This design comes from an exercise in tuning for small area and a short achievable clock period on the open sky130 flow, not from production work.
RTL that was checked went through simulation tests only; none was proved equivalent to the original.
Not every run is shown, and edits may drop behaviour that the tests do not exercise.
Function not checked in runs 4 to 9: the RTL went through the layout flow alone.
In runs 14 to 16 the design's own scripts or RTL, not TritonCTS, make the clock network.
The flow treats the clock pin as an ideal source. Dropping or thinning the clock tree relies on that and would not hold on a real chip.

**Run 1: M1 wires**

Scale: 2 px per um. Cells faint in the background.
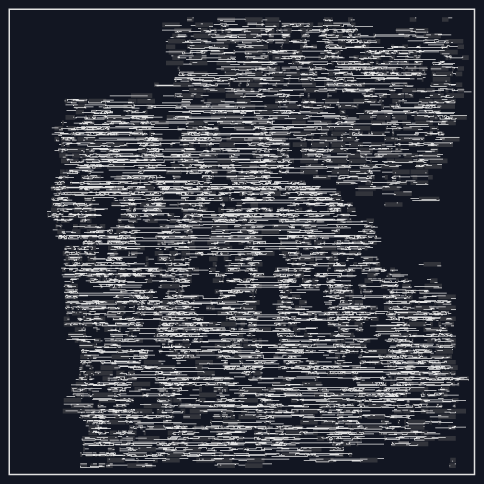
**Run 1: logic cells by family**

Scale: 2 px per um.
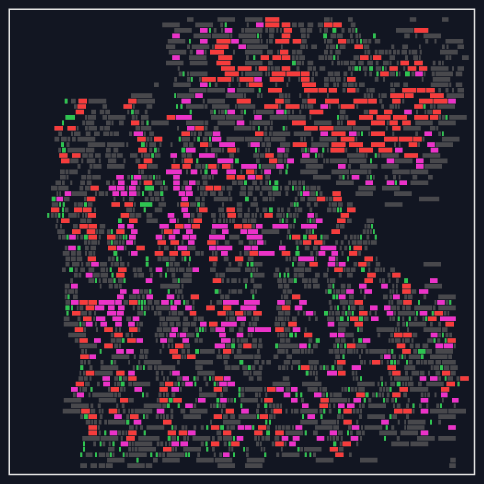
**Run 1: sizing map**

Scale: 2 px per um.
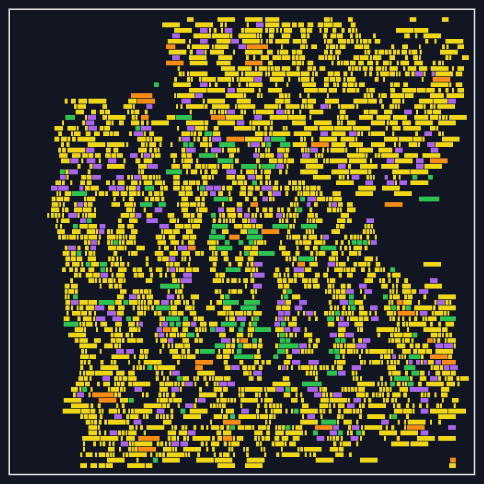
**Run 1: wire density map**

Scale: 1.5 px per um. The die is cut into 23 by 23 equal tiles; white is low, dark blue is high, scaled to the fullest tile. Values are wire area over tile area, all layers added.
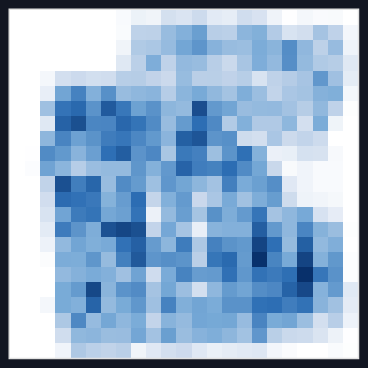
--- flow/config.mk ---
export PLATFORM = sky130hd
export DESIGN_NAME = image_filter_top
export DESIGN_NICKNAME = image_filter_top
export VERILOG_FILES = /design/flow/design.v
export SDC_FILE = /design/flow/constraint.sdc
export NUM_CORES = 4
export LEC_CHECK = 0
export CAP_MARGIN = 20
export CORE_MARGIN = 2
export CORE_UTILIZATION = 40
export SLEW_MARGIN = 20
--- flow/run.sh ---
#!/bin/bash
# synth_recipe.tcl (not shown) runs the flow's synth.tcl, then flattens the netlist and writes it again
# the make line also repeats each setting of config.mk as NAME=value (left out here)
make -C /OpenROAD-flow-scripts/flow DESIGN_CONFIG=/design/flow/config.mk WORK_HOME=/design/flow/orfs CLKGATE_MAP_FILE= SYNTH_SCRIPT=/design/flow/synth_recipe.tcl finish
--- flow/design.v ---
`timescale 1ns / 1ps
module source_code(
    input clk,                          
    input rst,                          
    input [7:0] pixel_in,               
    input valid_in,                     
    output reg [7:0] pixel_out,         
    output reg valid_out                
);
    reg [7:0] line_buffer_1 [0:2];
    reg [7:0] line_buffer_2 [0:2];
    reg [7:0] line_buffer_3 [0:2];
    always @(posedge clk or posedge rst) begin
        if (rst) begin
            line_buffer_1[0] <= 8'b0;  line_buffer_1[1] <= 8'b0;  line_buffer_1[2] <= 8'b0;
            line_buffer_2[0] <= 8'b0;  line_buffer_2[1] <= 8'b0;  line_buffer_2[2] <= 8'b0;
            line_buffer_3[0] <= 8'b0;  line_buffer_3[1] <= 8'b0;  line_buffer_3[2] <= 8'b0;
        end else if (valid_in) begin
            line_buffer_1[2] <= line_buffer_1[1];
            line_buffer_1[1] <= line_buffer_1[0];
            line_buffer_1[0] <= pixel_in;
            line_buffer_2[2] <= line_buffer_2[1];
            line_buffer_2[1] <= line_buffer_2[0];
            line_buffer_2[0] <= line_buffer_1[2];
            line_buffer_3[2] <= line_buffer_3[1];
            line_buffer_3[1] <= line_buffer_3[0];
            line_buffer_3[0] <= line_buffer_2[2];
        end
    end
    reg [7:0] window [0:8];
    reg [7:0] sorted [0:8];
    integer i, j;
    reg [7:0] temp;
    always @(posedge clk or posedge rst) begin
        if (rst) begin
            pixel_out <= 8'b0;
            valid_out <= 1'b0;
        end else if (valid_in) begin
            window[0] = line_buffer_3[2];  
            window[1] = line_buffer_3[1];  
            window[2] = line_buffer_3[0];  
            window[3] = line_buffer_2[2];  
            window[4] = line_buffer_2[1];  
            window[5] = line_buffer_2[0];  
            window[6] = line_buffer_1[2];  
            window[7] = line_buffer_1[1];  
            window[8] = line_buffer_1[0];  
            for (i = 0; i < 9; i = i + 1) begin
                sorted[i] = window[i];
            end
            for (i = 0; i < 9; i = i + 1) begin
                for (j = 0; j < 8 - i; j = j + 1) begin
                    if (sorted[j] > sorted[j+1]) begin
                        temp = sorted[j];
                        sorted[j] = sorted[j+1];
                        sorted[j+1] = temp;
                    end
                end
            end
            pixel_out <= sorted[4];
            valid_out <= 1'b1;
        end else begin
            valid_out <= 1'b0;
        end
    end
endmodule
`timescale 1ns / 1ps
module sobel_filter(
    input clk,
    input rst,
    input [7:0] pixel_in,
    input valid_in,
    output reg [7:0] pixel_out,
    output reg valid_out
);
    reg [7:0] row1 [0:2];
    reg [7:0] row2 [0:2];
    reg [7:0] row3 [0:2];
    reg [7:0] window [0:8];
    integer i;
    always @(posedge clk or posedge rst) begin
        if (rst) begin
            for (i = 0; i < 3; i = i + 1) begin
                row1[i] <= 8'd0;
                row2[i] <= 8'd0;
                row3[i] <= 8'd0;
            end
        end else if (valid_in) begin
            row1[2] <= row1[1];
            row1[1] <= row1[0];
            row1[0] <= pixel_in;
            row2[2] <= row2[1];
            row2[1] <= row2[0];
            row2[0] <= row1[2];
            row3[2] <= row3[1];
            row3[1] <= row3[0];
            row3[0] <= row2[2];
        end
    end
    reg [10:0] Gx, Gy;
    reg [10:0] abs_Gx, abs_Gy;
    reg [10:0] magnitude;
    always @(posedge clk or posedge rst) begin
        if (rst) begin
            pixel_out <= 8'd0;
            valid_out <= 1'b0;
        end else if (valid_in) begin
            window[0] = row3[2]; window[1] = row3[1]; window[2] = row3[0];
            window[3] = row2[2]; window[4] = row2[1]; window[5] = row2[0];
            window[6] = row1[2]; window[7] = row1[1]; window[8] = row1[0];
            Gx = -window[0] + window[2]
               - (window[3] << 1) + (window[5] << 1)
               - window[6] + window[8];
            Gy =  window[0] + (window[1] << 1) + window[2]
               - window[6] - (window[7] << 1) - window[8];
            abs_Gx = (Gx[10]) ? -Gx : Gx;
            abs_Gy = (Gy[10]) ? -Gy : Gy;
            magnitude = abs_Gx + abs_Gy;
            pixel_out <= (magnitude > 255) ? 8'd255 : magnitude[7:0];
            valid_out <= 1'b1;
        end else begin
            valid_out <= 1'b0;
        end
    end
endmodule
`timescale 1ns / 1ps
module image_filter_top (
    input clk,
    input rst,
    input [7:0] pixel_in,
    input valid_in,
    output [7:0] pixel_out,
    output valid_out
);
    wire [7:0] median_out;
    wire       median_valid;
    source_code median_filter (
        .clk(clk),
        .rst(rst),
        .pixel_in(pixel_in),
        .valid_in(valid_in),
        .pixel_out(median_out),
        .valid_out(median_valid)
    );
    sobel_filter sobel (
        .clk(clk),
        .rst(rst),
        .pixel_in(median_out),
        .valid_in(median_valid),
        .pixel_out(pixel_out),
        .valid_out(valid_out)
    );
endmodule
--- flow/constraint.sdc ---
create_clock -name core_clock -period 24.0 [get_ports {clk}]
set_input_delay 4.8000 -clock core_clock [delete_from_list [all_inputs] [get_ports {clk}]]
set_output_delay 4.8000 -clock core_clock [all_outputs]
set_load 0.01 [all_outputs]
==> summary.txt, run 1 <==
Final layout
  • Total Nets Final: 2897
  • ClkCell Share: 2.686%
  • Multi-input logic area: 15980 um^2
  • Sequential Area: 4059 um^2
  • Fillers: 4989

Placed design
  • Post-DP Area: 21920 um^2

Clocking
  • CTS Sinks: 162
  • Clk Latency, worst-skew pair: 0.48 ns
  • H-tree Lvls: 4
  • TritonCTS clock tree: built
  • Post-cts sizing count: 5

GRT
  • First-pass GRT wire length: 89.06 mm
  • GR peak layer: met2
  • Pin count of the biggest net entering global routing: 99

Floorplanning
  • N_taps: 680
  • FP Rows: 83
  • Core ar.: 51300 um^2
  • Die H: 231.9 um

Worst setup path
  • Reg2reg start: median_filter.line_buffer_3[2][1]
  • CP max-delay cell: a2111oi_4
  • R2R setup slack: 1.34 ns
  • WP depth: 112
  • CP required: 24.39 ns
  • Most frequent CP cell: ha_1
  • Worst Reg-to-Reg Cells: 112

Min path
  • Worst Hold End: sobel.row2[2][7]

Synth
  • Flop and latch count out of synthesis: 162
  • Count leader, synth: inv_1
  • Post-Synth Adder-Cell Area: 20.68%
  • Post-Syn Instances: 2533
  • Top cells by count, synth: inv_1, ha_1, nand2_1, o21ai_0, a21oi_1
  • Synth unique cells: 108
  • Mux contribution to synthesized area: 13.69%
  • Synth area leaders: dfrtp_1, ha_1, mux2i_1
  • Sequential-to-total area share from yosys stat: 19.52%
  • Combinational family with the most area after synthesis: compound AO/OA/AOI/OAI gates

Route
  • Routed met3 length: 1.838 mm

STA
  • Final setup viols: 0
  • Final Max Slew Viols: 0
  • Worst Tran Pin Value: 0.9310 ns
  • Clk_skew: 0.007515 ns
  • Final Hold Vio Count: 0

Outcome
  • Status: timing/DRC/antenna clean
About 'M1 wires':
The wires run mostly horizontal. 2784 nets have wire on it. The longest straight run is 43.7 um.
Total Wirelength: 55.75 mm
global routing usage on met1: 27.01%

About 'logic cells by family':
Key: multiplexers = magenta [cells 269, most used mux2i_1]; NAND gates = green [cells 310, most used nand2_1, where spread over the die]; adder and majority cells = red [cells 311, most used ha_1, where spread over the die]
multi-input logic portion of the cell area: 67.68%
fin cells: 3273
commonest non-fill, non-tap cell in the layout: inv_1

About 'sizing map':
Key: drive 1 or less = yellow [cells 2204, share 85%]; drive 2 = purple [cells 219, share 8.4%]; drive 6 and up = orange [cells 36, share 1.4%]; drive 3 to 4 = green [cells 134, share 5.2%]
area growth from synthesis to layout: 13.72%
non-clock buffer count in the final layout: 105
Final WS setup: 1.340 ns
Design Area, Final: 23620 um^2

About 'wire density map':
17% of the tiles are nearly empty. The mean over all tiles is 0.16. The emptiest ninth of the die: north-west. The fullest tile reaches 0.45. 31% of the tiles are over half the peak. The densest ninth of the die: center.
Via Count: 18214
wire per inst: 17.03 um
GRT Overall Usage: 20.50%

--- run 2 (changed files replaced; the others as in run 1) ---
==> flow/design.v <==
module median9_window (
    input            clk,
    input            rst,
    input            shift,
    input      [7:0] pixel_in,
    output     [7:0] median        
);
    reg  [7:0] p [0:8];
    reg        t [0:7][0:7];       
    wire [7:0] gt;                 
    wire [7:0] prec [0:8];       
    wire [8:0] sel;
    genvar a, b;
    generate
        for (a = 0; a < 8; a = a + 1) begin : g_cmp
            greater8 u_gt (.x(p[a]), .y_n(~p[8]), .gt(gt[a]));
        end
        for (b = 0; b < 9; b = b + 1) begin : g_rank
            for (a = 0; a < 8; a = a + 1) begin : g_other
                if (a < b) begin : g_older
                    if (b == 8) begin : g_new
                        assign prec[b][a] = ~gt[a];
                    end else begin : g_old
                        assign prec[b][a] = ~t[a][b];
                    end
                end else begin : g_newer
                    if (a + 1 == 8) begin : g_new
                        assign prec[b][a] = gt[b];
                    end else begin : g_old
                        assign prec[b][a] = t[b][a+1];
                    end
                end
            end
            exactly4of8 u_rank (.x(prec[b]), .y(sel[b]));
        end
    endgenerate
    assign median = ({8{sel[0]}} & p[0]) | ({8{sel[1]}} & p[1]) | ({8{sel[2]}} & p[2])
                  | ({8{sel[3]}} & p[3]) | ({8{sel[4]}} & p[4]) | ({8{sel[5]}} & p[5])
                  | ({8{sel[6]}} & p[6]) | ({8{sel[7]}} & p[7]) | ({8{sel[8]}} & p[8]);
    integer i, j;
    always @(posedge clk or posedge rst) begin
        if (rst) begin
            for (i = 0; i < 9; i = i + 1)
                p[i] <= 8'd0;
            for (i = 0; i < 8; i = i + 1)
                for (j = 0; j < 8; j = j + 1)
                    t[i][j] <= 1'b0;
        end else if (shift) begin
            for (i = 0; i < 8; i = i + 1)
                p[i] <= p[i+1];
            p[8] <= pixel_in;
            for (i = 0; i < 7; i = i + 1) begin
                for (j = i + 1; j < 7; j = j + 1)
                    t[i][j] <= t[i+1][j+1];
                t[i][7] <= gt[i+1];
            end
        end
    end
endmodule
module greater8 (
    input  [7:0] x,
    input  [7:0] y_n,
    output       gt
);
    wire [8:0] c;
    assign c[0] = 1'b0;
    genvar k;
    generate
        for (k = 0; k < 8; k = k + 1) begin : g_bit
            assign c[k+1] = (x[k] & y_n[k]) | (c[k] & (x[k] | y_n[k]));
        end
    endgenerate
    assign gt = c[8];
endmodule
module exactly4of8 (
    input  [7:0] x,
    output       y
);
    wire s0 = x[0] ^ x[1] ^ x[2];
    wire c0 = (x[0] & x[1]) | (x[2] & (x[0] ^ x[1]));
    wire s1 = x[3] ^ x[4] ^ x[5];
    wire c1 = (x[3] & x[4]) | (x[5] & (x[3] ^ x[4]));
    wire s2 = x[6] ^ x[7];
    wire c2 = x[6] & x[7];
    wire s3 = s0 ^ s1 ^ s2;
    wire c3 = (s0 & s1) | (s2 & (s0 ^ s1));
    wire two = ((c0 ^ c1) & (c2 ^ c3)) | (c0 & c1 & ~c2 & ~c3) | (~c0 & ~c1 & c2 & c3);
    assign y = ~s3 & two;
endmodule
module sobel_mag (
    input         clk,
    input  [71:0] w,       
    output [7:0]  mag
);
    wire [7:0] w0 = w[0 +: 8], w1 = w[8 +: 8], w2 = w[16 +: 8];
    wire [7:0] w3 = w[24 +: 8], w5 = w[40 +: 8];
    wire [7:0] w6 = w[48 +: 8], w7 = w[56 +: 8], w8 = w[64 +: 8];
    wire [7:0] s17, s26, s53, s80;
    wire       c17, c26, c53, c80;
    rca #(8) u17 (.a(w1), .b(~w7), .cin(1'b1), .s(s17), .cout(c17));
    rca #(8) u26 (.a(w2), .b(~w6), .cin(1'b1), .s(s26), .cout(c26));
    rca #(8) u53 (.a(w5), .b(~w3), .cin(1'b1), .s(s53), .cout(c53));
    rca #(8) u80 (.a(w8), .b(~w0), .cin(1'b1), .s(s80), .cout(c80));
    wire [8:0] d17 = {~c17, s17}, d26 = {~c26, s26};
    wire [8:0] d53 = {~c53, s53}, d80 = {~c80, s80};
    wire [9:0]  e, f;
    wire        ce, cf;
    rca #(10) ue (.a({d53[8], d53}), .b({d26[8], d26}), .cin(1'b0), .s(e), .cout(ce));
    rca #(10) uf (.a({d53[8], d53}), .b({d80[8], d80}), .cin(1'b0), .s(f), .cout(cf));
    wire [10:0] sa, sb;
    wire        ca, cb;
    rca #(11) ua (.a({e[9], e}), .b({{2{d17[8]}}, d17}), .cin(1'b0), .s(sa), .cout(ca));
    rca #(11) ub (.a({f[9], f}), .b(~{{2{d17[8]}}, d17}), .cin(1'b1), .s(sb), .cout(cb));
    reg [10:0] da, db;
    always @(posedge clk) begin
        da <= sa;
        db <= sb;
    end
    wire neg_a = da[10], neg_b = db[10];
    wire big_a = ~((da[10:7] == 4'b0000) | ((da[10:7] == 4'b1111) & (da[6:0] != 7'd0)));
    wire big_b = ~((db[10:7] == 4'b0000) | ((db[10:7] == 4'b1111) & (db[6:0] != 7'd0)));
    wire [6:0] a1 = da[6:0] ^ {7{neg_a}};
    wire [6:0] b1 = db[6:0] ^ {7{neg_b}};
    wire [6:0] cmp_s;
    wire       pick_a;
    rca #(7) uc (.a(a1), .b(~b1), .cin(~(neg_b & ~neg_a)), .s(cmp_s), .cout(pick_a));
    wire [6:0] mx1 = pick_a ? a1 : b1;
    wire       inc = pick_a ? neg_a : neg_b;
    wire [7:0] mx;
    rca #(7) ui (.a(mx1), .b(7'd0), .cin(inc), .s(mx[6:0]), .cout(mx[7]));
    reg [7:0] mag_q;
    always @(posedge clk)
        mag_q <= (big_a | big_b) ? 8'd255 : {mx[6:0], 1'b0};
    assign mag = mag_q;
endmodule
module rca #(parameter N = 8) (
    input  [N-1:0] a,
    input  [N-1:0] b,
    input          cin,
    output [N-1:0] s,
    output         cout
);
    wire [N:0] c;
    assign c[0] = cin;
    genvar k;
    generate
        for (k = 0; k < N; k = k + 1) begin : g_bit
            assign s[k]   = a[k] ^ b[k] ^ c[k];
            assign c[k+1] = (a[k] & b[k]) | (c[k] & (a[k] ^ b[k]));
        end
    endgenerate
    assign cout = c[N];
endmodule
module image_filter_top (
    input        clk,
    input        rst,
    input  [7:0] pixel_in,
    input        valid_in,
    output [7:0] pixel_out,
    output       valid_out
);
    wire [7:0] med;
    reg  [7:0] m [0:8];
    reg        v1, v2;
    median9_window u_median (
        .clk(clk), .rst(rst), .shift(valid_in), .pixel_in(pixel_in), .median(med)
    );
    sobel_mag u_sobel (
        .clk(clk),
        .w({m[8], m[7], m[6], m[5], m[4], m[3], m[2], m[1], m[0]}),
        .mag(pixel_out)
    );
    integer i;
    always @(posedge clk or posedge rst) begin
        if (rst) begin
            for (i = 0; i < 9; i = i + 1)
                m[i] <= 8'd0;
            v1 <= 1'b0;
            v2 <= 1'b0;
        end else begin
            if (valid_in) begin
                for (i = 0; i < 8; i = i + 1)
                    m[i] <= m[i+1];
                m[8] <= med;
            end
            v1 <= valid_in;
            v2 <= v1;
        end
    end
    assign valid_out = v2;
endmodule
==> flow/config.mk <==
export PLATFORM = sky130hd
export DESIGN_NAME = image_filter_top
export DESIGN_NICKNAME = image_filter_top
export VERILOG_FILES = /design/flow/design.v
export SDC_FILE = /design/flow/constraint.sdc
export NUM_CORES = 4
export LEC_CHECK = 0
export CAP_MARGIN = 50
export CORE_MARGIN = 2
export CORE_UTILIZATION = 40
export SLEW_MARGIN = 70
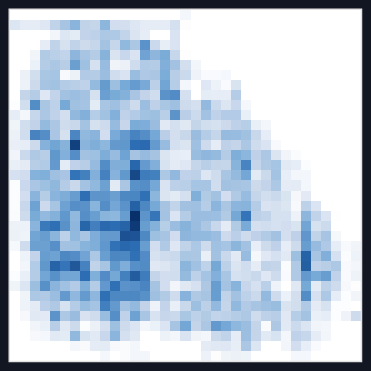
**Above:** run 2 (wire density map).
Scale: 2 px per um. The die is cut into 35 by 35 equal tiles; white is low, dark blue is high, scaled to the fullest tile. Values are wire area over tile area, all layers added.
The emptiest ninth of the die: north-east. 13% of the tiles are over half the peak. The fullest tile reaches 0.51. 27% of the tiles are nearly empty. The mean over all tiles is 0.12.
Total Wirelength: 23.68 mm
GRT Overall Usage: 16.04%

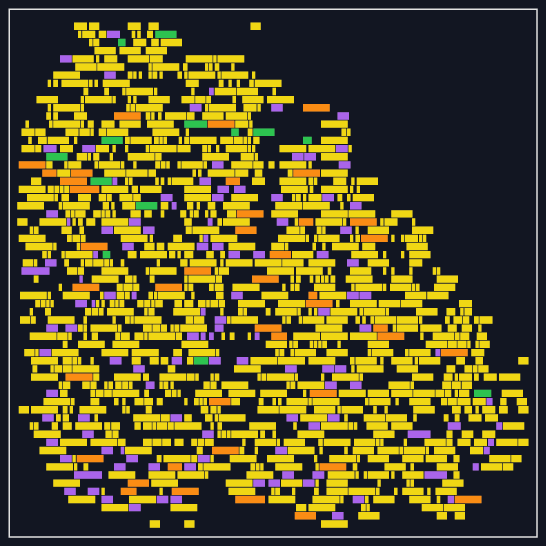
**Above:** run 2 (sizing map).
Scale: 3 px per um.
Key: drive 3 to 4 = green [cells 13, share 1.2%]; drive 2 = purple [cells 117, share 10%]; drive 1 or less = yellow [cells 947, share 85%]; drive 6 and up = orange [cells 41, share 3.7%]
Final WS setup: 17.78 ns
non-clock buffer count in the final layout: 40

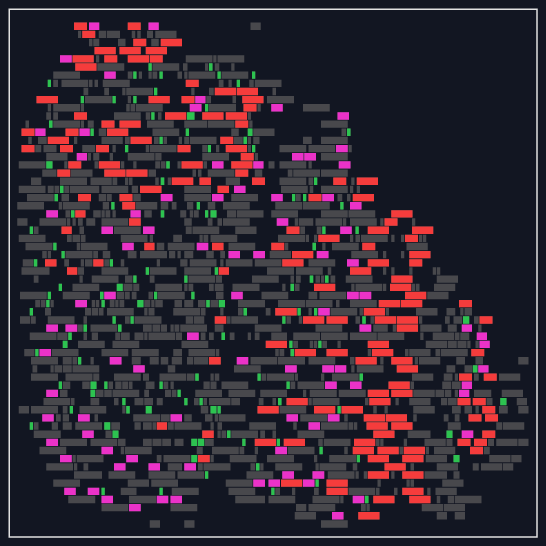
**Above:** run 2 (logic cells by family).
Scale: 3 px per um.
Key: NAND gates = green [cells 127, most used nand2_1]; multiplexers = magenta [cells 90, most used mux2_2]; adder and majority cells = red [cells 155, most used fa_1, where spread over the die]
multi-input logic portion of the cell area: 45.10%
fin cells: 1502

==> summary.txt, run 2 <==
GRT
  • First-pass GRT wire length: 40.10 mm (-55%)

Final layout
  • Fillers: 2625 (-47%)
  • Commonest non-fill, non-tap cell in the layout: inv_1
  • ClkCell Share: 5.429% (+2.7 points)
  • Sequential Area: 4960 um^2 (+22%)
  • Total Nets Final: 1253 (-57%)
  • Multi-input logic area: 6018 um^2 (-62%)

Worst setup path
  • R2R setup slack: 18.34 ns (+17.00 ns)
  • WP depth: 7 (-94%)
  • CP max-delay cell: mux2_2
  • Most frequent CP cell: buf_12
  • CP required: 24.39 ns (about the same)
  • Reg2reg start: m[8][0]

Synth
  • Post-Synth Adder-Cell Area: 22.01% (+1.3 points)
  • Top cells by count, synth: inv_1, dfrtp_1, nand2_1, o21ai_0, fa_1
  • Count leader, synth: inv_1

STA
  • Final Hold Vio Count: 0 (unchanged)
  • Clk_skew: 0.01744 ns (+0.009929 ns)

Clocking
  • Clk Latency, worst-skew pair: 0.51 ns (+0.03 ns)
  • H-tree Lvls: 1 (-3)
  • Post-cts sizing count: 0 (-5)

Floorplanning
  • Core ar.: 28780 um^2 (-44%)
  • FP Rows: 62 (-25%)
  • Die H: 175.4 um (-24%)

Route
  • Via Count: 7562 (-58%)
  • Wire per inst: 15.77 um (-7.4%)

Outcome
  • Status: timing/DRC/antenna clean

Min path
  • Worst Hold End: v2
==> inputs of run 3 (changes only) <==
--- a/flow/config.mk
+++ b/flow/config.mk
@@ -5,7 +5,7 @@
 export SDC_FILE = /design/flow/constraint.sdc
 export NUM_CORES = 4
 export LEC_CHECK = 0
-export CAP_MARGIN = 50
+export CAP_MARGIN = 20
 export CORE_MARGIN = 2
 export CORE_UTILIZATION = 40
-export SLEW_MARGIN = 70
+export SLEW_MARGIN = 20
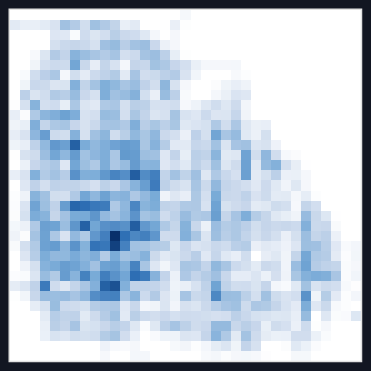
**Above:** run 3 (wire density map).
Scale: 2 px per um. The die is cut into 35 by 35 equal tiles; white is low, dark blue is high, scaled to the fullest tile. Values are wire area over tile area, all layers added.
The emptiest ninth of the die: north-east. The fullest tile reaches 0.59. The densest ninth of the die: west.
Total Wirelength: 23.70 mm
wire per inst: 15.95 um
GRT Overall Usage: 16.01%
Via Count: 7554

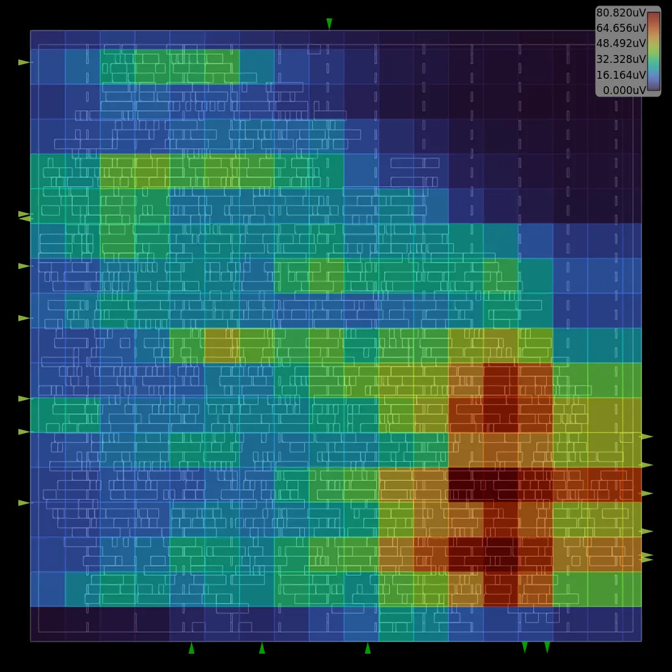
**Above:** run 3 (supply voltage drop heat map).

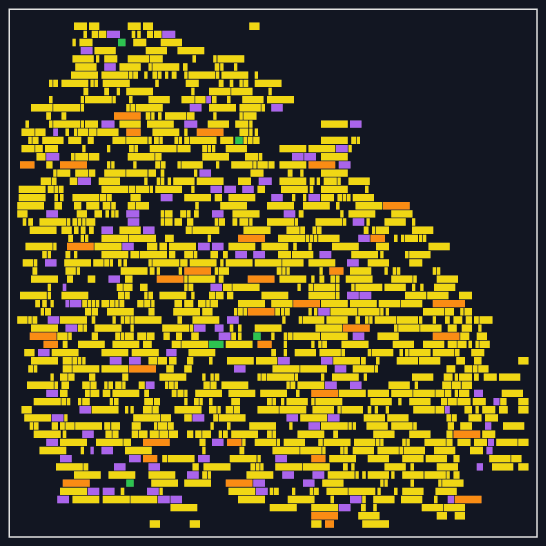
**Above:** run 3 (sizing map).
Scale: 3 px per um.
Key: drive 6 and up = orange [cells 34, share 3.1%]; drive 1 or less = yellow [cells 955, share 87%]; drive 2 = purple [cells 108, share 9.8%]; drive 3 to 4 = green [cells 5, share 0.45%]
area growth from synthesis to layout: 11.01%
Final WS setup: 17.42 ns

==> summary.txt, run 3 <==
Outcome
  • Status: timing/DRC/antenna clean

Clocking
  • Clk Latency, worst-skew pair: 0.50 ns (about the same)
  • Post-cts sizing count: 0 (unchanged)
  • H-tree Lvls: 1 (unchanged)
  • Clock Path Buffers: 3

Synth
  • Number of synthesized flops with an enable pin: 0
  • Synth Flop Type: dfrtp_1
  • Post-Synth Adder-Cell Area: 22.01% (unchanged)
  • Top cells by count, synth: inv_1, dfrtp_1, nand2_1, o21ai_0, fa_1
  • Count leader, synth: inv_1
  • Cell area after synthesis: 11750 um^2
  • Syn Nets: 1225
  • Mean post-synth cell area: 10.93 um^2

Floorplanning
  • Core ar.: 28780 um^2 (unchanged)
  • FP Rows: 62 (unchanged)
  • Die extent in x: 175.4 um
  • Die H: 175.4 um (unchanged)
  • Die Area: 30770 um^2

Final layout
  • Fillers: 2654 (+1.1%)
  • Commonest non-fill, non-tap cell in the layout: inv_1
  • Fin cells: 1486 (-1.1%)
  • Top flop regs: m (72), u_median.p (72), u_median.t (28)
  • Number of clock buffers in the layout: 36
  • #MultiIn Comb: 651
  • Sequential Area: 4955 um^2 (-0.10%)
  • Total Nets Final: 1236 (-1.4%)
  • Non-clock buffer count in the final layout: 23 (-43%)
  • Seq area share: 37.98%
  • Multi-input logic portion of the cell area: 45.54% (+0.44 points)
  • Multi-input logic area: 5941 um^2 (-1.3%)
  • ClkCell Share: 5.774% (+0.35 points)

Flow run
  • Max-cap violations: 0

Worst setup path
  • CP required: 24.38 ns (about the same)
  • R2R setup slack: 18.35 ns (about the same)
  • CP max-delay cell: buf_4
  • Critical path class: in -> reg
  • WP depth: 3 (-4)
  • Worst r2r dst: u_sobel.db[9]
  • Reg2reg start: m[8][0]
  • CP top delay family: buffers and inverters

STA
  • Setup TNS Final: 0 ns
  • Final Hold Vio Count: 0 (unchanged)
  • Clk_skew: 0.01175 ns (-0.005698 ns)
  • Worst Tran Pin Value: 1.019 ns

Route
  • ANT nets after route: 0

Min path
  • Worst Hold End: v2
  • Hold path start: v1

GRT
  • GR Layer Usage met2: 26.89%
  • GR peak layer: met2
  • First-pass GRT wire length: 40.04 mm (-0.15%)

Placed design
  • GP Congestion: 0.8054
==> inputs of run 4 (changes only) <==
--- a/flow/design.v
+++ b/flow/design.v
@@ -31,9 +31,12 @@
                     end
                 end
             end
-            exactly4of8 u_rank (.x(prec[b]), .y(sel[b]));
+            if (b < 8) begin : g_sel
+                exactly4of8 u_rank (.x(prec[b]), .y(sel[b]));
+            end
         end
     endgenerate
+    assign sel[8] = ~|sel[7:0];
     assign median = ({8{sel[0]}} & p[0]) | ({8{sel[1]}} & p[1]) | ({8{sel[2]}} & p[2])
                   | ({8{sel[3]}} & p[3]) | ({8{sel[4]}} & p[4]) | ({8{sel[5]}} & p[5])
                   | ({8{sel[6]}} & p[6]) | ({8{sel[7]}} & p[7]) | ({8{sel[8]}} & p[8]);
@@ -159,11 +162,15 @@
     output [7:0] pixel_out,
     output       valid_out
 );
+    reg  [7:0] pix_q;              
+    reg        take;
     wire [7:0] med;
     reg  [7:0] m [0:8];
     reg        v1, v2;
+    always @(posedge clk)
+        pix_q <= pixel_in;
     median9_window u_median (
-        .clk(clk), .rst(rst), .shift(valid_in), .pixel_in(pixel_in), .median(med)
+        .clk(clk), .rst(rst), .shift(take), .pixel_in(pix_q), .median(med)
     );
     sobel_mag u_sobel (
         .clk(clk),
@@ -175,15 +182,17 @@
         if (rst) begin
             for (i = 0; i < 9; i = i + 1)
                 m[i] <= 8'd0;
+            take <= 1'b0;
             v1 <= 1'b0;
             v2 <= 1'b0;
         end else begin
-            if (valid_in) begin
+            if (take) begin
                 for (i = 0; i < 8; i = i + 1)
                     m[i] <= m[i+1];
                 m[8] <= med;
             end
-            v1 <= valid_in;
+            take <= valid_in;
+            v1 <= take;
             v2 <= v1;
         end
     end
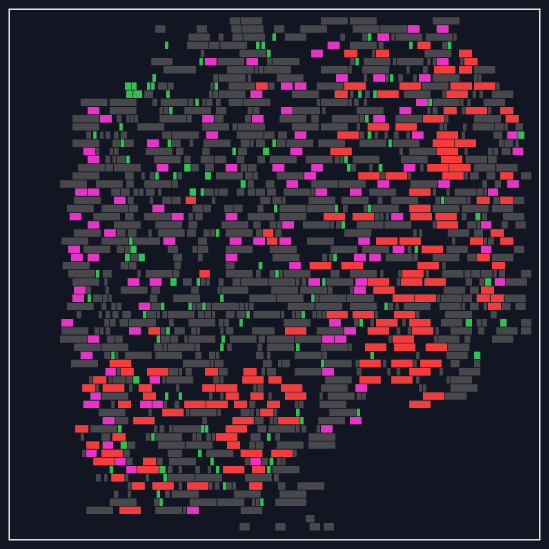
**Above:** run 4 (logic cells by family).
Scale: 3 px per um.
Key: multiplexers = magenta [cells 104, most used mux2_2, where spread over the die]; adder and majority cells = red [cells 139, most used fa_1, where spread over the die]; NAND gates = green [cells 114, most used nand2_1]
commonest non-fill, non-tap cell in the layout: dfrtp_1
multi-input logic portion of the cell area: 44.81%

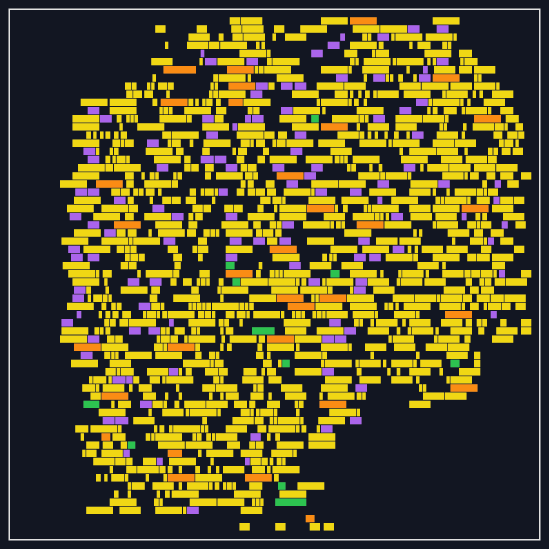
**Above:** run 4 (sizing map).
Scale: 3 px per um.
Key: drive 6 and up = orange [cells 32, share 2.9%]; drive 1 or less = yellow [cells 944, share 86%]; drive 2 = purple [cells 115, share 10%]; drive 3 to 4 = green [cells 11, share 1.0%]
Final WS setup: 17.58 ns
area growth from synthesis to layout: 11.63%

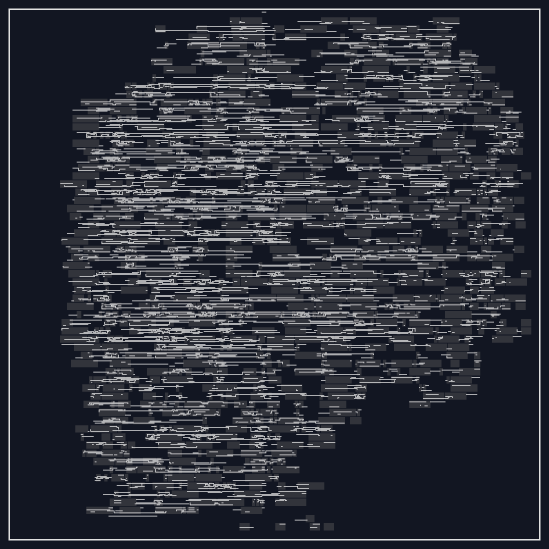
**Above:** run 4 (M1 wires).
Scale: 3 px per um. Cells faint in the background.
The layer carries 11400 um of wire. The wires run mostly horizontal. 1149 nets have wire on it.
Via Count: 7592
Total Wirelength: 24.63 mm
global routing usage on met1: 22.89%

==> summary.txt, run 4 <==
Outcome
  • Status: timing/DRC/antenna clean

Synth
  • Post-Synth Adder-Cell Area: 20.03% (-2.0 points)
  • Cell area after synthesis: 11880 um^2 (+1.1%)
  • Mean post-synth cell area: 11.10 um^2 (+1.6%)
  • Synth Flop Type: dfrtp_1
  • Count leader, synth: dfrtp_1
  • Syn Nets: 1214 (-0.90%)
  • Top cells by count, synth: dfrtp_1, inv_1, nand2_1, fa_1, mux2_2
  • Number of synthesized flops with an enable pin: 0 (unchanged)
  • Synth unique cells: 72
  • Flop and latch count out of synthesis: 213

GRT
  • GR peak layer: met2
  • First-pass GRT wire length: 41.26 mm (+3.0%)
  • GR Layer Usage met2: 27.09% (+0.21 points)
  • Vias in the first global route: 7895

Worst setup path
  • R2R setup slack: 18.45 ns (+0.10 ns)
  • CP Cell Sequence: clkdlybuf4s50_1, inv_6, buf_4
  • CP max-delay cell: buf_4
  • CP required: 24.50 ns (+0.12 ns)
  • WP depth: 3 (unchanged)
  • Reg2reg start: m[5][0]
  • Worst setup path endpoint: m[7][5]
  • Worst r2r dst: u_sobel.db[9]
  • Critical path class: in -> async
  • CP top delay family: buffers and inverters

Final layout
  • Fillers: 2738 (+3.2%)
  • ClkCell Share: 6.265% (+0.49 points)
  • Top flop regs: m (72), u_median.p (72), u_median.t (28)
  • Number of clock buffers in the layout: 34 (-5.6%)
  • Total Nets Final: 1226 (-0.81%)
  • Fin cells: 1492 (+0.40%)
  • Sequential Area: 5144 um^2 (+3.8%)
  • Multi-input logic area: 5942 um^2 (about the same)

Min path
  • Worst Hold End: v2
  • Hold path start: v1

STA
  • Worst Tran Pin Value: 1.026 ns (+0.007229 ns)
  • Setup TNS Final: 0 ns (unchanged)
  • Final Hold Vio Count: 0 (unchanged)
  • Clk_skew: 0.01496 ns (+0.003210 ns)
  • Final Max Slew Viols: 0

Floorplanning
  • Die Area: 31090 um^2 (+1.1%)
  • Die H: 176.3 um (+0.53%)
  • Core ar.: 29400 um^2 (+2.2%)
  • Die extent in x: 176.3 um (+0.53%)

Placed design
  • GP Congestion: 0.8164 (+1.4%)

Clocking
  • Clock Path Buffers: 3 (unchanged)
  • Clk Latency, worst-skew pair: 0.53 ns (+0.03 ns)
  • H-tree Lvls: 1 (unchanged)

Route
  • ANT nets after route: 0 (unchanged)
  • Wire per inst: 16.51 um (+3.5%)

Flow run
  • Max-cap violations: 0 (unchanged)
==> inputs of run 5 (changes only) <==
--- a/flow/config.mk
+++ b/flow/config.mk
@@ -8,4 +8,5 @@
 export CAP_MARGIN = 20
 export CORE_MARGIN = 2
 export CORE_UTILIZATION = 40
+export CTS_BUF_LIST = sky130_fd_sc_hd__clkbuf_8
 export SLEW_MARGIN = 20
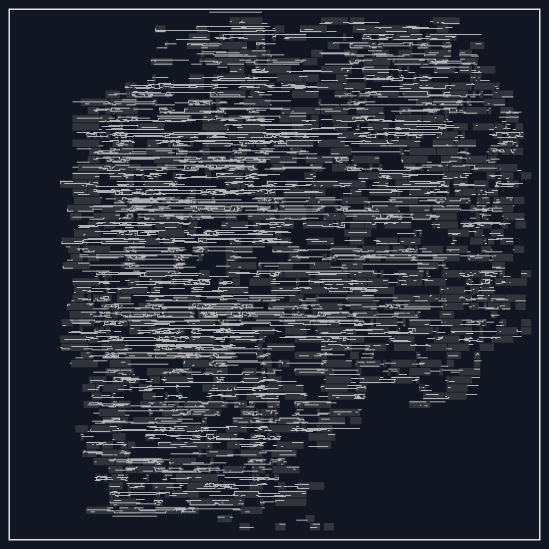
**Above:** run 5 (M1 wires).
Scale: 3 px per um. Cells faint in the background.
The layer carries 11400 um of wire. The longest straight run is 63.5 um. The layer holds 46% of the routed length.
Via Count: 7676
global routing usage on met1: 22.96%
Total Wirelength: 24.72 mm

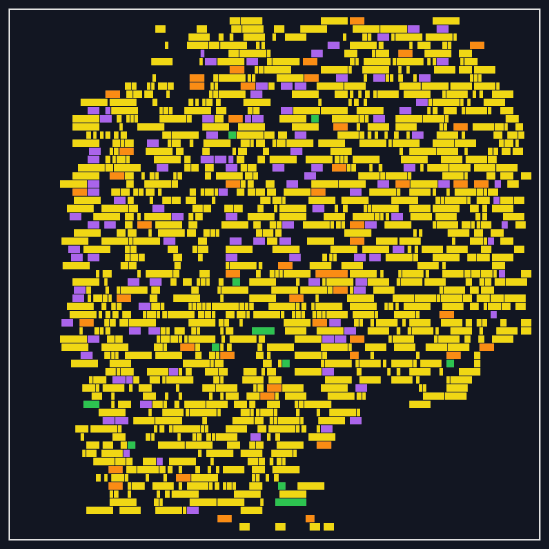
**Above:** run 5 (sizing map).
Scale: 3 px per um.
Key: drive 6 and up = orange [cells 48, share 4.3%]; drive 1 or less = yellow [cells 954, share 85%]; drive 3 to 4 = green [cells 11, share 0.98%]; drive 2 = purple [cells 109, share 9.7%]
area growth from synthesis to layout: 10.95%
non-clock buffer count in the final layout: 24
Final WS setup: 17.56 ns

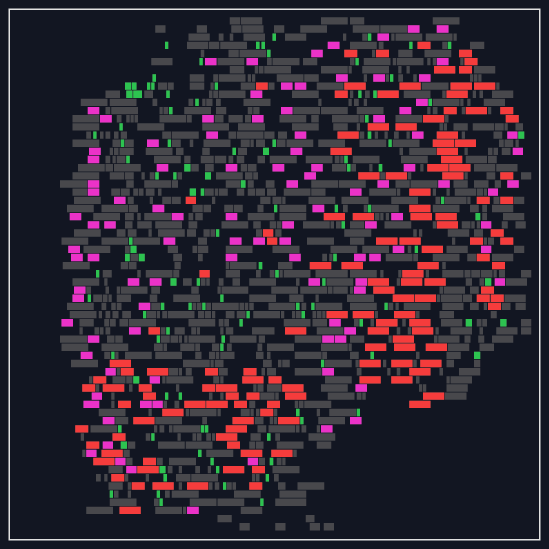
**Above:** run 5 (logic cells by family).
Scale: 3 px per um.
Key: multiplexers = magenta [cells 104, most used mux2_2, where spread over the die]; adder and majority cells = red [cells 139, most used fa_1, where spread over the die]; NAND gates = green [cells 114, most used nand2_1]
fin cells: 1512
multi-input logic portion of the cell area: 45.08%
commonest non-fill, non-tap cell in the layout: inv_1

==> summary.txt, run 5 <==
Floorplanning
  • Die H: 176.3 um (unchanged)
  • Die extent in x: 176.3 um (unchanged)
  • Core ar.: 29400 um^2 (unchanged)
  • Die Area: 31090 um^2 (unchanged)

Worst setup path
  • Critical path class: in -> async
  • CP Cell Sequence: clkdlybuf4s50_1, inv_6, buf_4
  • R2R setup slack: 18.44 ns (about the same)
  • CP max-delay cell: buf_4
  • Worst r2r dst: u_sobel.db[9]
  • Worst setup path endpoint: m[7][7]
  • CP required: 24.49 ns (about the same)
  • CP top delay family: buffers and inverters
  • Reg2reg start: m[5][0]

Synth
  • Number of synthesized flops with an enable pin: 0 (unchanged)
  • Count leader, synth: dfrtp_1
  • Syn Nets: 1214 (unchanged)
  • Synth Flop Type: dfrtp_1
  • Mean post-synth cell area: 11.10 um^2 (unchanged)
  • Synth unique cells: 72 (unchanged)
  • Post-Synth Adder-Cell Area: 20.03% (unchanged)

Final layout
  • ClkCell Share: 5.696% (-0.57 points)
  • Number of clock buffers in the layout: 45 (+32%)
  • Fillers: 2780 (+1.5%)
  • Sequential Area: 5144 um^2 (unchanged)
  • Multi-input logic area: 5942 um^2 (unchanged)

GRT
  • First-pass GRT wire length: 41.50 mm (+0.60%)
  • GR Layer Usage met2: 27.14% (+0.049 points)

STA
  • Final Max Slew Viols: 0 (unchanged)
  • Clk_skew: 0.03518 ns (+0.02022 ns)
  • Final Hold Vio Count: 0 (unchanged)
  • Setup TNS Final: 0 ns (unchanged)
  • Worst Tran Pin Value: 1.017 ns (-0.009591 ns)

Clocking
  • Clock Path Buffers: 3 (unchanged)
  • H-tree Lvls: 2 (+1)

Flow run
  • Max-cap violations: 0 (unchanged)

Placed design
  • GP Congestion: 0.8164 (unchanged)

Min path
  • Hold path start: v1

Outcome
  • Status: timing/DRC/antenna clean

Route
  • Wire per inst: 16.35 um (-0.97%)
  • ANT nets after route: 0 (unchanged)
==> inputs of run 6 (changes only) <==
==> flow/flow/run.sh (new file) <==
#!/bin/bash
# The standard layout, with port buffers of a faster cell than the one
# buffer_ports picks by default (a clock delay buffer).
set -euo pipefail
export BUFFER_PORTS_ARGS="-buffer_cell sky130_fd_sc_hd__buf_2"
bash standard.sh > standard.log 2>&1
==> flow/standard.sh (new file) <==
#!/bin/bash
# synth_recipe.tcl (not shown) runs the flow's synth.tcl, then flattens the netlist and writes it again
# the make line also repeats each setting of config.mk as NAME=value (left out here)
make -C /OpenROAD-flow-scripts/flow DESIGN_CONFIG=/design/flow/config.mk WORK_HOME=/design/flow/orfs CLKGATE_MAP_FILE= SYNTH_SCRIPT=/design/flow/synth_recipe.tcl "${@:-finish}"
--- a/flow/config.mk
+++ b/flow/config.mk
@@ -8,5 +8,4 @@
 export CAP_MARGIN = 20
 export CORE_MARGIN = 2
 export CORE_UTILIZATION = 40
-export CTS_BUF_LIST = sky130_fd_sc_hd__clkbuf_8
 export SLEW_MARGIN = 20
removed: flow/run.sh
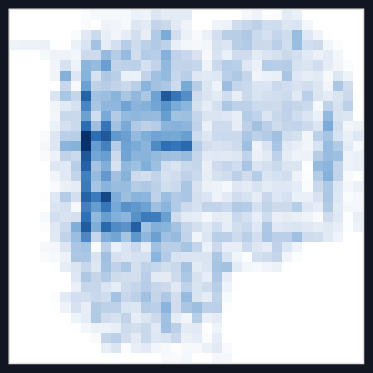
**Above:** run 6 (wire density map).
Scale: 2 px per um. The die is cut into 35 by 35 equal tiles; white is low, dark blue is high, scaled to the fullest tile. Values are wire area over tile area, all layers added.
The emptiest ninth of the die: south-east. The fullest tile reaches 0.72. The densest ninth of the die: center. 5.3% of the tiles are over half the peak. 30% of the tiles are nearly empty.
Total Wirelength: 24.58 mm
wire per inst: 16.48 um
Via Count: 7686
GRT Overall Usage: 16.46%

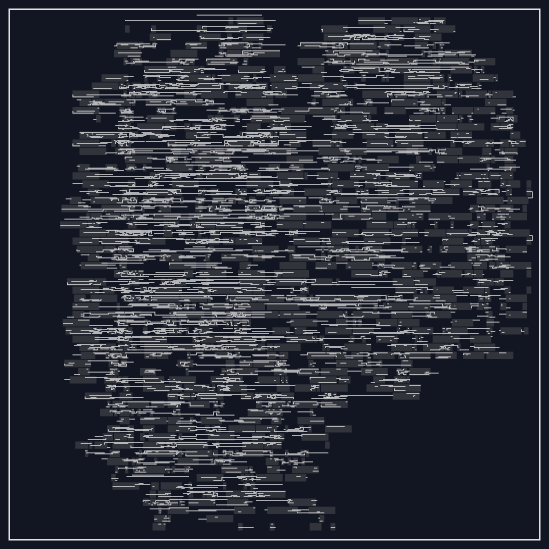
**Above:** run 6 (M1 wires).
Scale: 3 px per um. Cells faint in the background.
The longest straight run is 50.1 um. 1151 nets have wire on it. The wires run mostly horizontal. The layer holds 44% of the routed length. The layer carries 10900 um of wire.
global routing usage on met1: 22.20%

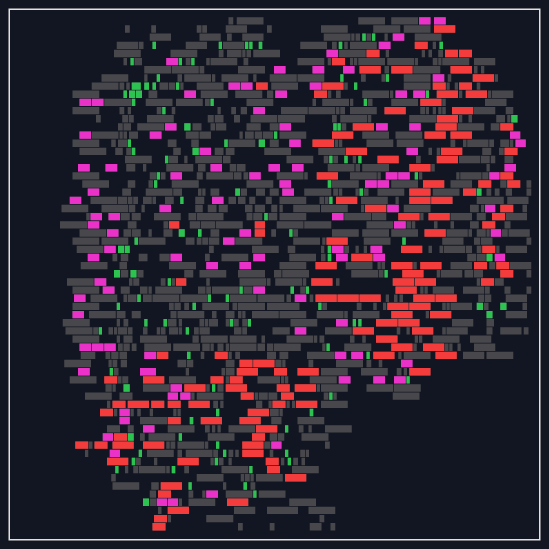
**Above:** run 6 (logic cells by family).
Scale: 3 px per um.
Key: NAND gates = green [cells 114, most used nand2_1]; multiplexers = magenta [cells 104, most used mux2_2]; adder and majority cells = red [cells 139, most used fa_1]
multi-input logic portion of the cell area: 45.13%
commonest non-fill, non-tap cell in the layout: dfrtp_1
fin cells: 1491

==> summary.txt, run 6 <==
Final layout
  • Fillers: 2713 (-2.4%)
  • ClkCell Share: 6.366% (+0.67 points)
  • Area growth from synthesis to layout: 10.85% (about the same)
  • Sequential Area: 5144 um^2 (unchanged)

Floorplanning
  • Die extent in x: 176.3 um (unchanged)
  • Core ar.: 29400 um^2 (unchanged)
  • Die H: 176.3 um (unchanged)
  • Die Area: 31090 um^2 (unchanged)

Worst setup path
  • CP max-delay cell: buf_4
  • CP top delay family: buffers and inverters
  • Worst r2r dst: u_sobel.da[9]
  • Critical path class: in -> async
  • CP required: 24.52 ns (+0.03 ns)
  • R2R setup slack: 18.46 ns (+0.02 ns)
  • Reg2reg start: m[5][0]

Outcome
  • Status: timing/DRC/antenna clean

STA
  • Final WS setup: 18.17 ns (+0.6069 ns)
  • Setup TNS Final: 0 ns (unchanged)
  • Worst Tran Pin Value: 0.9929 ns (-0.02381 ns)
  • Final Hold Vio Count: 0 (unchanged)
  • Clk_skew: 0.03458 ns (-0.0005992 ns)

Flow run
  • Max-cap violations: 0 (unchanged)

Placed design
  • GP Congestion: 0.7733 (-5.3%)

Synth
  • Mean post-synth cell area: 11.10 um^2 (unchanged)
  • Synth Flop Type: dfrtp_1
  • Post-Synth Adder-Cell Area: 20.03% (unchanged)
  • Syn Nets: 1214 (unchanged)
  • Count leader, synth: dfrtp_1

GRT
  • First-pass GRT wire length: 41.11 mm (-0.95%)
  • Antenna violations before repair: 0

Clocking
  • Clock Path Buffers: 3 (unchanged)

Route
  • ANT nets after route: 0 (unchanged)
==> inputs of run 7 (changes only) <==
--- a/flow/config.mk
+++ b/flow/config.mk
@@ -8,4 +8,6 @@
 export CAP_MARGIN = 20
 export CORE_MARGIN = 2
 export CORE_UTILIZATION = 40
+export CTS_CLUSTER_DIAMETER = 80
+export CTS_CLUSTER_SIZE = 25
 export SLEW_MARGIN = 20
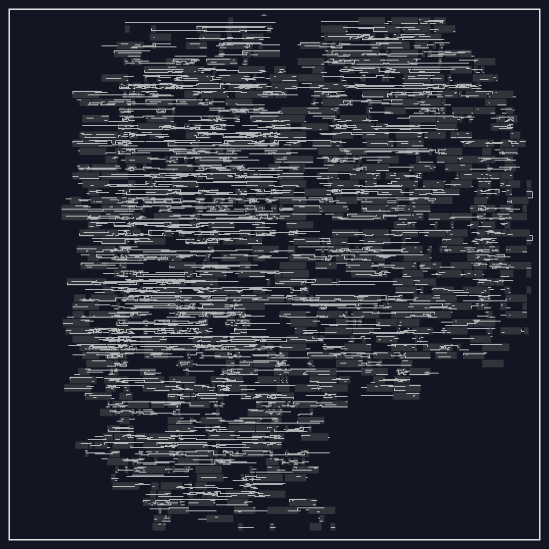
**Above:** run 7 (M1 wires).
Scale: 3 px per um. Cells faint in the background.
The layer carries 11000 um of wire. 1144 nets have wire on it. The layer holds 45% of the routed length. The longest straight run is 50.1 um.
Via Count: 7580
global routing usage on met1: 22.43%

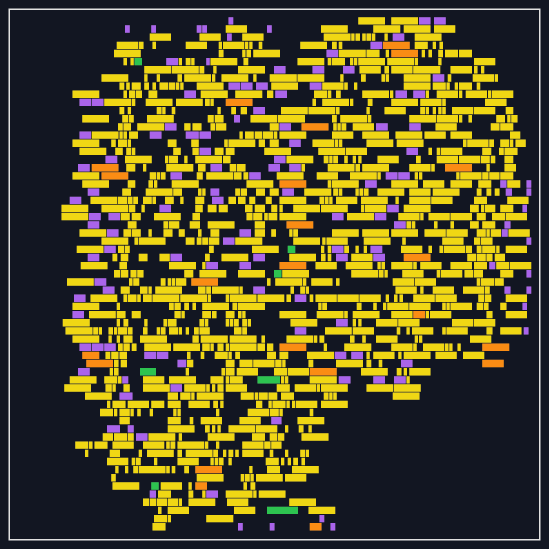
**Above:** run 7 (sizing map).
Scale: 3 px per um.
Key: drive 1 or less = yellow [cells 921, share 86%]; drive 6 and up = orange [cells 22, share 2.0%]; drive 2 = purple [cells 126, share 12%]; drive 3 to 4 = green [cells 7, share 0.65%]
Design Area, Final: 12820 um^2
area growth from synthesis to layout: 7.931%

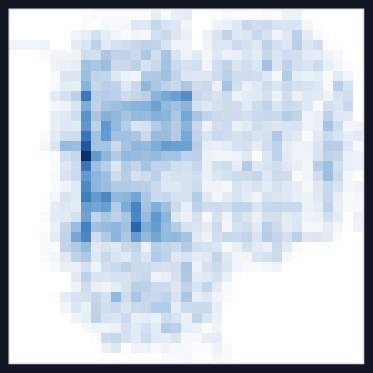
**Above:** run 7 (wire density map).
Scale: 2 px per um. The die is cut into 35 by 35 equal tiles; white is low, dark blue is high, scaled to the fullest tile. Values are wire area over tile area, all layers added.
The densest ninth of the die: center. 3.2% of the tiles are over half the peak. The emptiest ninth of the die: south-east. The fullest tile reaches 0.84. The mean over all tiles is 0.12.
GRT Overall Usage: 16.34%
Total Wirelength: 24.32 mm
wire per inst: 16.59 um

==> summary.txt, run 7 <==
STA
  • Setup TNS Final: 0 ns (unchanged)
  • Clk_skew: 0.02741 ns (-0.007173 ns)
  • Final WS setup: 18.20 ns (+0.02480 ns)

Worst setup path
  • Critical path class: in -> async
  • CP required: 24.54 ns (+0.02 ns)
  • Worst r2r dst: u_sobel.da[9]
  • CP max-delay cell: buf_4
  • CP top delay family: buffers and inverters

Synth
  • Post-Synth Adder-Cell Area: 20.03% (unchanged)
  • Syn Nets: 1214 (unchanged)
  • Mean post-synth cell area: 11.10 um^2 (unchanged)
  • Synth Flop Type: dfrtp_1

Final layout
  • Sequential Area: 5144 um^2 (unchanged)
  • Fillers: 2747 (+1.3%)
  • Fin cells: 1466 (-1.7%)
  • ClkCell Share: 3.835% (-2.5 points)
  • Multi-input logic portion of the cell area: 46.35% (+1.2 points)
  • Commonest non-fill, non-tap cell in the layout: dfrtp_1

Floorplanning
  • Die extent in x: 176.3 um (unchanged)
  • Die H: 176.3 um (unchanged)

Route
  • ANT nets after route: 0 (unchanged)

Clocking
  • Clock Path Buffers: 3 (unchanged)

Outcome
  • Status: timing/DRC/antenna clean

Placed design
  • GP Congestion: 0.7733 (unchanged)

GRT
  • Antenna violations before repair: 0 (unchanged)
  • First-pass GRT wire length: 40.74 mm (-0.91%)

Flow run
  • Max-cap violations: 0 (unchanged)
==> inputs of run 8 (changes only) <==
--- a/flow/design.v
+++ b/flow/design.v
@@ -3,17 +3,23 @@
     input            rst,
     input            shift,
     input      [7:0] pixel_in,
-    output     [7:0] median        
+    output     [7:0] median,       
+    output     [7:0] live          
 );
     reg  [7:0] p [0:8];
     reg        t [0:7][0:7];       
+    reg  [3:0] fill;
     wire [7:0] gt;                 
-    wire [7:0] prec [0:8];       
+    wire [7:0] prec [0:8];         
     wire [8:0] sel;
+    wire [7:0] pick;
     genvar a, b;
     generate
         for (a = 0; a < 8; a = a + 1) begin : g_cmp
-            greater8 u_gt (.x(p[a]), .y_n(~p[8]), .gt(gt[a]));
+            wire gt_raw;
+            assign live[a] = (fill >= 9 - a);
+            greater8 u_gt (.x(p[a]), .y_n(~p[8]), .gt(gt_raw));
+            assign gt[a] = gt_raw & live[a];
         end
         for (b = 0; b < 9; b = b + 1) begin : g_rank
             for (a = 0; a < 8; a = a + 1) begin : g_other
@@ -37,18 +43,19 @@
         end
     endgenerate
     assign sel[8] = ~|sel[7:0];
-    assign median = ({8{sel[0]}} & p[0]) | ({8{sel[1]}} & p[1]) | ({8{sel[2]}} & p[2])
-                  | ({8{sel[3]}} & p[3]) | ({8{sel[4]}} & p[4]) | ({8{sel[5]}} & p[5])
-                  | ({8{sel[6]}} & p[6]) | ({8{sel[7]}} & p[7]) | ({8{sel[8]}} & p[8]);
+    assign pick = ({8{sel[0]}} & p[0]) | ({8{sel[1]}} & p[1]) | ({8{sel[2]}} & p[2])
+                | ({8{sel[3]}} & p[3]) | ({8{sel[4]}} & p[4]) | ({8{sel[5]}} & p[5])
+                | ({8{sel[6]}} & p[6]) | ({8{sel[7]}} & p[7]) | ({8{sel[8]}} & p[8]);
+    assign median = pick & {8{live[4]}};
+    always @(posedge clk or posedge rst) begin
+        if (rst)
+            fill <= 4'd0;
+        else if (shift && fill != 4'd9)
+            fill <= fill + 4'd1;
+    end
     integer i, j;
-    always @(posedge clk or posedge rst) begin
-        if (rst) begin
-            for (i = 0; i < 9; i = i + 1)
-                p[i] <= 8'd0;
-            for (i = 0; i < 8; i = i + 1)
-                for (j = 0; j < 8; j = j + 1)
-                    t[i][j] <= 1'b0;
-        end else if (shift) begin
+    always @(posedge clk) begin
+        if (shift) begin
             for (i = 0; i < 8; i = i + 1)
                 p[i] <= p[i+1];
             p[8] <= pixel_in;
@@ -93,6 +100,7 @@
 module sobel_mag (
     input         clk,
     input  [71:0] w,       
+    input         zero,    
     output [7:0]  mag
 );
     wire [7:0] w0 = w[0 +: 8], w1 = w[8 +: 8], w2 = w[16 +: 8];
@@ -115,9 +123,11 @@
     rca #(11) ua (.a({e[9], e}), .b({{2{d17[8]}}, d17}), .cin(1'b0), .s(sa), .cout(ca));
     rca #(11) ub (.a({f[9], f}), .b(~{{2{d17[8]}}, d17}), .cin(1'b1), .s(sb), .cout(cb));
     reg [10:0] da, db;
+    reg        zero_q;
     always @(posedge clk) begin
         da <= sa;
         db <= sb;
+        zero_q <= zero;
     end
     wire neg_a = da[10], neg_b = db[10];
     wire big_a = ~((da[10:7] == 4'b0000) | ((da[10:7] == 4'b1111) & (da[6:0] != 7'd0)));
@@ -133,7 +143,7 @@
     rca #(7) ui (.a(mx1), .b(7'd0), .cin(inc), .s(mx[6:0]), .cout(mx[7]));
     reg [7:0] mag_q;
     always @(posedge clk)
-        mag_q <= (big_a | big_b) ? 8'd255 : {mx[6:0], 1'b0};
+        mag_q <= zero_q ? 8'd0 : (big_a | big_b) ? 8'd255 : {mx[6:0], 1'b0};
     assign mag = mag_q;
 endmodule
 module rca #(parameter N = 8) (
@@ -165,32 +175,35 @@
     reg  [7:0] pix_q;              
     reg        take;
     wire [7:0] med;
+    wire [7:0] live;
     reg  [7:0] m [0:8];
     reg        v1, v2;
     always @(posedge clk)
         pix_q <= pixel_in;
     median9_window u_median (
-        .clk(clk), .rst(rst), .shift(take), .pixel_in(pix_q), .median(med)
+        .clk(clk), .rst(rst), .shift(take), .pixel_in(pix_q), .median(med), .live(live)
     );
     sobel_mag u_sobel (
         .clk(clk),
-        .w({m[8], m[7], m[6], m[5], m[4], m[3], m[2], m[1], m[0]}),
+        .w({m[8], m[7], m[6], m[5], m[4], m[3],
+            m[2] & {8{live[2]}}, m[1] & {8{live[1]}}, m[0] & {8{live[0]}}}),
+        .zero(~live[3]),
         .mag(pixel_out)
     );
     integer i;
+    always @(posedge clk) begin
+        if (take) begin
+            for (i = 0; i < 8; i = i + 1)
+                m[i] <= m[i+1];
+            m[8] <= med;
+        end
+    end
     always @(posedge clk or posedge rst) begin
         if (rst) begin
-            for (i = 0; i < 9; i = i + 1)
-                m[i] <= 8'd0;
             take <= 1'b0;
             v1 <= 1'b0;
             v2 <= 1'b0;
         end else begin
-            if (take) begin
-                for (i = 0; i < 8; i = i + 1)
-                    m[i] <= m[i+1];
-                m[8] <= med;
-            end
             take <= valid_in;
             v1 <= take;
             v2 <= v1;
--- a/flow/config.mk
+++ b/flow/config.mk
@@ -8,6 +8,6 @@
 export CAP_MARGIN = 20
 export CORE_MARGIN = 2
 export CORE_UTILIZATION = 40
-export CTS_CLUSTER_DIAMETER = 80
-export CTS_CLUSTER_SIZE = 25
+export CTS_CLUSTER_DIAMETER = 70
+export CTS_CLUSTER_SIZE = 28
 export SLEW_MARGIN = 20
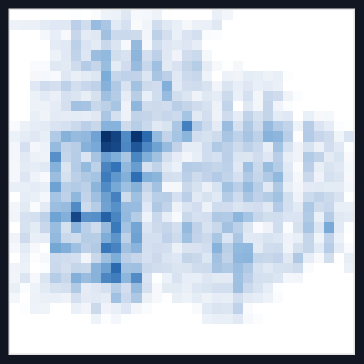
**Above:** run 8 (wire density map).
Scale: 2 px per um. The die is cut into 34 by 34 equal tiles; white is low, dark blue is high, scaled to the fullest tile. Values are wire area over tile area, all layers added.
The densest ninth of the die: west. The emptiest ninth of the die: north-east. 4.2% of the tiles are over half the peak. The mean over all tiles is 0.11. The fullest tile reaches 0.68. 29% of the tiles are nearly empty.
wire per inst: 16.64 um
GRT Overall Usage: 14.61%

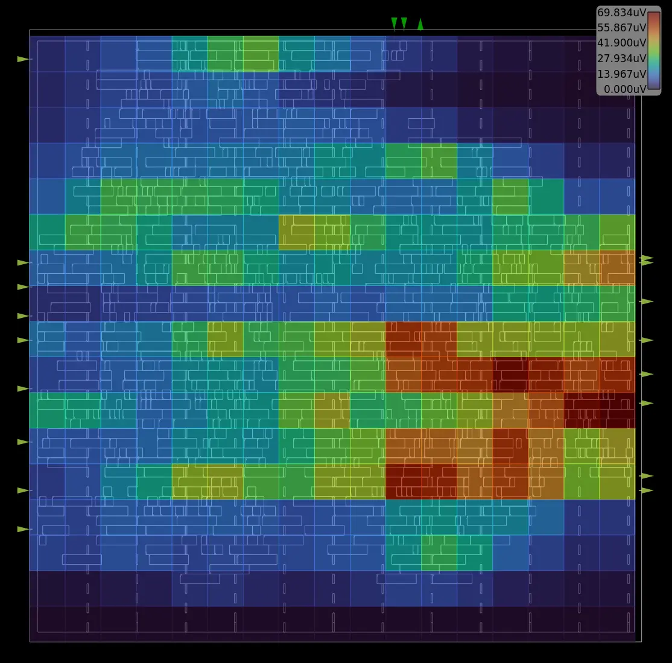
**Above:** run 8 (supply voltage drop heat map).

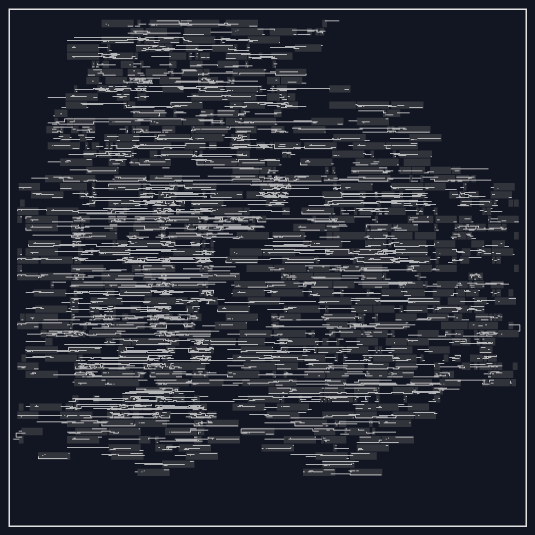
**Above:** run 8 (M1 wires).
Scale: 3 px per um. Cells faint in the background.
947 nets have wire on it. The wires run mostly horizontal. The longest straight run is 39.6 um. The layer carries 9290 um of wire.
Via Count: 6353
global routing usage on met1: 19.12%

==> summary.txt, run 8 <==
STA
  • Setup TNS Final: 0 ns (unchanged)
  • Final WS setup: 17.55 ns (-0.6446 ns)
  • Final cycle utilization of the critical path: 26.87%
  • Clk_skew: 0.03040 ns (+0.002990 ns)

Final layout
  • Commonest non-fill, non-tap cell in the layout: edfxtp_1
  • Design Area, Final: 12360 um^2 (-3.6%)
  • Fillers: 2558 (-6.9%)
  • ClkCell Share: 4.099% (+0.26 points)
  • Top flop regs: m (72), u_median.p (72), u_median.t (28)
  • Area growth from synthesis to layout: 9.766%
  • Sequential Area: 6125 um^2 (+19%)
  • Top class by area: registers
  • Fin cells: 1259 (-14%)
  • Multi-input logic portion of the cell area: 36.32% (-10 points)

Worst setup path
  • Reg2reg start: u_median.fill[0]
  • CP max-delay cell: a21oi_1
  • Critical path class: reg -> reg
  • Worst r2r dst: u_sobel.da[9]
  • CP top delay family: adder cells
  • CP required: 24.44 ns (-0.10 ns)
  • Worst setup path endpoint: u_sobel.da[9]

Synth
  • Mean post-synth cell area: 13.41 um^2 (+21%)
  • Top-area cell type share of the netlist area: 45.86%
  • Post-Syn Instances: 840
  • Synth Flop Type: edfxtp_1
  • Post-Synth Adder-Cell Area: 22.03% (+2.0 points)
  • Combinational family with the most area after synthesis: adder cells
  • Fraction of synthesized cell area in xor and xnor cells: 1.478%
  • Number of synthesized flops with an enable pin: 172
  • Syn Nets: 988 (-19%)

GRT
  • First-pass GRT wire length: 33.38 mm (-18%)
  • Antenna violations before repair: 0 (unchanged)
  • GR peak layer: met2

Clocking
  • TritonCTS clock tree: built
  • Total setup buffers inserted after CTS: 0
  • CTS Sinks: 218
  • Clock Path Buffers: 3 (unchanged)

Outcome
  • Status: timing/DRC/antenna clean

Floorplanning
  • Die H: 171.8 um (-2.6%)
  • Die extent in x: 171.8 um (-2.6%)
  • N_taps: 378

Route
  • Initial DRC Count: 499
  • ANT nets after route: 0 (unchanged)
  • Routed met3 length: 934 um
  • Total Wirelength: 20.95 mm (-14%)

Placed design
  • Placed Cells: 1234
  • GP Congestion: 0.8225 (+6.4%)

Flow run
  • Max-cap violations: 0 (unchanged)
==> inputs of run 9 (changes only) <==
--- a/flow/config.mk
+++ b/flow/config.mk
@@ -8,6 +8,6 @@
 export CAP_MARGIN = 20
 export CORE_MARGIN = 2
 export CORE_UTILIZATION = 40
-export CTS_CLUSTER_DIAMETER = 70
-export CTS_CLUSTER_SIZE = 28
+export CTS_CLUSTER_DIAMETER = 80
+export CTS_CLUSTER_SIZE = 25
 export SLEW_MARGIN = 20
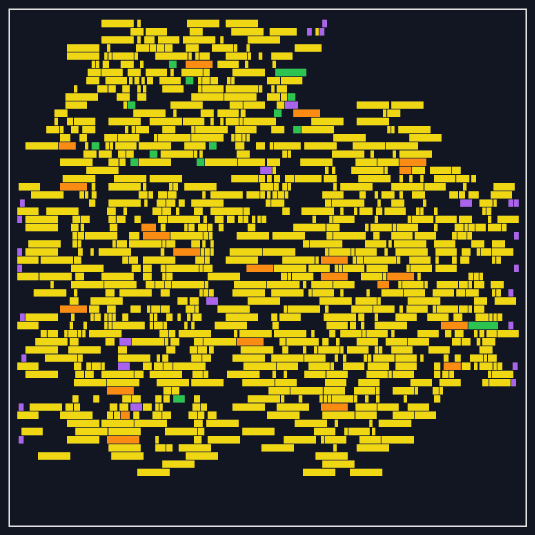
**Above:** run 9 (sizing map).
Scale: 3 px per um.
Key: drive 1 or less = yellow [cells 818, share 93%]; drive 6 and up = orange [cells 22, share 2.5%]; drive 3 to 4 = green [cells 14, share 1.6%]; drive 2 = purple [cells 26, share 3.0%]
Design Area, Final: 12340 um^2
area growth from synthesis to layout: 9.577%

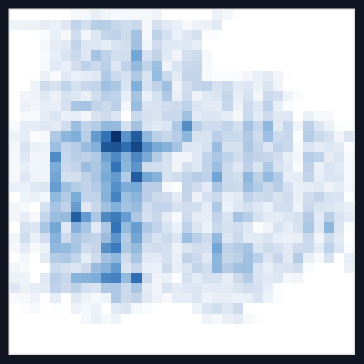
**Above:** run 9 (wire density map).
Scale: 2 px per um. The die is cut into 34 by 34 equal tiles; white is low, dark blue is high, scaled to the fullest tile. Values are wire area over tile area, all layers added.
The densest ninth of the die: west. The emptiest ninth of the die: north-east. The fullest tile reaches 0.71.
Total Wirelength: 20.95 mm
GRT Overall Usage: 14.62%
wire per inst: 16.65 um
Via Count: 6344

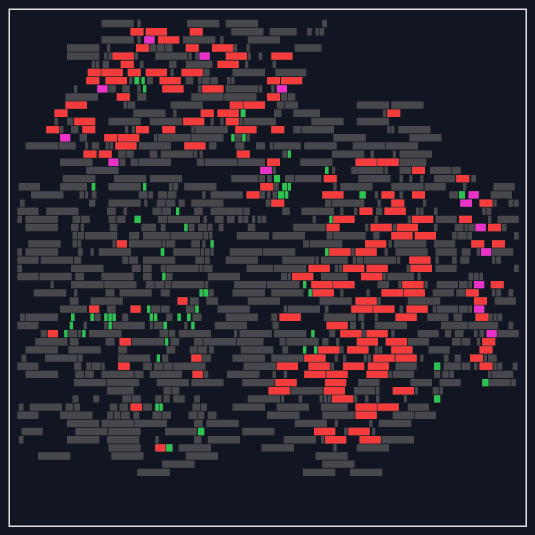
**Above:** run 9 (logic cells by family).
Scale: 3 px per um.
Key: NAND gates = green [cells 58, most used nand2_1]; adder and majority cells = red [cells 148, most used fa_1]; multiplexers = magenta [cells 14, most used mux2i_1]
fin cells: 1258
commonest non-fill, non-tap cell in the layout: edfxtp_1
multi-input logic portion of the cell area: 36.38%

==> summary.txt, run 9 <==
Outcome
  • Status: timing/DRC/antenna clean

Worst setup path
  • CP top delay family: adder cells
  • Worst setup path endpoint: u_sobel.da[9]
  • CP required: 24.43 ns (about the same)
  • Reg2reg start: u_median.fill[0]
  • CP max-delay cell: a21oi_1
  • Largest stage delay on the critical path: 0.65 ns
  • Worst r2r dst: u_sobel.da[9]
  • Critical path class: reg -> reg

Synth
  • Fraction of synthesized cell area in xor and xnor cells: 1.478% (unchanged)
  • Top-area cell type share of the netlist area: 45.86% (unchanged)
  • Number of synthesized flops with an enable pin: 172 (unchanged)
  • Post-Syn Instances: 840 (unchanged)
  • Synth area leaders: edfxtp_1, fa_1, dfxtp_1
  • Synth Flop Type: edfxtp_1
  • Mean post-synth cell area: 13.41 um^2 (unchanged)
  • Flop and latch count out of synthesis: 218
  • Post-Synth Adder-Cell Area: 22.03% (unchanged)
  • Syn Nets: 988 (unchanged)

Flow run
  • Max-cap violations: 0 (unchanged)

Clocking
  • Num CTS Buffers: 14
  • Total setup buffers inserted after CTS: 0 (unchanged)
  • Clk Latency, worst-skew pair: 0.50 ns
  • Clock Path Buffers: 3 (unchanged)
  • TritonCTS clock tree: built
  • CTS Sinks: 218 (unchanged)

Route
  • Initial DRC Count: 410 (-18%)
  • ANT nets after route: 0 (unchanged)
  • Routed met3 length: 977 um (+4.6%)

GRT
  • Antenna violations before repair: 0 (unchanged)
  • GR peak layer: met2
  • First-pass GRT wire length: 33.38 mm (about the same)
  • Global routing usage on met1: 19.10% (-0.027 points)

Final layout
  • ClkCell Share: 3.934% (-0.17 points)
  • Top flop regs: m (72), u_median.p (72), u_median.t (28)
  • Sequential Area: 6125 um^2 (unchanged)
  • Top class by area: registers
  • ANT cells: 0
  • Fillers: 2565 (+0.27%)

STA
  • Clk_skew: 0.03061 ns (+0.0002154 ns)
  • FMAX: 155.3 MHz
  • Setup TNS Final: 0 ns (unchanged)
  • Final WS setup: 17.56 ns (+0.009100 ns)
  • Final cycle utilization of the critical path: 26.83% (-0.038 points)

Floorplanning
  • Die extent in x: 171.8 um (unchanged)
  • Die Area: 29510 um^2
  • N_taps: 378 (unchanged)

Placed design
  • Dpl ws: 17.50 ns
  • Post-DP Area: 11850 um^2
  • GP Congestion: 0.8225 (unchanged)
  • Placed Cells: 1234 (unchanged)
==> inputs of run 10 (changes only) <==
--- a/flow/design.v
+++ b/flow/design.v
@@ -185,15 +185,16 @@
     );
     sobel_mag u_sobel (
         .clk(clk),
-        .w({m[8], m[7], m[6], m[5], m[4], m[3],
-            m[2] & {8{live[2]}}, m[1] & {8{live[1]}}, m[0] & {8{live[0]}}}),
+        .w({m[8], m[7], m[6], m[5], m[4], m[3], m[2], m[1], m[0]}),
         .zero(~live[3]),
         .mag(pixel_out)
     );
     integer i;
     always @(posedge clk) begin
         if (take) begin
-            for (i = 0; i < 8; i = i + 1)
+            for (i = 0; i < 3; i = i + 1)
+                m[i] <= m[i+1] & {8{live[i+1]}};
+            for (i = 3; i < 8; i = i + 1)
                 m[i] <= m[i+1];
             m[8] <= med;
         end
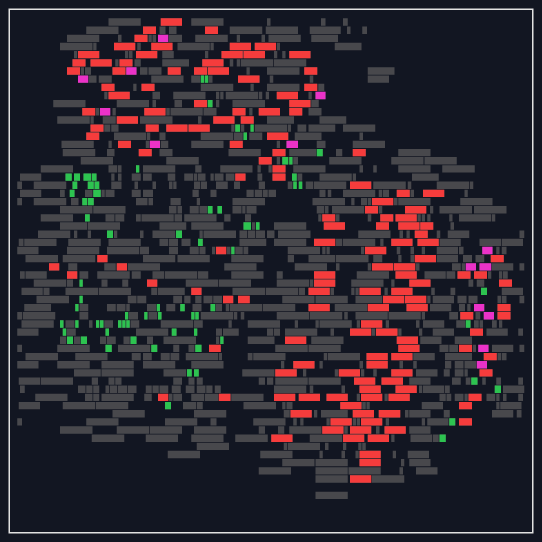
**Above:** run 10 (logic cells by family).
Scale: 3 px per um.
Key: NAND gates = green [cells 71, most used nand2_1]; multiplexers = magenta [cells 14, most used mux2i_1]; adder and majority cells = red [cells 150, most used fa_1]
fin cells: 1295
multi-input logic portion of the cell area: 37.35%

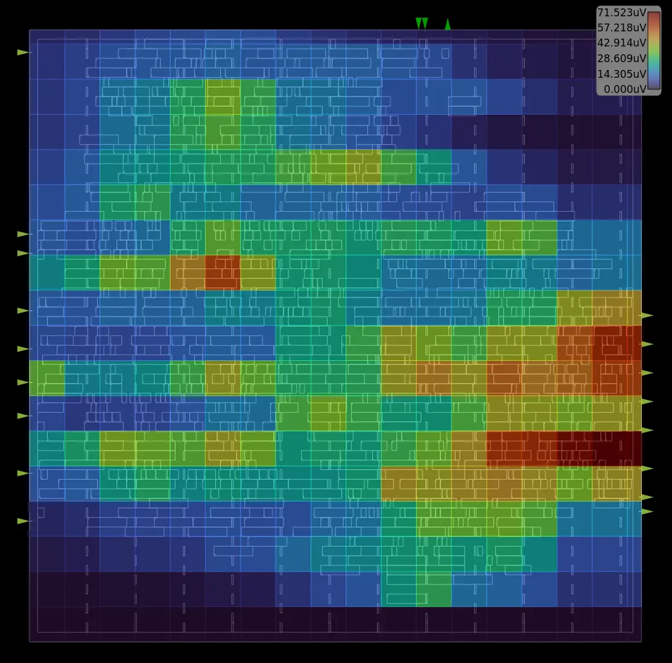
**Above:** run 10 (supply voltage drop heat map).

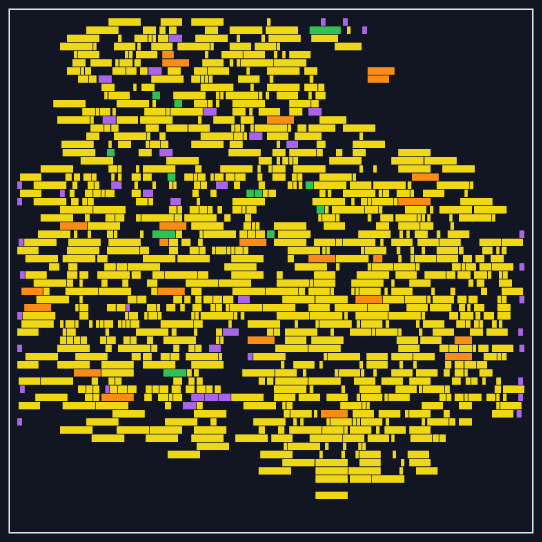
**Above:** run 10 (sizing map).
Scale: 3 px per um.
Key: drive 1 or less = yellow [cells 833, share 91%]; drive 3 to 4 = green [cells 12, share 1.3%]; drive 2 = purple [cells 43, share 4.7%]; drive 6 and up = orange [cells 23, share 2.5%]
area growth from synthesis to layout: 9.512%
Final WS setup: 18.23 ns
non-clock buffer count in the final layout: 28
Design Area, Final: 12660 um^2

==> summary.txt, run 10 <==
Outcome
  • Status: timing/DRC/antenna clean

Placed design
  • GP Congestion: 0.8034 (-2.3%)
  • Placed Cells: 1269 (+2.8%)
  • Post-DP Area: 12130 um^2 (+2.3%)

Clocking
  • Num CTS Buffers: 15 (+1)
  • CTS Sinks: 218 (unchanged)
  • Clock Path Buffers: 3 (unchanged)

Worst setup path
  • Largest stage delay on the critical path: 0.36 ns (-0.29 ns)
  • Worst r2r dst: u_sobel.db[9]
  • CP max-delay cell: dfrtp_1
  • Worst setup path endpoint: valid_out

Final layout
  • Commonest non-fill, non-tap cell in the layout: edfxtp_1
  • ClkCell Share: 4.219% (+0.29 points)
  • Top flop regs: m (72), u_median.p (72), u_median.t (28)

STA
  • Setup TNS Final: 0 ns (unchanged)
  • FMAX: 173.4 MHz (+12%)
  • Clk_skew: 0.02924 ns (-0.001372 ns)

GRT
  • First-pass GRT wire length: 35.05 mm (+5.0%)
  • Global routing usage on met1: 20.36% (+1.3 points)

Floorplanning
  • Die extent in x: 174.0 um (+1.3%)

Synth
  • Flop and latch count out of synthesis: 218 (unchanged)
  • Post-Synth Adder-Cell Area: 21.63% (-0.40 points)
  • Mean post-synth cell area: 13.23 um^2 (-1.3%)
  • Number of synthesized flops with an enable pin: 172 (unchanged)
  • Fraction of synthesized cell area in xor and xnor cells: 1.439% (-0.038 points)
  • Synth Flop Type: edfxtp_1

Route
  • Initial DRC Count: 499 (+22%)
==> inputs of run 11 (changes only) <==
==> flow/flow/run.sh (replaced) <==
#!/bin/bash
# The standard layout (standard.sh), with two changes to how it is made:
#  - logic mapping: ABC runs an area-oriented script (flow/abc_area.script,
#    selected by ABC_AREA=1 in config.mk) instead of ORFS's own. It maps only
#    the logic between registers, so the registers and their names are those
#    of the standard synthesis.
#  - port buffers: buffer_ports uses buf_2 instead of the clock delay buffer
#    it picks by default.
# Every tool's output goes to the ORFS logs under orfs/logs and to
# standard.log here.
set -euo pipefail
here=$(pwd)
rm -rf scripts
cp -r "$FLOW_HOME/scripts" scripts
cp flow/abc_area.script scripts/abc_area.script
export SCRIPTS_DIR="$here/scripts"
export BUFFER_PORTS_ARGS="-buffer_cell sky130_fd_sc_hd__buf_2"
bash standard.sh > standard.log 2>&1
==> flow/flow/abc_area.script (new file) <==
&get -n
&st
&dch
&nf -p -R 1000
&put
topo
stime -c
--- a/flow/config.mk
+++ b/flow/config.mk
@@ -5,6 +5,8 @@
 export SDC_FILE = /design/flow/constraint.sdc
 export NUM_CORES = 4
 export LEC_CHECK = 0
+export ABC_AREA = 1
+export ABC_CLOCK_PERIOD_IN_PS = 10000
 export CAP_MARGIN = 20
 export CORE_MARGIN = 2
 export CORE_UTILIZATION = 40
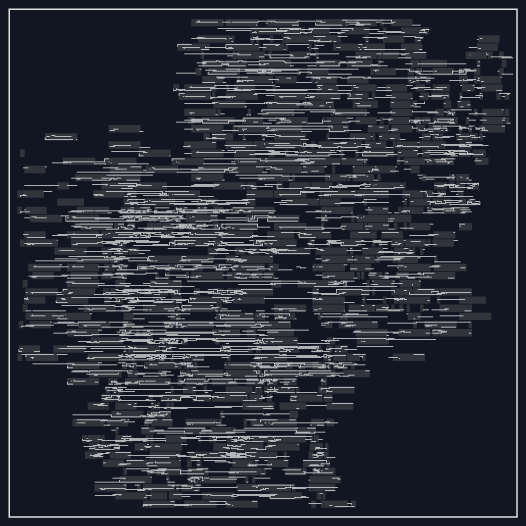
**Above:** run 11 (M1 wires).
Scale: 3 px per um. Cells faint in the background.
The layer holds 48% of the routed length. 875 nets have wire on it. The layer carries 9090 um of wire.
Via Count: 5687
global routing usage on met1: 19.97%
Total Wirelength: 18.99 mm

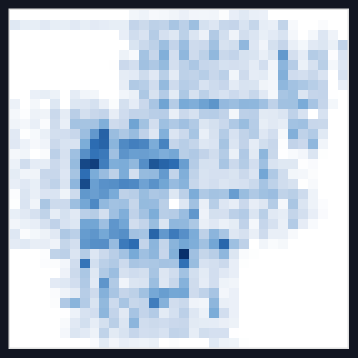
**Above:** run 11 (wire density map).
Scale: 2 px per um. The die is cut into 34 by 34 equal tiles; white is low, dark blue is high, scaled to the fullest tile. Values are wire area over tile area, all layers added.
The mean over all tiles is 0.10. The emptiest ninth of the die: south-east. 28% of the tiles are nearly empty. 6.8% of the tiles are over half the peak. The fullest tile reaches 0.55.
GRT Overall Usage: 13.94%
wire per inst: 16.30 um

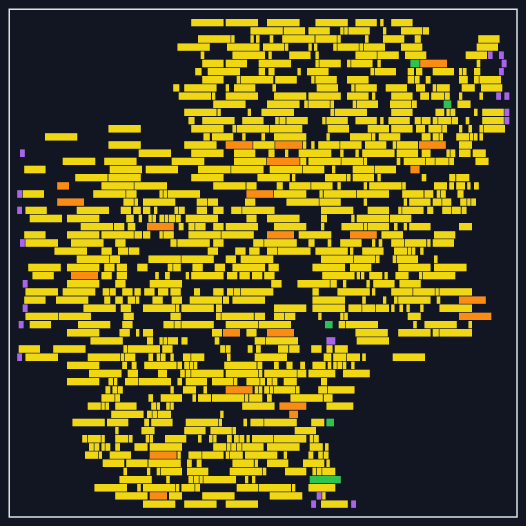
**Above:** run 11 (sizing map).
Scale: 3 px per um.
Key: drive 3 to 4 = green [cells 5, share 0.61%]; drive 1 or less = yellow [cells 777, share 94%]; drive 6 and up = orange [cells 22, share 2.7%]; drive 2 = purple [cells 20, share 2.4%]
area growth from synthesis to layout: 9.769%
Design Area, Final: 11920 um^2
Final WS setup: 17.80 ns
non-clock buffer count in the final layout: 22

==> summary.txt, run 11 <==
Synth
  • Mean post-synth cell area: 13.96 um^2 (+5.5%)
  • Synth Flop Type: edfxtp_1
  • Number of synthesized flops with an enable pin: 172 (unchanged)
  • Flop and latch count out of synthesis: 218 (unchanged)
  • Syn Nets: 926
  • Synth warn: 8
  • Post-synth ARST share: 3.211%
  • Post-Synth Adder-Cell Area: 26.59% (+5.0 points)
  • Simple-Gate Fraction of Synth Area: 4.850%
  • Synth unique cells: 29

Clocking
  • TritonCTS clock tree: built
  • Num CTS Buffers: 15 (unchanged)
  • Clock Path Buffers: 3 (unchanged)
  • CTS Sinks: 218 (unchanged)

Final layout
  • Top flop regs: m (72), u_median.p (72), u_median.t (28)
  • Utilization after layout: 44.48%
  • Number of clock buffers in the layout: 16
  • Fin cells: 1165 (-10%)
  • Signal buf overhead: 0.9866%
  • Seq area share: 51.38%
  • Commonest non-fill, non-tap cell in the layout: edfxtp_1
  • Multi-input logic portion of the cell area: 35.16% (-2.2 points)
  • ClkCell Share: 4.272% (+0.052 points)

STA
  • WHS: 0.3618 ns
  • FMAX: 161.2 MHz (-7.1%)
  • Setup TNS Final: 0 ns (unchanged)
  • Final cycle utilization of the critical path: 25.85%
  • Clk_skew: 0.02601 ns (-0.003232 ns)

Placed design
  • Post-DP Area: 11410 um^2 (-5.9%)
  • Placed Cells: 1141 (-10%)
  • GP Congestion: 0.8183 (+1.9%)

Worst setup path
  • Worst setup path endpoint: m[8][2]
  • CP max-delay cell: a21oi_1
  • Largest stage delay on the critical path: 0.74 ns (+0.38 ns)
  • Worst r2r dst: m[8][2]
  • Crit-path max FO: 9
  • Bufs and invs on worst path: 1

Route
  • DRC Markers: 0
  • Via-to-Cell Ratio: 4.882
  • Initial DRC Count: 390 (-22%)

Outcome
  • Status: timing/DRC/antenna clean

GRT
  • Total gr overflow: 0
  • GR Layer Usage met2: 22.70%
  • First-pass GRT wire length: 31.27 mm (-11%)

Floorplanning
  • Die extent in x: 168.8 um (-3.0%)
  • Core ar.: 26800 um^2
==> inputs of run 12 (changes only) <==
--- a/flow/flow/run.sh
+++ b/flow/flow/run.sh
@@ -6,6 +6,9 @@
 #    of the standard synthesis.
 #  - port buffers: buffer_ports uses buf_2 instead of the clock delay buffer
 #    it picks by default.
+#  - timing repair: repair_timing works on every path slower than 5.9 ns
+#    (a setup slack margin of 18.1 ns at the 24 ns clock), not only on
+#    failing ones; the clock and constraints are unchanged.
 # Every tool's output goes to the ORFS logs under orfs/logs and to
 # standard.log here.
 set -euo pipefail
@@ -15,4 +18,5 @@
 cp flow/abc_area.script scripts/abc_area.script
 export SCRIPTS_DIR="$here/scripts"
 export BUFFER_PORTS_ARGS="-buffer_cell sky130_fd_sc_hd__buf_2"
+export SETUP_SLACK_MARGIN=18.1
 bash standard.sh > standard.log 2>&1
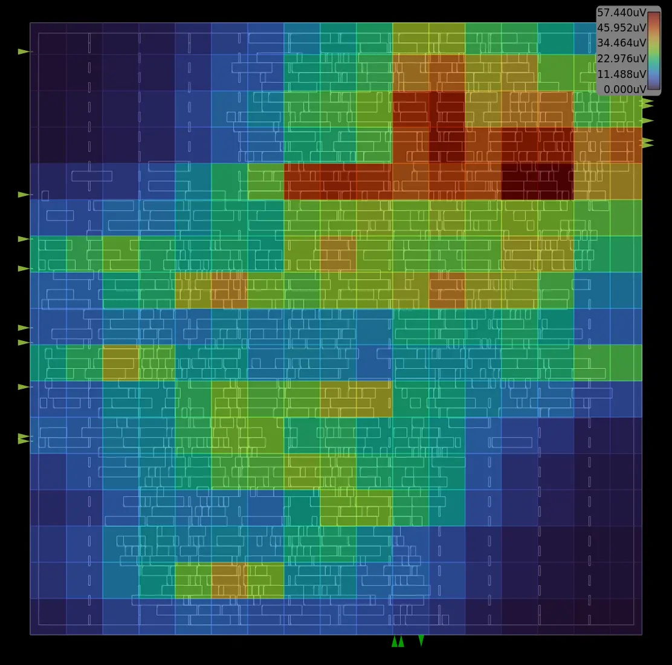
**Above:** run 12 (supply voltage drop heat map).

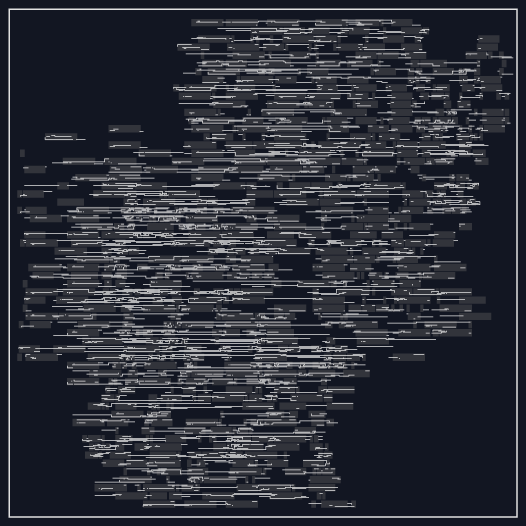
**Above:** run 12 (M1 wires).
Scale: 3 px per um. Cells faint in the background.
The wires run mostly horizontal. The longest straight run is 44.2 um. The layer holds 48% of the routed length. The layer carries 9110 um of wire. 884 nets have wire on it.
Total Wirelength: 19.15 mm
Via Count: 5728
global routing usage on met1: 19.99%

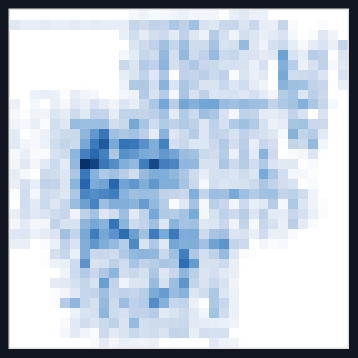
**Above:** run 12 (wire density map).
Scale: 2 px per um. The die is cut into 34 by 34 equal tiles; white is low, dark blue is high, scaled to the fullest tile. Values are wire area over tile area, all layers added.
The mean over all tiles is 0.11. The emptiest ninth of the die: south-east. 6.1% of the tiles are over half the peak.
GRT Overall Usage: 14.03%
wire per inst: 16.37 um

==> summary.txt, run 12 <==
Outcome
  • Status: timing/DRC/antenna clean

Route
  • Via-to-Cell Ratio: 4.896 (+0.29%)
  • DRC Markers: 0 (unchanged)
  • Initial DRC Count: 394 (+1.0%)

Final layout
  • Design Area, Final: 12060 um^2 (+1.2%)
  • Utilization after layout: 45.00% (+0.52 points)
  • Commonest non-fill, non-tap cell in the layout: edfxtp_1
  • Area growth from synthesis to layout: 11.06%
  • Top flop regs: m (72), u_median.p (72), u_median.t (28)
  • Signal buf overhead: 1.266% (+0.28 points)
  • Multi-input logic portion of the cell area: 35.59% (+0.43 points)
  • Number of clock buffers in the layout: 16 (unchanged)
  • Fin cells: 1170 (+0.43%)
  • ClkCell Share: 4.222% (-0.050 points)
  • Non-clock buffer count in the final layout: 27 (+23%)

Clocking
  • TritonCTS clock tree: built
  • Clock Path Buffers: 3 (unchanged)
  • Num CTS Buffers: 15 (unchanged)
  • CTS Sinks: 218 (unchanged)

STA
  • FMAX: 173.2 MHz (+7.4%)
  • WHS: 0.3616 ns (-0.0001330 ns)
  • Setup TNS Final: 0 ns (unchanged)
  • Final WS setup: 18.23 ns (+0.4300 ns)
  • Worst Tran Pin Value: 0.8792 ns
  • Final cycle utilization of the critical path: 24.06% (-1.8 points)
  • Clk_skew: 0.02723 ns (+0.001224 ns)

GRT
  • First-pass GRT wire length: 31.47 mm (+0.64%)
  • GR Layer Usage met2: 22.77% (+0.071 points)

Synth
  • Syn Nets: 926 (unchanged)
  • Number of synthesized flops with an enable pin: 172 (unchanged)
  • Synth Flop Type: edfxtp_1
  • Flop and latch count out of synthesis: 218 (unchanged)
  • Post-synth ARST share: 3.211% (unchanged)
  • Post-Synth Adder-Cell Area: 26.59% (unchanged)
  • Synth warn: 8 (unchanged)
  • Simple-Gate Fraction of Synth Area: 4.850% (unchanged)

Worst setup path
  • Worst r2r dst: m[8][4]
  • CP max-delay cell: dfrtp_1
  • Worst setup path endpoint: valid_out
  • Largest stage delay on the critical path: 0.36 ns (-0.38 ns)

Placed design
  • Placed Cells: 1141 (unchanged)
  • GP Congestion: 0.8183 (unchanged)

Floorplanning
  • Core ar.: 26800 um^2 (unchanged)
==> inputs of run 13 (changes only) <==
--- a/flow/design.v
+++ b/flow/design.v
@@ -172,16 +172,12 @@
     output [7:0] pixel_out,
     output       valid_out
 );
-    reg  [7:0] pix_q;              
-    reg        take;
     wire [7:0] med;
     wire [7:0] live;
     reg  [7:0] m [0:8];
     reg        v1, v2;
-    always @(posedge clk)
-        pix_q <= pixel_in;
     median9_window u_median (
-        .clk(clk), .rst(rst), .shift(take), .pixel_in(pix_q), .median(med), .live(live)
+        .clk(clk), .rst(rst), .shift(valid_in), .pixel_in(pixel_in), .median(med), .live(live)
     );
     sobel_mag u_sobel (
         .clk(clk),
@@ -191,7 +187,7 @@
     );
     integer i;
     always @(posedge clk) begin
-        if (take) begin
+        if (valid_in) begin
             for (i = 0; i < 3; i = i + 1)
                 m[i] <= m[i+1] & {8{live[i+1]}};
             for (i = 3; i < 8; i = i + 1)
@@ -201,12 +197,10 @@
     end
     always @(posedge clk or posedge rst) begin
         if (rst) begin
-            take <= 1'b0;
             v1 <= 1'b0;
             v2 <= 1'b0;
         end else begin
-            take <= valid_in;
-            v1 <= take;
+            v1 <= valid_in;
             v2 <= v1;
         end
     end
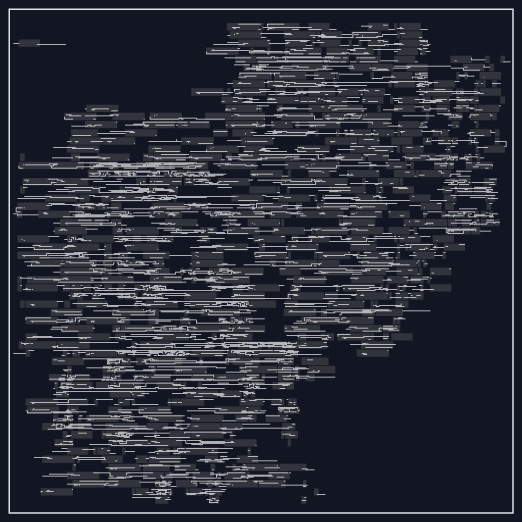
**Above:** run 13 (M1 wires).
Scale: 3 px per um. Cells faint in the background.
The longest straight run is 42.5 um. The layer holds 46% of the routed length. The wires run mostly horizontal. The layer carries 8560 um of wire. 896 nets have wire on it.
global routing usage on met1: 19.32%
Via Count: 5708

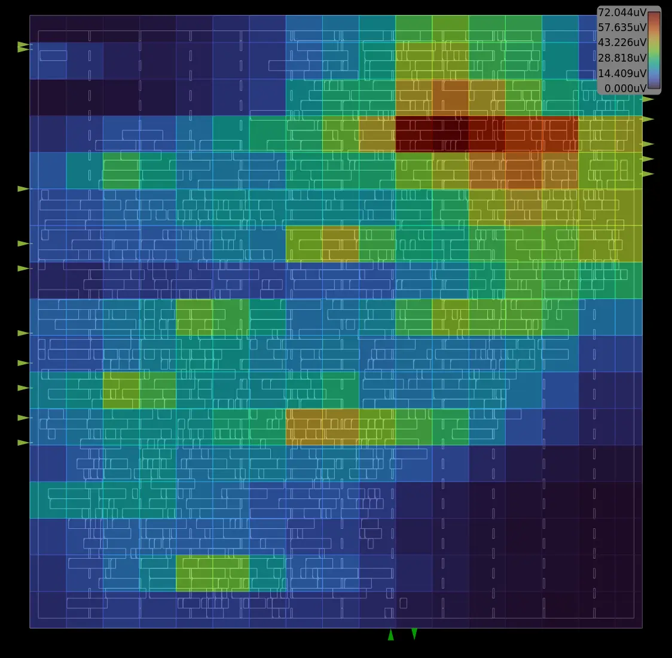
**Above:** run 13 (supply voltage drop heat map).

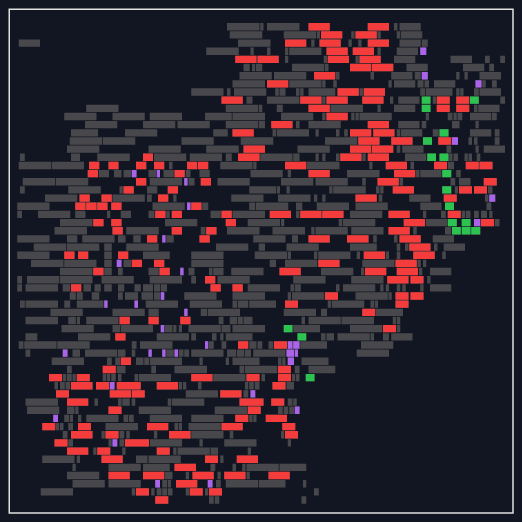
**Above:** run 13 (logic cells by family).
Scale: 3 px per um.
Key: NAND gates = purple [cells 35, most used nand2_1]; adder and majority cells = red [cells 186, most used fa_1, where spread over the die]; XOR/XNOR gates = green [cells 18, most used xnor2_1]
multi-input logic portion of the cell area: 35.86%
fin cells: 1169

==> summary.txt, run 13 <==
Final layout
  • Number of clock buffers in the layout: 17 (+1)
  • Non-clock buffer count in the final layout: 36 (+33%)
  • Utilization after layout: 45.09% (+0.088 points)
  • Signal buf overhead: 2.049% (+0.78 points)
  • Top flop regs: m (72), u_median.p (72), u_median.t (28)
  • Area growth from synthesis to layout: 10.31%
  • Commonest non-fill, non-tap cell in the layout: edfxtp_1
  • Design Area, Final: 11780 um^2 (-2.3%)

Clocking
  • Clock Path Buffers: 3 (unchanged)
  • CTS Sinks: 209 (-4.1%)
  • Root buffer cell: clkbuf_16
  • H-tree Lvls: 1
  • TritonCTS clock tree: built

STA
  • Final WS setup: 18.20 ns (-0.02360 ns)
  • FMAX: 172.5 MHz (-0.41%)
  • Clk_skew: 0.02714 ns (-0.00009410 ns)
  • Final cycle utilization of the critical path: 24.16% (+0.098 points)
  • WHS: 0.3607 ns (-0.0008800 ns)
  • Setup TNS Final: 0 ns (unchanged)
  • Worst Tran Pin Value: 0.8629 ns (-0.01628 ns)
  • Final Max Slew Viols: 0

Outcome
  • Status: timing/DRC/antenna clean

Route
  • Total Wirelength: 18.64 mm (-2.7%)
  • Wire per inst: 15.94 um (-2.6%)
  • Max Used Layer: met4
  • DRC Markers: 0 (unchanged)
  • Initial DRC Count: 539 (+37%)

GRT
  • GR Layer Usage met2: 23.63% (+0.86 points)
  • GRT Overall Usage: 13.97% (-0.061 points)
  • First-pass GRT wire length: 31.10 mm (-1.2%)

Synth
  • Number of synthesized flops with an enable pin: 172 (unchanged)
  • Post-synth ARST share: 2.871% (-0.34 points)
  • Synth Flop Type: edfxtp_1
  • Flop and latch count out of synthesis: 209 (-4.1%)
  • Synth warn: 8 (unchanged)
  • Post-Synth Adder-Cell Area: 26.75% (+0.16 points)

Worst setup path
  • CP max-delay cell: dfrtp_1
  • Worst setup SP type: flop
  • Worst r2r dst: m[8][2]

Placed design
  • Placed Cells: 1141 (unchanged)
  • GP Congestion: 0.7346 (-10%)

Min path
  • Worst hold stages: 0

Floorplanning
  • Core ar.: 26130 um^2 (-2.5%)
==> inputs of run 14 (changes only) <==
--- a/flow/design.v
+++ b/flow/design.v
@@ -6,7 +6,9 @@
     output     [7:0] median,       
     output     [7:0] live          
 );
-    reg  [7:0] p [0:8];
+    reg  [7:0] p [0:7];
+    reg  [7:0] p8_n;               
+    wire [7:0] p8 = ~p8_n;
     reg        t [0:7][0:7];       
     reg  [3:0] fill;
     wire [7:0] gt;                 
@@ -18,7 +20,7 @@
         for (a = 0; a < 8; a = a + 1) begin : g_cmp
             wire gt_raw;
             assign live[a] = (fill >= 9 - a);
-            greater8 u_gt (.x(p[a]), .y_n(~p[8]), .gt(gt_raw));
+            greater8 u_gt (.x(p[a]), .y_n(p8_n), .gt(gt_raw));
             assign gt[a] = gt_raw & live[a];
         end
         for (b = 0; b < 9; b = b + 1) begin : g_rank
@@ -45,7 +47,7 @@
     assign sel[8] = ~|sel[7:0];
     assign pick = ({8{sel[0]}} & p[0]) | ({8{sel[1]}} & p[1]) | ({8{sel[2]}} & p[2])
                 | ({8{sel[3]}} & p[3]) | ({8{sel[4]}} & p[4]) | ({8{sel[5]}} & p[5])
-                | ({8{sel[6]}} & p[6]) | ({8{sel[7]}} & p[7]) | ({8{sel[8]}} & p[8]);
+                | ({8{sel[6]}} & p[6]) | ({8{sel[7]}} & p[7]) | ({8{sel[8]}} & p8);
     assign median = pick & {8{live[4]}};
     always @(posedge clk or posedge rst) begin
         if (rst)
@@ -56,9 +58,10 @@
     integer i, j;
     always @(posedge clk) begin
         if (shift) begin
-            for (i = 0; i < 8; i = i + 1)
+            for (i = 0; i < 7; i = i + 1)
                 p[i] <= p[i+1];
-            p[8] <= pixel_in;
+            p[7] <= p8;
+            p8_n <= ~pixel_in;
             for (i = 0; i < 7; i = i + 1) begin
                 for (j = i + 1; j < 7; j = j + 1)
                     t[i][j] <= t[i+1][j+1];
==> flow/flow/run.sh (replaced) <==
#!/bin/bash
# The standard layout (standard.sh), with these changes to how it is made:
#  - logic mapping: ABC runs an area-oriented script (flow/abc_area.script,
#    selected by ABC_AREA=1 in config.mk) instead of ORFS's own, and half
#    adder cells are not used (they are marked don't-use), which leaves that
#    logic to ABC. Neither touches the registers, so they and their names
#    are those of the standard synthesis.
#  - port buffers: buffer_ports uses buf_2 instead of the clock delay buffer
#    it picks by default.
#  - clock tree: instead of TritonCTS's three-level tree, a two-level one
#    (flow/clocktree.tcl): the clock port drives two clkbuf_16, which drive
#    twelve clkbuf_16, each at the centre of a cluster of flip-flops. Every
#    flip-flop is two buffers away from the port. The rest of the CTS step
#    (legalising, repair) is ORFS's.
#  - timing repair: repair_timing works on every path slower than 5.6 ns
#    (a setup slack margin of 18.4 ns at the 24 ns clock), not only on
#    failing ones; the clock and constraints are unchanged.
# Every tool's output goes to the ORFS logs under orfs/logs and to
# standard.log here.
set -euo pipefail
here=$(pwd)
rm -rf scripts
cp -r "$FLOW_HOME/scripts" scripts
cp flow/abc_area.script scripts/abc_area.script
grep -q '^log_cmd clock_tree_synthesis {\*}\$cts_args$' scripts/cts.tcl
sed -i 's|^log_cmd clock_tree_synthesis {\*}\$cts_args$|source $::env(CLOCK_TREE_TCL)\nbuild_clock_tree2 2 12 sky130_fd_sc_hd__clkbuf_16\nset_propagated_clock [all_clocks]|' scripts/cts.tcl
export CLOCK_TREE_TCL="$here/flow/clocktree.tcl"
export SCRIPTS_DIR="$here/scripts"
export DONT_USE_CELLS="sky130_fd_sc_hd__ha_1 sky130_fd_sc_hd__ha_2 sky130_fd_sc_hd__ha_4"
export BUFFER_PORTS_ARGS="-buffer_cell sky130_fd_sc_hd__buf_2"
export SETUP_SLACK_MARGIN=18.4
bash standard.sh > standard.log 2>&1
==> flow/flow/clocktree.tcl (new file) <==
# A two-level clock tree: the clock port drives NROOT clock buffers, each of
# which drives some of NLEAF clock buffers; each leaf buffer sits at the
# centre of a cluster of flip-flops and drives only them. Every flip-flop is
# two buffers away from the port. Clusters come from k-means on placed
# locations.

proc ct_kmeans {xs ys k} {
  set n [llength $xs]
  set order [lsort -real -indices [lmap x $xs y $ys {expr {$x + 0.7 * $y}}]]
  set cx {}; set cy {}
  for {set j 0} {$j < $k} {incr j} {
    set i [lindex $order [expr {int(($j + 0.5) * $n / $k)}]]
    lappend cx [lindex $xs $i]; lappend cy [lindex $ys $i]
  }
  set asg {}
  for {set iter 0} {$iter < 60} {incr iter} {
    set asg {}
    for {set i 0} {$i < $n} {incr i} {
      set best 0; set bd 1e30
      for {set j 0} {$j < $k} {incr j} {
        set d [expr {abs([lindex $xs $i] - [lindex $cx $j]) + abs([lindex $ys $i] - [lindex $cy $j])}]
        if {$d < $bd} { set bd $d; set best $j }
      }
      lappend asg $best
    }
    set sx [lrepeat $k 0.0]; set sy [lrepeat $k 0.0]; set cnt [lrepeat $k 0]
    for {set i 0} {$i < $n} {incr i} {
      set j [lindex $asg $i]
      lset sx $j [expr {[lindex $sx $j] + [lindex $xs $i]}]
      lset sy $j [expr {[lindex $sy $j] + [lindex $ys $i]}]
      lset cnt $j [expr {[lindex $cnt $j] + 1}]
    }
    for {set j 0} {$j < $k} {incr j} {
      if {[lindex $cnt $j] > 0} {
        lset cx $j [expr {[lindex $sx $j] / [lindex $cnt $j]}]
        lset cy $j [expr {[lindex $sy $j] / [lindex $cnt $j]}]
      }
    }
  }
  return [list $asg $cx $cy]
}

proc ct_buffer {block master name x y in_net} {
  set inst [odb::dbInst_create $block $master $name]
  $inst setLocation [expr {int($x)}] [expr {int($y)}]
  $inst setPlacementStatus PLACED
  set net [odb::dbNet_create $block "${name}_net"]
  $net setSigType CLOCK
  [$inst findITerm X] connect $net
  [$inst findITerm A] connect $in_net
  return $net
}

proc build_clock_tree2 {nroot nleaf master_name} {
  set block [ord::get_db_block]
  set master [[ord::get_db] findMaster $master_name]
  set clk [$block findNet clk]
  set sinks [$clk getITerms]
  set xs {}; set ys {}
  foreach it $sinks {
    set b [[$it getInst] getBBox]
    lappend xs [expr {([$b xMin] + [$b xMax]) / 2.0}]
    lappend ys [expr {([$b yMin] + [$b yMax]) / 2.0}]
  }
  lassign [ct_kmeans $xs $ys $nleaf] asg lx ly
  lassign [ct_kmeans $lx $ly $nroot] rasg rx ry
  set rnets {}
  for {set r 0} {$r < $nroot} {incr r} {
    lappend rnets [ct_buffer $block $master "clkbuf_root_$r" [lindex $rx $r] [lindex $ry $r] $clk]
  }
  set lnets {}
  for {set j 0} {$j < $nleaf} {incr j} {
    set rn [lindex $rnets [lindex $rasg $j]]
    lappend lnets [ct_buffer $block $master "clkbuf_leaf_$j" [lindex $lx $j] [lindex $ly $j] $rn]
  }
  set i 0
  foreach it $sinks {
    $it disconnect
    $it connect [lindex $lnets [lindex $asg $i]]
    incr i
  }
  puts "clock tree: [llength $sinks] sinks, $nleaf leaf buffers, $nroot root buffers"
}
--- a/flow/config.mk
+++ b/flow/config.mk
@@ -10,6 +10,4 @@
 export CAP_MARGIN = 20
 export CORE_MARGIN = 2
 export CORE_UTILIZATION = 40
-export CTS_CLUSTER_DIAMETER = 80
-export CTS_CLUSTER_SIZE = 25
 export SLEW_MARGIN = 20
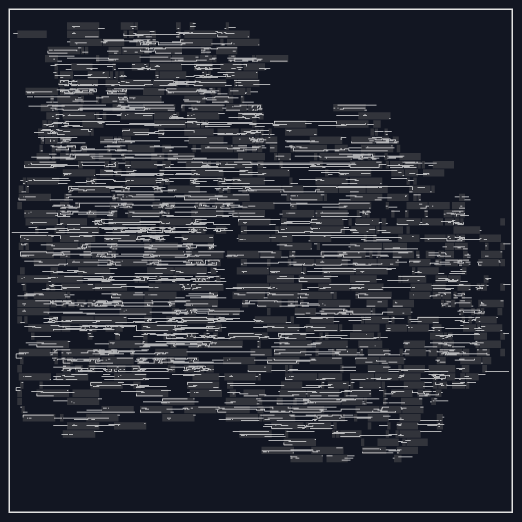
**Above:** run 14 (M1 wires).
Scale: 3 px per um. Cells faint in the background.
The layer holds 46% of the routed length. The layer carries 8620 um of wire. 899 nets have wire on it. The wires run mostly horizontal. The longest straight run is 35.9 um.
global routing usage on met1: 18.92%
Total Wirelength: 18.90 mm
Via Count: 6029

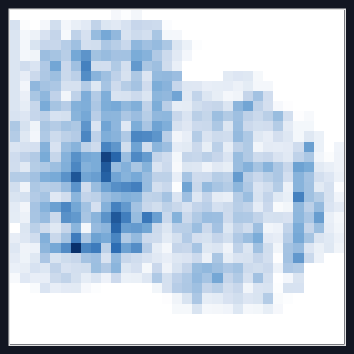
**Above:** run 14 (wire density map).
Scale: 2 px per um. The die is cut into 33 by 33 equal tiles; white is low, dark blue is high, scaled to the fullest tile. Values are wire area over tile area, all layers added.
The emptiest ninth of the die: north-east. 30% of the tiles are nearly empty. The fullest tile reaches 0.53.
wire per inst: 16.18 um
GRT Overall Usage: 13.66%

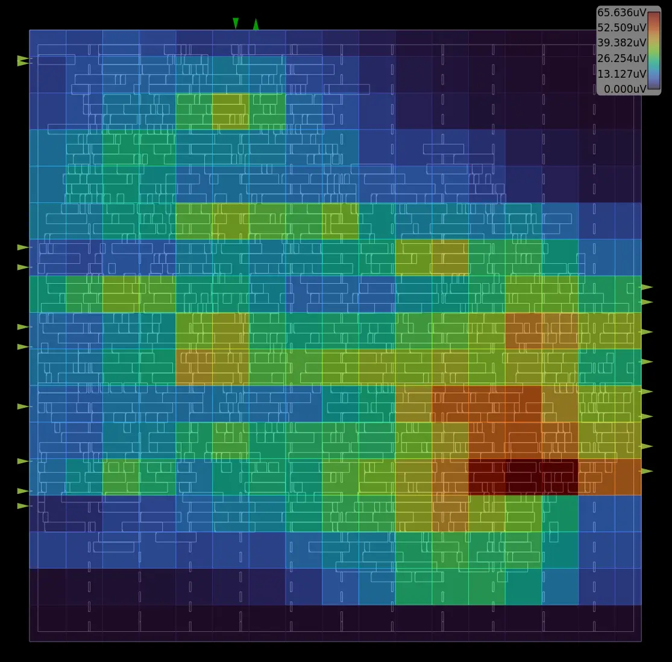
**Above:** run 14 (supply voltage drop heat map).

==> summary.txt, run 14 <==
Final layout
  • Fin cells: 1168 (-0.086%)
  • Commonest non-fill, non-tap cell in the layout: edfxtp_1
  • Design Area, Final: 11730 um^2 (-0.46%)
  • Most frequent cells in the layout: edfxtp_1, clkinv_1, fa_1
  • Area growth from synthesis to layout: 10.11%
  • #MultiIn Comb: 428
  • Multi-input logic portion of the cell area: 35.78% (-0.081 points)
  • Utilization after layout: 44.89% (-0.21 points)
  • Top flop regs: m (72), u_median.p (64), u_median.t (28)

Floorplanning
  • Core ar.: 26130 um^2 (unchanged)
  • Die extent in x: 167.2 um

Placed design
  • IO buf count: 19
  • GP Congestion: 0.7787 (+6.0%)
  • Placed Cells: 1149 (+0.70%)

STA
  • Final WS setup: 18.34 ns (+0.1334 ns)
  • Worst Tran Pin Value: 1.053 ns (+0.1898 ns)
  • Setup TNS Final: 0 ns (unchanged)
  • Final cycle utilization of the critical path: 23.60% (-0.56 points)
  • WHS: 0.3645 ns (+0.003716 ns)
  • Final Max Slew Viols: 0 (unchanged)
  • FMAX: 176.5 MHz (+2.4%)
  • Final setup viols: 0
  • Clk_skew: 0.04455 ns (+0.01742 ns)

Synth
  • Number of synthesized flops with an enable pin: 172 (unchanged)
  • Synth warn: 8 (unchanged)
  • Flop and latch count out of synthesis: 209 (unchanged)
  • Synth Flop Type: edfxtp_1
  • Simple-Gate Fraction of Synth Area: 4.910%
  • Post-synth ARST share: 2.871% (unchanged)
  • Post-Synth Adder-Cell Area: 22.41% (-4.3 points)
  • Sequential-to-total area share from yosys stat: 55.72%

Worst setup path
  • Worst setup path endpoint: valid_out
  • Reg2reg start: m[8][0]
  • Worst setup SP type: flop
  • CP max-delay cell: dfrtp_1

Route
  • DRC Markers: 0 (unchanged)
  • Via-to-Cell Ratio: 5.162
  • Max Used Layer: met4

GRT
  • GR Layer Usage met2: 24.08% (+0.45 points)
  • Met3 GRT Util: 1.229%
  • First-pass GRT wire length: 31.48 mm (+1.2%)

Min path
  • Worst hold stages: 0 (unchanged)

Clocking
  • Clk Latency, worst-skew pair: 0.36 ns

Outcome
  • Status: timing/DRC/antenna clean
==> inputs of run 15 (changes only) <==
--- a/flow/flow/run.sh
+++ b/flow/flow/run.sh
@@ -12,8 +12,8 @@
 #    twelve clkbuf_16, each at the centre of a cluster of flip-flops. Every
 #    flip-flop is two buffers away from the port. The rest of the CTS step
 #    (legalising, repair) is ORFS's.
-#  - timing repair: repair_timing works on every path slower than 5.6 ns
-#    (a setup slack margin of 18.4 ns at the 24 ns clock), not only on
+#  - timing repair: repair_timing works on every path slower than 5.75 ns
+#    (a setup slack margin of 18.25 ns at the 24 ns clock), not only on
 #    failing ones; the clock and constraints are unchanged.
 # Every tool's output goes to the ORFS logs under orfs/logs and to
 # standard.log here.
@@ -28,5 +28,5 @@
 export SCRIPTS_DIR="$here/scripts"
 export DONT_USE_CELLS="sky130_fd_sc_hd__ha_1 sky130_fd_sc_hd__ha_2 sky130_fd_sc_hd__ha_4"
 export BUFFER_PORTS_ARGS="-buffer_cell sky130_fd_sc_hd__buf_2"
-export SETUP_SLACK_MARGIN=18.4
+export SETUP_SLACK_MARGIN=18.25
 bash standard.sh > standard.log 2>&1
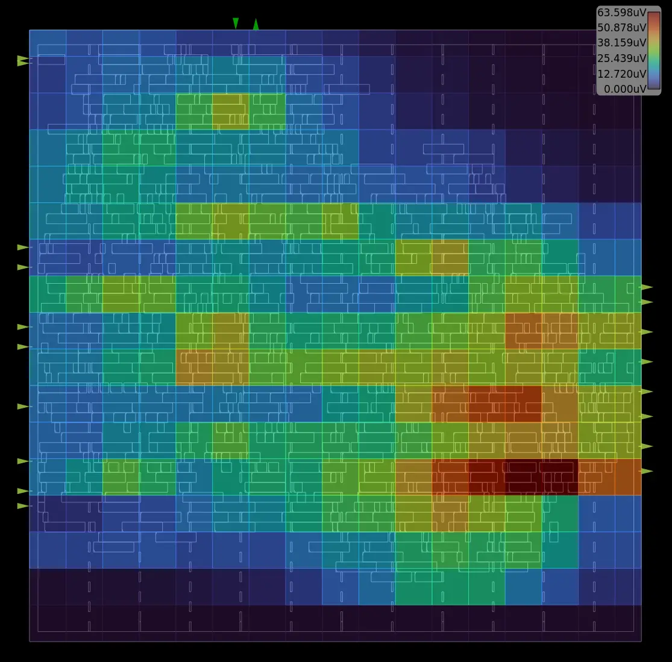
**Above:** run 15 (supply voltage drop heat map).

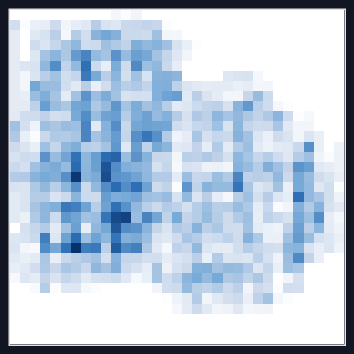
**Above:** run 15 (wire density map).
Scale: 2 px per um. The die is cut into 33 by 33 equal tiles; white is low, dark blue is high, scaled to the fullest tile. Values are wire area over tile area, all layers added.
30% of the tiles are nearly empty. The densest ninth of the die: west. 10% of the tiles are over half the peak.
Via Count: 5996
wire per inst: 15.89 um
GRT Overall Usage: 13.46%
Total Wirelength: 18.51 mm

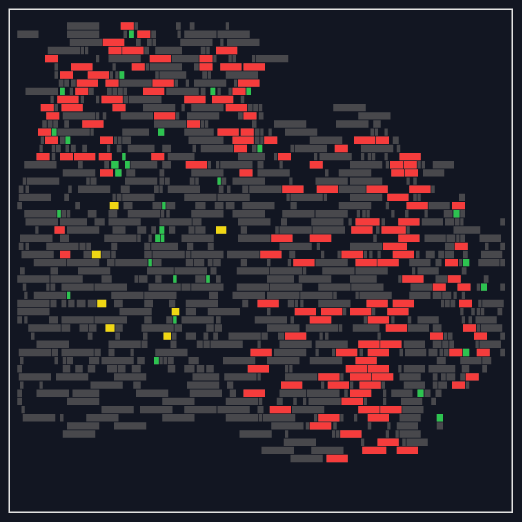
**Above:** run 15 (logic cells by family).
Scale: 3 px per um.
Key: NAND gates = green [cells 31, most used nand3_1]; AND-OR and OR-AND gates = yellow [cells 7, most used a22o_1, where west]; adder and majority cells = red [cells 139, most used fa_1, where spread over the die]
multi-input logic portion of the cell area: 35.70%
fin cells: 1165

==> summary.txt, run 15 <==
Outcome
  • Status: timing/DRC/antenna clean

Route
  • Met2 WL: 9.150 mm
  • DRC Markers: 0 (unchanged)
  • Via-to-Cell Ratio: 5.147 (-0.29%)
  • Max Used Layer: met4

Placed design
  • Placed Cells: 1149 (unchanged)
  • IO buf count: 19 (unchanged)

STA
  • Final cycle utilization of the critical path: 23.61% (about the same)
  • Final setup viols: 0 (unchanged)
  • Clk_skew: 0.04591 ns (+0.001354 ns)
  • WHS: 0.3650 ns (+0.0005150 ns)
  • Final WS setup: 18.33 ns (-0.0005000 ns)
  • FMAX: 176.5 MHz (about the same)
  • Setup TNS Final: 0 ns (unchanged)
  • Worst Tran Pin Value: 1.040 ns (-0.01252 ns)

Final layout
  • Most frequent cells in the layout: edfxtp_1, clkinv_1, fa_1
  • Area growth from synthesis to layout: 9.150%
  • #MultiIn Comb: 428 (unchanged)
  • Utilization after layout: 44.49% (-0.39 points)
  • Top flop regs: m (72), u_median.p (64), u_median.t (28)
  • Design Area, Final: 11630 um^2 (-0.87%)

Synth
  • Post-synth ARST share: 2.871% (unchanged)
  • Post-Synth Adder-Cell Area: 22.41% (unchanged)
  • Number of synthesized flops with an enable pin: 172 (unchanged)
  • Flop and latch count out of synthesis: 209 (unchanged)
  • Sequential-to-total area share from yosys stat: 55.72% (unchanged)
  • Synth Flop Type: edfxtp_1

GRT
  • GR Layer Usage met2: 23.56% (-0.52 points)
  • Met3 GRT Util: 1.229% (unchanged)
  • First-pass GRT wire length: 31.12 mm (-1.1%)

Min path
  • Worst hold stages: 0 (unchanged)

Worst setup path
  • Reg2reg start: m[5][0]
  • Worst setup path endpoint: valid_out
  • Worst setup SP type: flop
  • CP max-delay cell: dfrtp_1

Floorplanning
  • Core ar.: 26130 um^2 (unchanged)
  • Die extent in x: 167.2 um (unchanged)

Clocking
  • Clk Latency, worst-skew pair: 0.36 ns (about the same)
==> inputs of run 16 (changes only) <==
--- a/flow/design.v
+++ b/flow/design.v
@@ -199,13 +199,12 @@
         end
     end
     always @(posedge clk or posedge rst) begin
-        if (rst) begin
+        if (rst)
             v1 <= 1'b0;
-            v2 <= 1'b0;
-        end else begin
+        else
             v1 <= valid_in;
-            v2 <= v1;
-        end
-    end
+    end
+    always @(posedge clk)
+        v2 <= v1 & ~rst;
     assign valid_out = v2;
 endmodule
==> flow/flow/run.sh (replaced) <==
#!/bin/bash
# The standard layout (standard.sh), with these changes to how it is made:
#  - logic mapping: ABC runs an area-oriented script (flow/abc_area.script,
#    selected by ABC_AREA=1 in config.mk) instead of ORFS's own, and Yosys
#    extracts only full adders (extract_fa -fa), which leaves half-adder
#    logic to ABC. Neither touches the registers, so they and their names
#    are those of the standard synthesis.
#  - port buffers: buffer_ports uses buf_2 instead of the clock delay buffer
#    it picks by default.
#  - clock tree: instead of TritonCTS's three-level tree, a two-level one
#    (flow/clocktree.tcl): the clock port drives two clkbuf_16, which drive
#    twelve clkbuf_16, each at the centre of a cluster of flip-flops. Every
#    flip-flop is two buffers away from the port. The rest of the CTS step
#    (legalising, repair) is ORFS's.
#  - timing repair: repair_timing works on every path slower than 5.55 ns
#    (a setup slack margin of 18.45 ns at the 24 ns clock), not only on
#    failing ones; the clock and constraints are unchanged.
# Every tool's output goes to the ORFS logs under orfs/logs and to
# standard.log here.
set -euo pipefail
here=$(pwd)
rm -rf scripts
cp -r "$FLOW_HOME/scripts" scripts
cp flow/abc_area.script scripts/abc_area.script
grep -q '^  extract_fa {\*}\[dont_use_extract_fa_args\]$' scripts/synth.tcl
sed -i 's|^  extract_fa {\*}\[dont_use_extract_fa_args\]$|  extract_fa -fa|' scripts/synth.tcl
grep -q '^log_cmd clock_tree_synthesis {\*}\$cts_args$' scripts/cts.tcl
sed -i 's|^log_cmd clock_tree_synthesis {\*}\$cts_args$|source $::env(CLOCK_TREE_TCL)\nbuild_clock_tree2 2 12 sky130_fd_sc_hd__clkbuf_16\nset_propagated_clock [all_clocks]|' scripts/cts.tcl
export CLOCK_TREE_TCL="$here/flow/clocktree.tcl"
export SCRIPTS_DIR="$here/scripts"
export BUFFER_PORTS_ARGS="-buffer_cell sky130_fd_sc_hd__buf_2"
export SETUP_SLACK_MARGIN=18.45
bash standard.sh > standard.log 2>&1
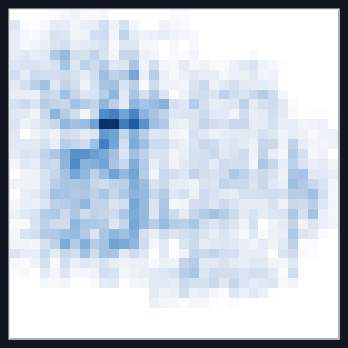
**Above:** run 16 (wire density map).
Scale: 2 px per um. The die is cut into 33 by 33 equal tiles; white is low, dark blue is high, scaled to the fullest tile. Values are wire area over tile area, all layers added.
The fullest tile reaches 0.77. The mean over all tiles is 0.11. 2.5% of the tiles are over half the peak.
Via Count: 5798
Total Wirelength: 18.97 mm
GRT Overall Usage: 14.38%
wire per inst: 16.96 um

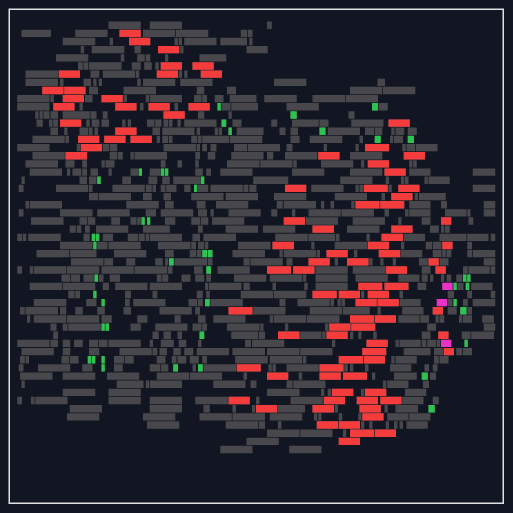
**Above:** run 16 (logic cells by family).
Scale: 3 px per um.
Key: adder and majority cells = red [cells 94, most used fa_1]; NAND gates = green [cells 45, most used nand2_1]; multiplexers = magenta [cells 3, most used mux2i_1]
fin cells: 1119
multi-input logic portion of the cell area: 34.41%

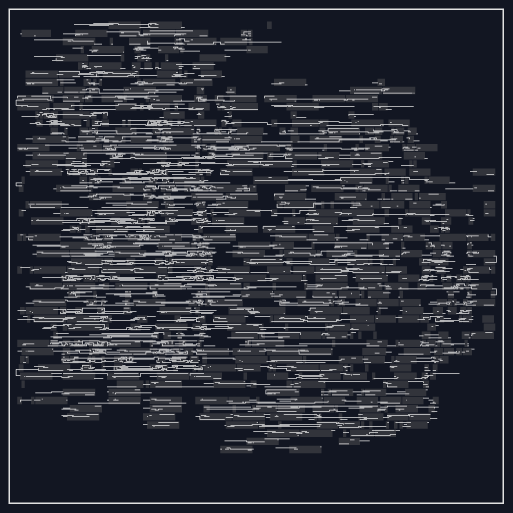
**Above:** run 16 (M1 wires).
Scale: 3 px per um. Cells faint in the background.
The layer holds 44% of the routed length. The wires run mostly horizontal. 808 nets have wire on it. The longest straight run is 40.5 um. The layer carries 8410 um of wire.
global routing usage on met1: 20.24%

==> summary.txt, run 16 <==
Synth
  • Post-Synth Adder-Cell Area: 17.65% (-4.8 points)
  • Flop and latch count out of synthesis: 209 (unchanged)
  • Sequential-to-total area share from yosys stat: 57.78% (+2.1 points)
  • Post-synth ARST share: 2.392% (-0.48 points)
  • Synth Flop Type: edfxtp_1

Route
  • Via-to-Cell Ratio: 5.181 (+0.67%)
  • Met2 WL: 9.384 mm (+2.6%)
  • DRC Markers: 0 (unchanged)
  • Max Used Layer: met4

Final layout
  • Most frequent cells in the layout: edfxtp_1, clkinv_1, fa_1
  • Top flop regs: m (72), u_median.p (64), u_median.t (28)
  • Design Area, Final: 11330 um^2 (-2.5%)
  • #MultiIn Comb: 409 (-4.4%)
  • Utilization after layout: 45.01% (+0.52 points)
  • Area growth from synthesis to layout: 10.43%

Worst setup path
  • Worst setup SP type: flop
  • Worst setup path endpoint: pixel_out[0]
  • CP max-delay cell: dfxtp_2

STA
  • Final WS setup: 18.43 ns (+0.09540 ns)
  • FMAX: 179.5 MHz (+1.7%)
  • Final setup viols: 0 (unchanged)
  • Clk_skew: 0.04403 ns (-0.001874 ns)
  • WHS: 0.4196 ns (+0.05462 ns)
  • Final cycle utilization of the critical path: 23.21% (-0.40 points)
  • Setup TNS Final: 0 ns (unchanged)

Clocking
  • Clk Latency, worst-skew pair: 0.36 ns (about the same)

Outcome
  • Status: timing/DRC/antenna clean

GRT
  • First-pass GRT wire length: 30.90 mm (-0.71%)

==> gallery <==
Supply voltage drop heat map.
image #1
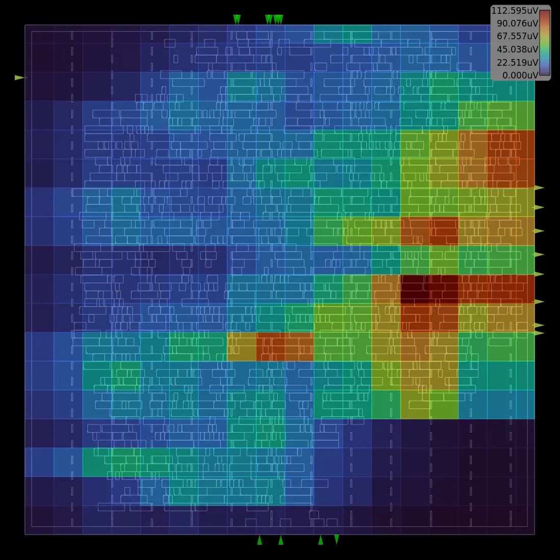
image #2
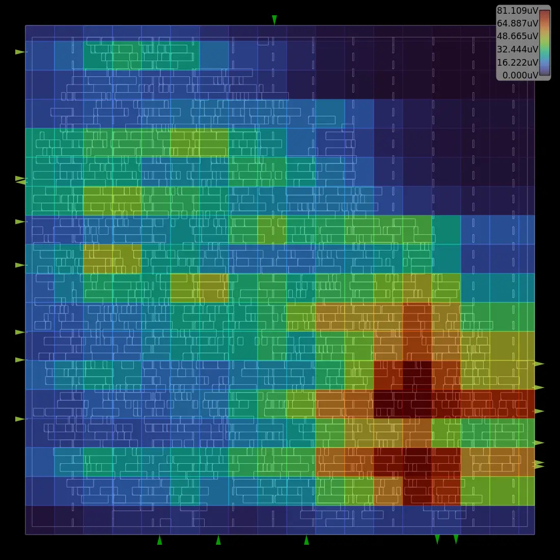
image #3
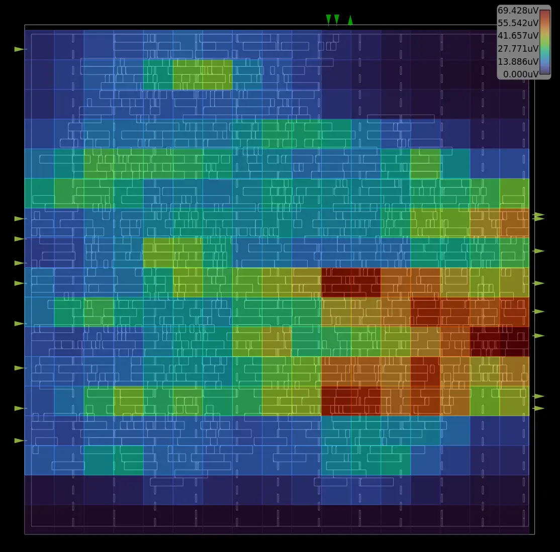
image #4
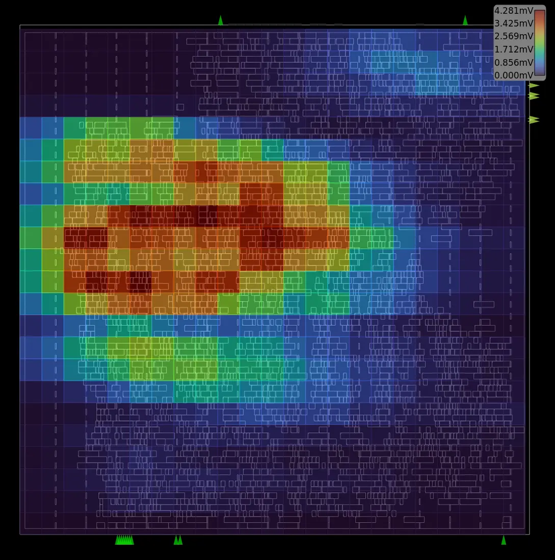
image #5
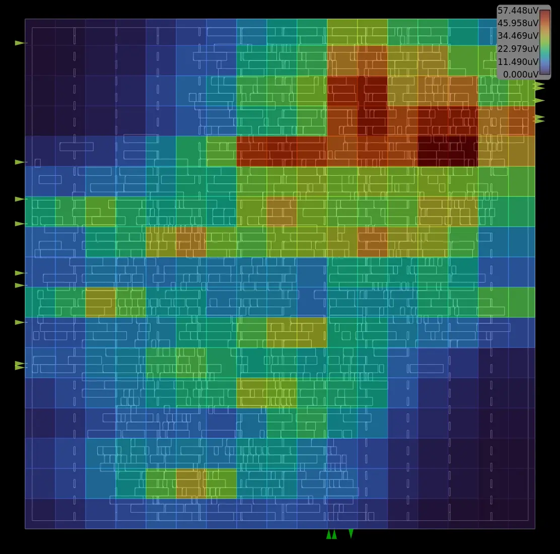
- run 4 = image #1
- run 9 = image #3
- run 11 = image #5
- run 2 = image #2
- run 1 = image #4


==> screenshots <==
Logic cells by family.
Scale: 3 px per um.
(a)
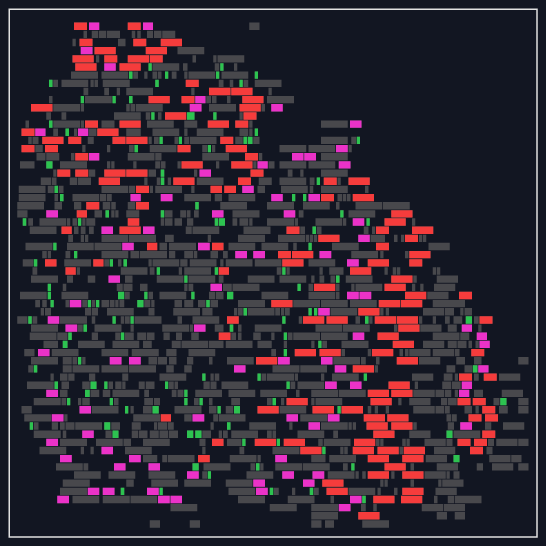
(b)
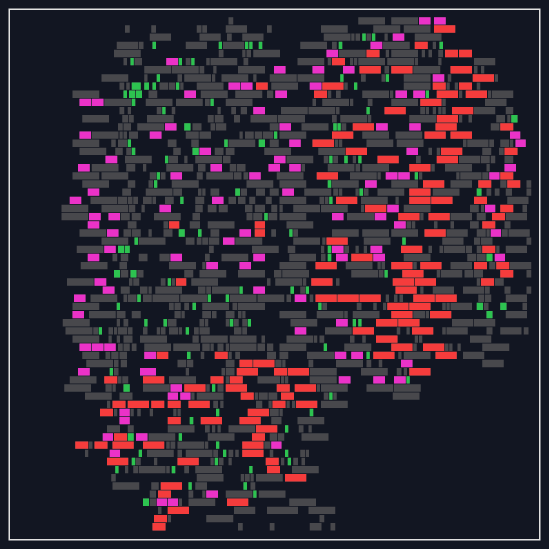
(c)
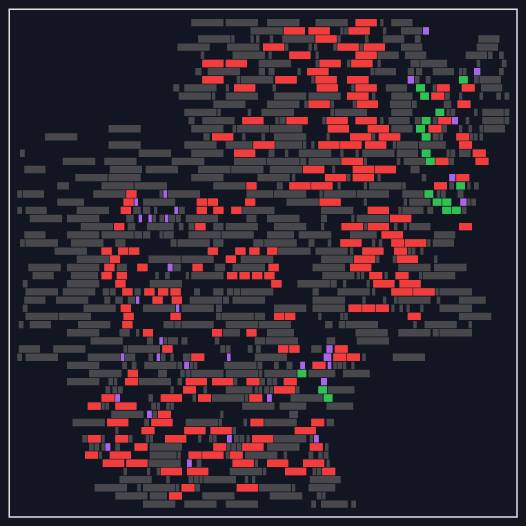
(d)
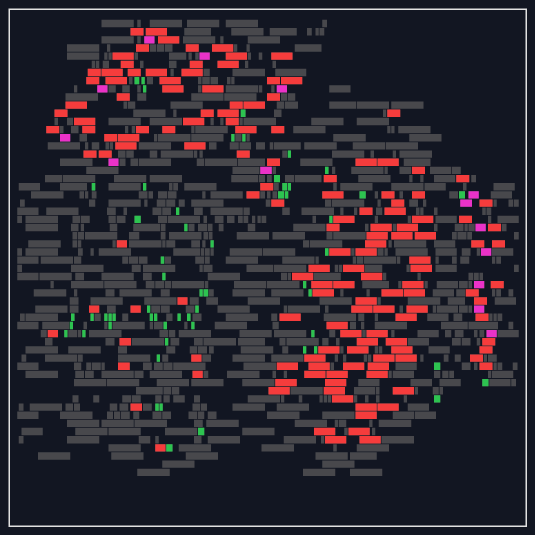
run 7 -> (b)
run 11 -> (c)
run 8 -> (d)
run 3 -> (a)

-- re-timing with driven ports --
The results above use ideal ports. As a check the final layouts listed here were re-extracted and re-timed, cells and wires unchanged. Step 1, drivers: a clkbuf_16 drives clk and a buf_2 each remaining input, both assumed. Step 2 adds t to the input delays and takes it off the output delays; t is the mean of the earliest and latest rising clock arrival at the registers after step 1. Input paths then give back, and output paths get back, about the clock's delay inside the block. a / b / c = no drivers / after step 1 / after step 2; a / b = the first two.
run | t (ns) | slack for setup (ns) | worst hold slack (ns) | slew at the worst register clock pin (ns) | worst slew at a driven data input, ns
run 1 | 0.530 | 1.340 / 1.340 / 1.340 | 0.479 / 0.479 / 0.479 | 0.07 / 0.07 | 0.03
run 2 | 0.550 | 17.781 / 17.777 / 17.227 | 0.363 / 0.363 / 0.363 | 0.06 / 0.06 | 0.05
run 3 | 0.544 | 17.416 / 17.428 / 16.885 | 0.361 / 0.361 / 0.361 | 0.07 / 0.07 | 0.03
run 4 | 0.566 | 17.577 / 17.603 / 17.038 | 0.350 / 0.350 / 0.350 | 0.06 / 0.06 | 0.05
run 5 | 0.561 | 17.565 / 17.587 / 17.026 | 0.369 / 0.369 / 0.369 | 0.06 / 0.06 | 0.05
run 6 | 0.569 | 18.172 / 18.158 / 17.631 | 0.347 / 0.347 / 0.347 | 0.06 / 0.06 | 0.05
run 7 | 0.528 | 18.197 / 18.162 / 17.697 | 0.358 / 0.358 / 0.358 | 0.10 / 0.10 | 0.05
run 8 | 0.536 | 17.552 / 17.552 / 17.552 | 0.360 / 0.360 / 0.360 | 0.11 / 0.11 | 0.03
run 9 | 0.528 | 17.561 / 17.561 / 17.561 | 0.361 / 0.361 / 0.361 | 0.10 / 0.10 | 0.03
run 10 | 0.533 | 18.234 / 18.185 / 18.517 | 0.352 / 0.352 / 0.352 | 0.10 / 0.10 | 0.03
run 11 | 0.523 | 17.795 / 17.795 / 17.795 | 0.362 / 0.362 / 0.362 | 0.10 / 0.10 | 0.03
run 12 | 0.524 | 18.225 / 18.180 / 18.294 | 0.362 / 0.362 / 0.362 | 0.10 / 0.10 | 0.03
run 13 | 0.526 | 18.202 / 18.154 / 17.737 | 0.361 / 0.361 / 0.361 | 0.11 / 0.11 | 0.06
run 14 | 0.400 | 18.335 / 18.270 / 18.065 | 0.364 / 0.364 / 0.364 | 0.10 / 0.10 | 0.14
run 15 | 0.398 | 18.335 / 18.271 / 17.970 | 0.365 / 0.365 / 0.365 | 0.10 / 0.10 | 0.06
run 16 | 0.399 | 18.430 / 18.366 / 18.005 | 0.420 / 0.420 / 0.420 | 0.09 / 0.09 | 0.19
After both steps every run listed still meets setup and hold. For run 2, which loses most, drivers alone change the setup slack by -0.004 ns; drivers and shift together by -0.554 ns. The worst setup slack also covers recovery checks on asynchronous resets.
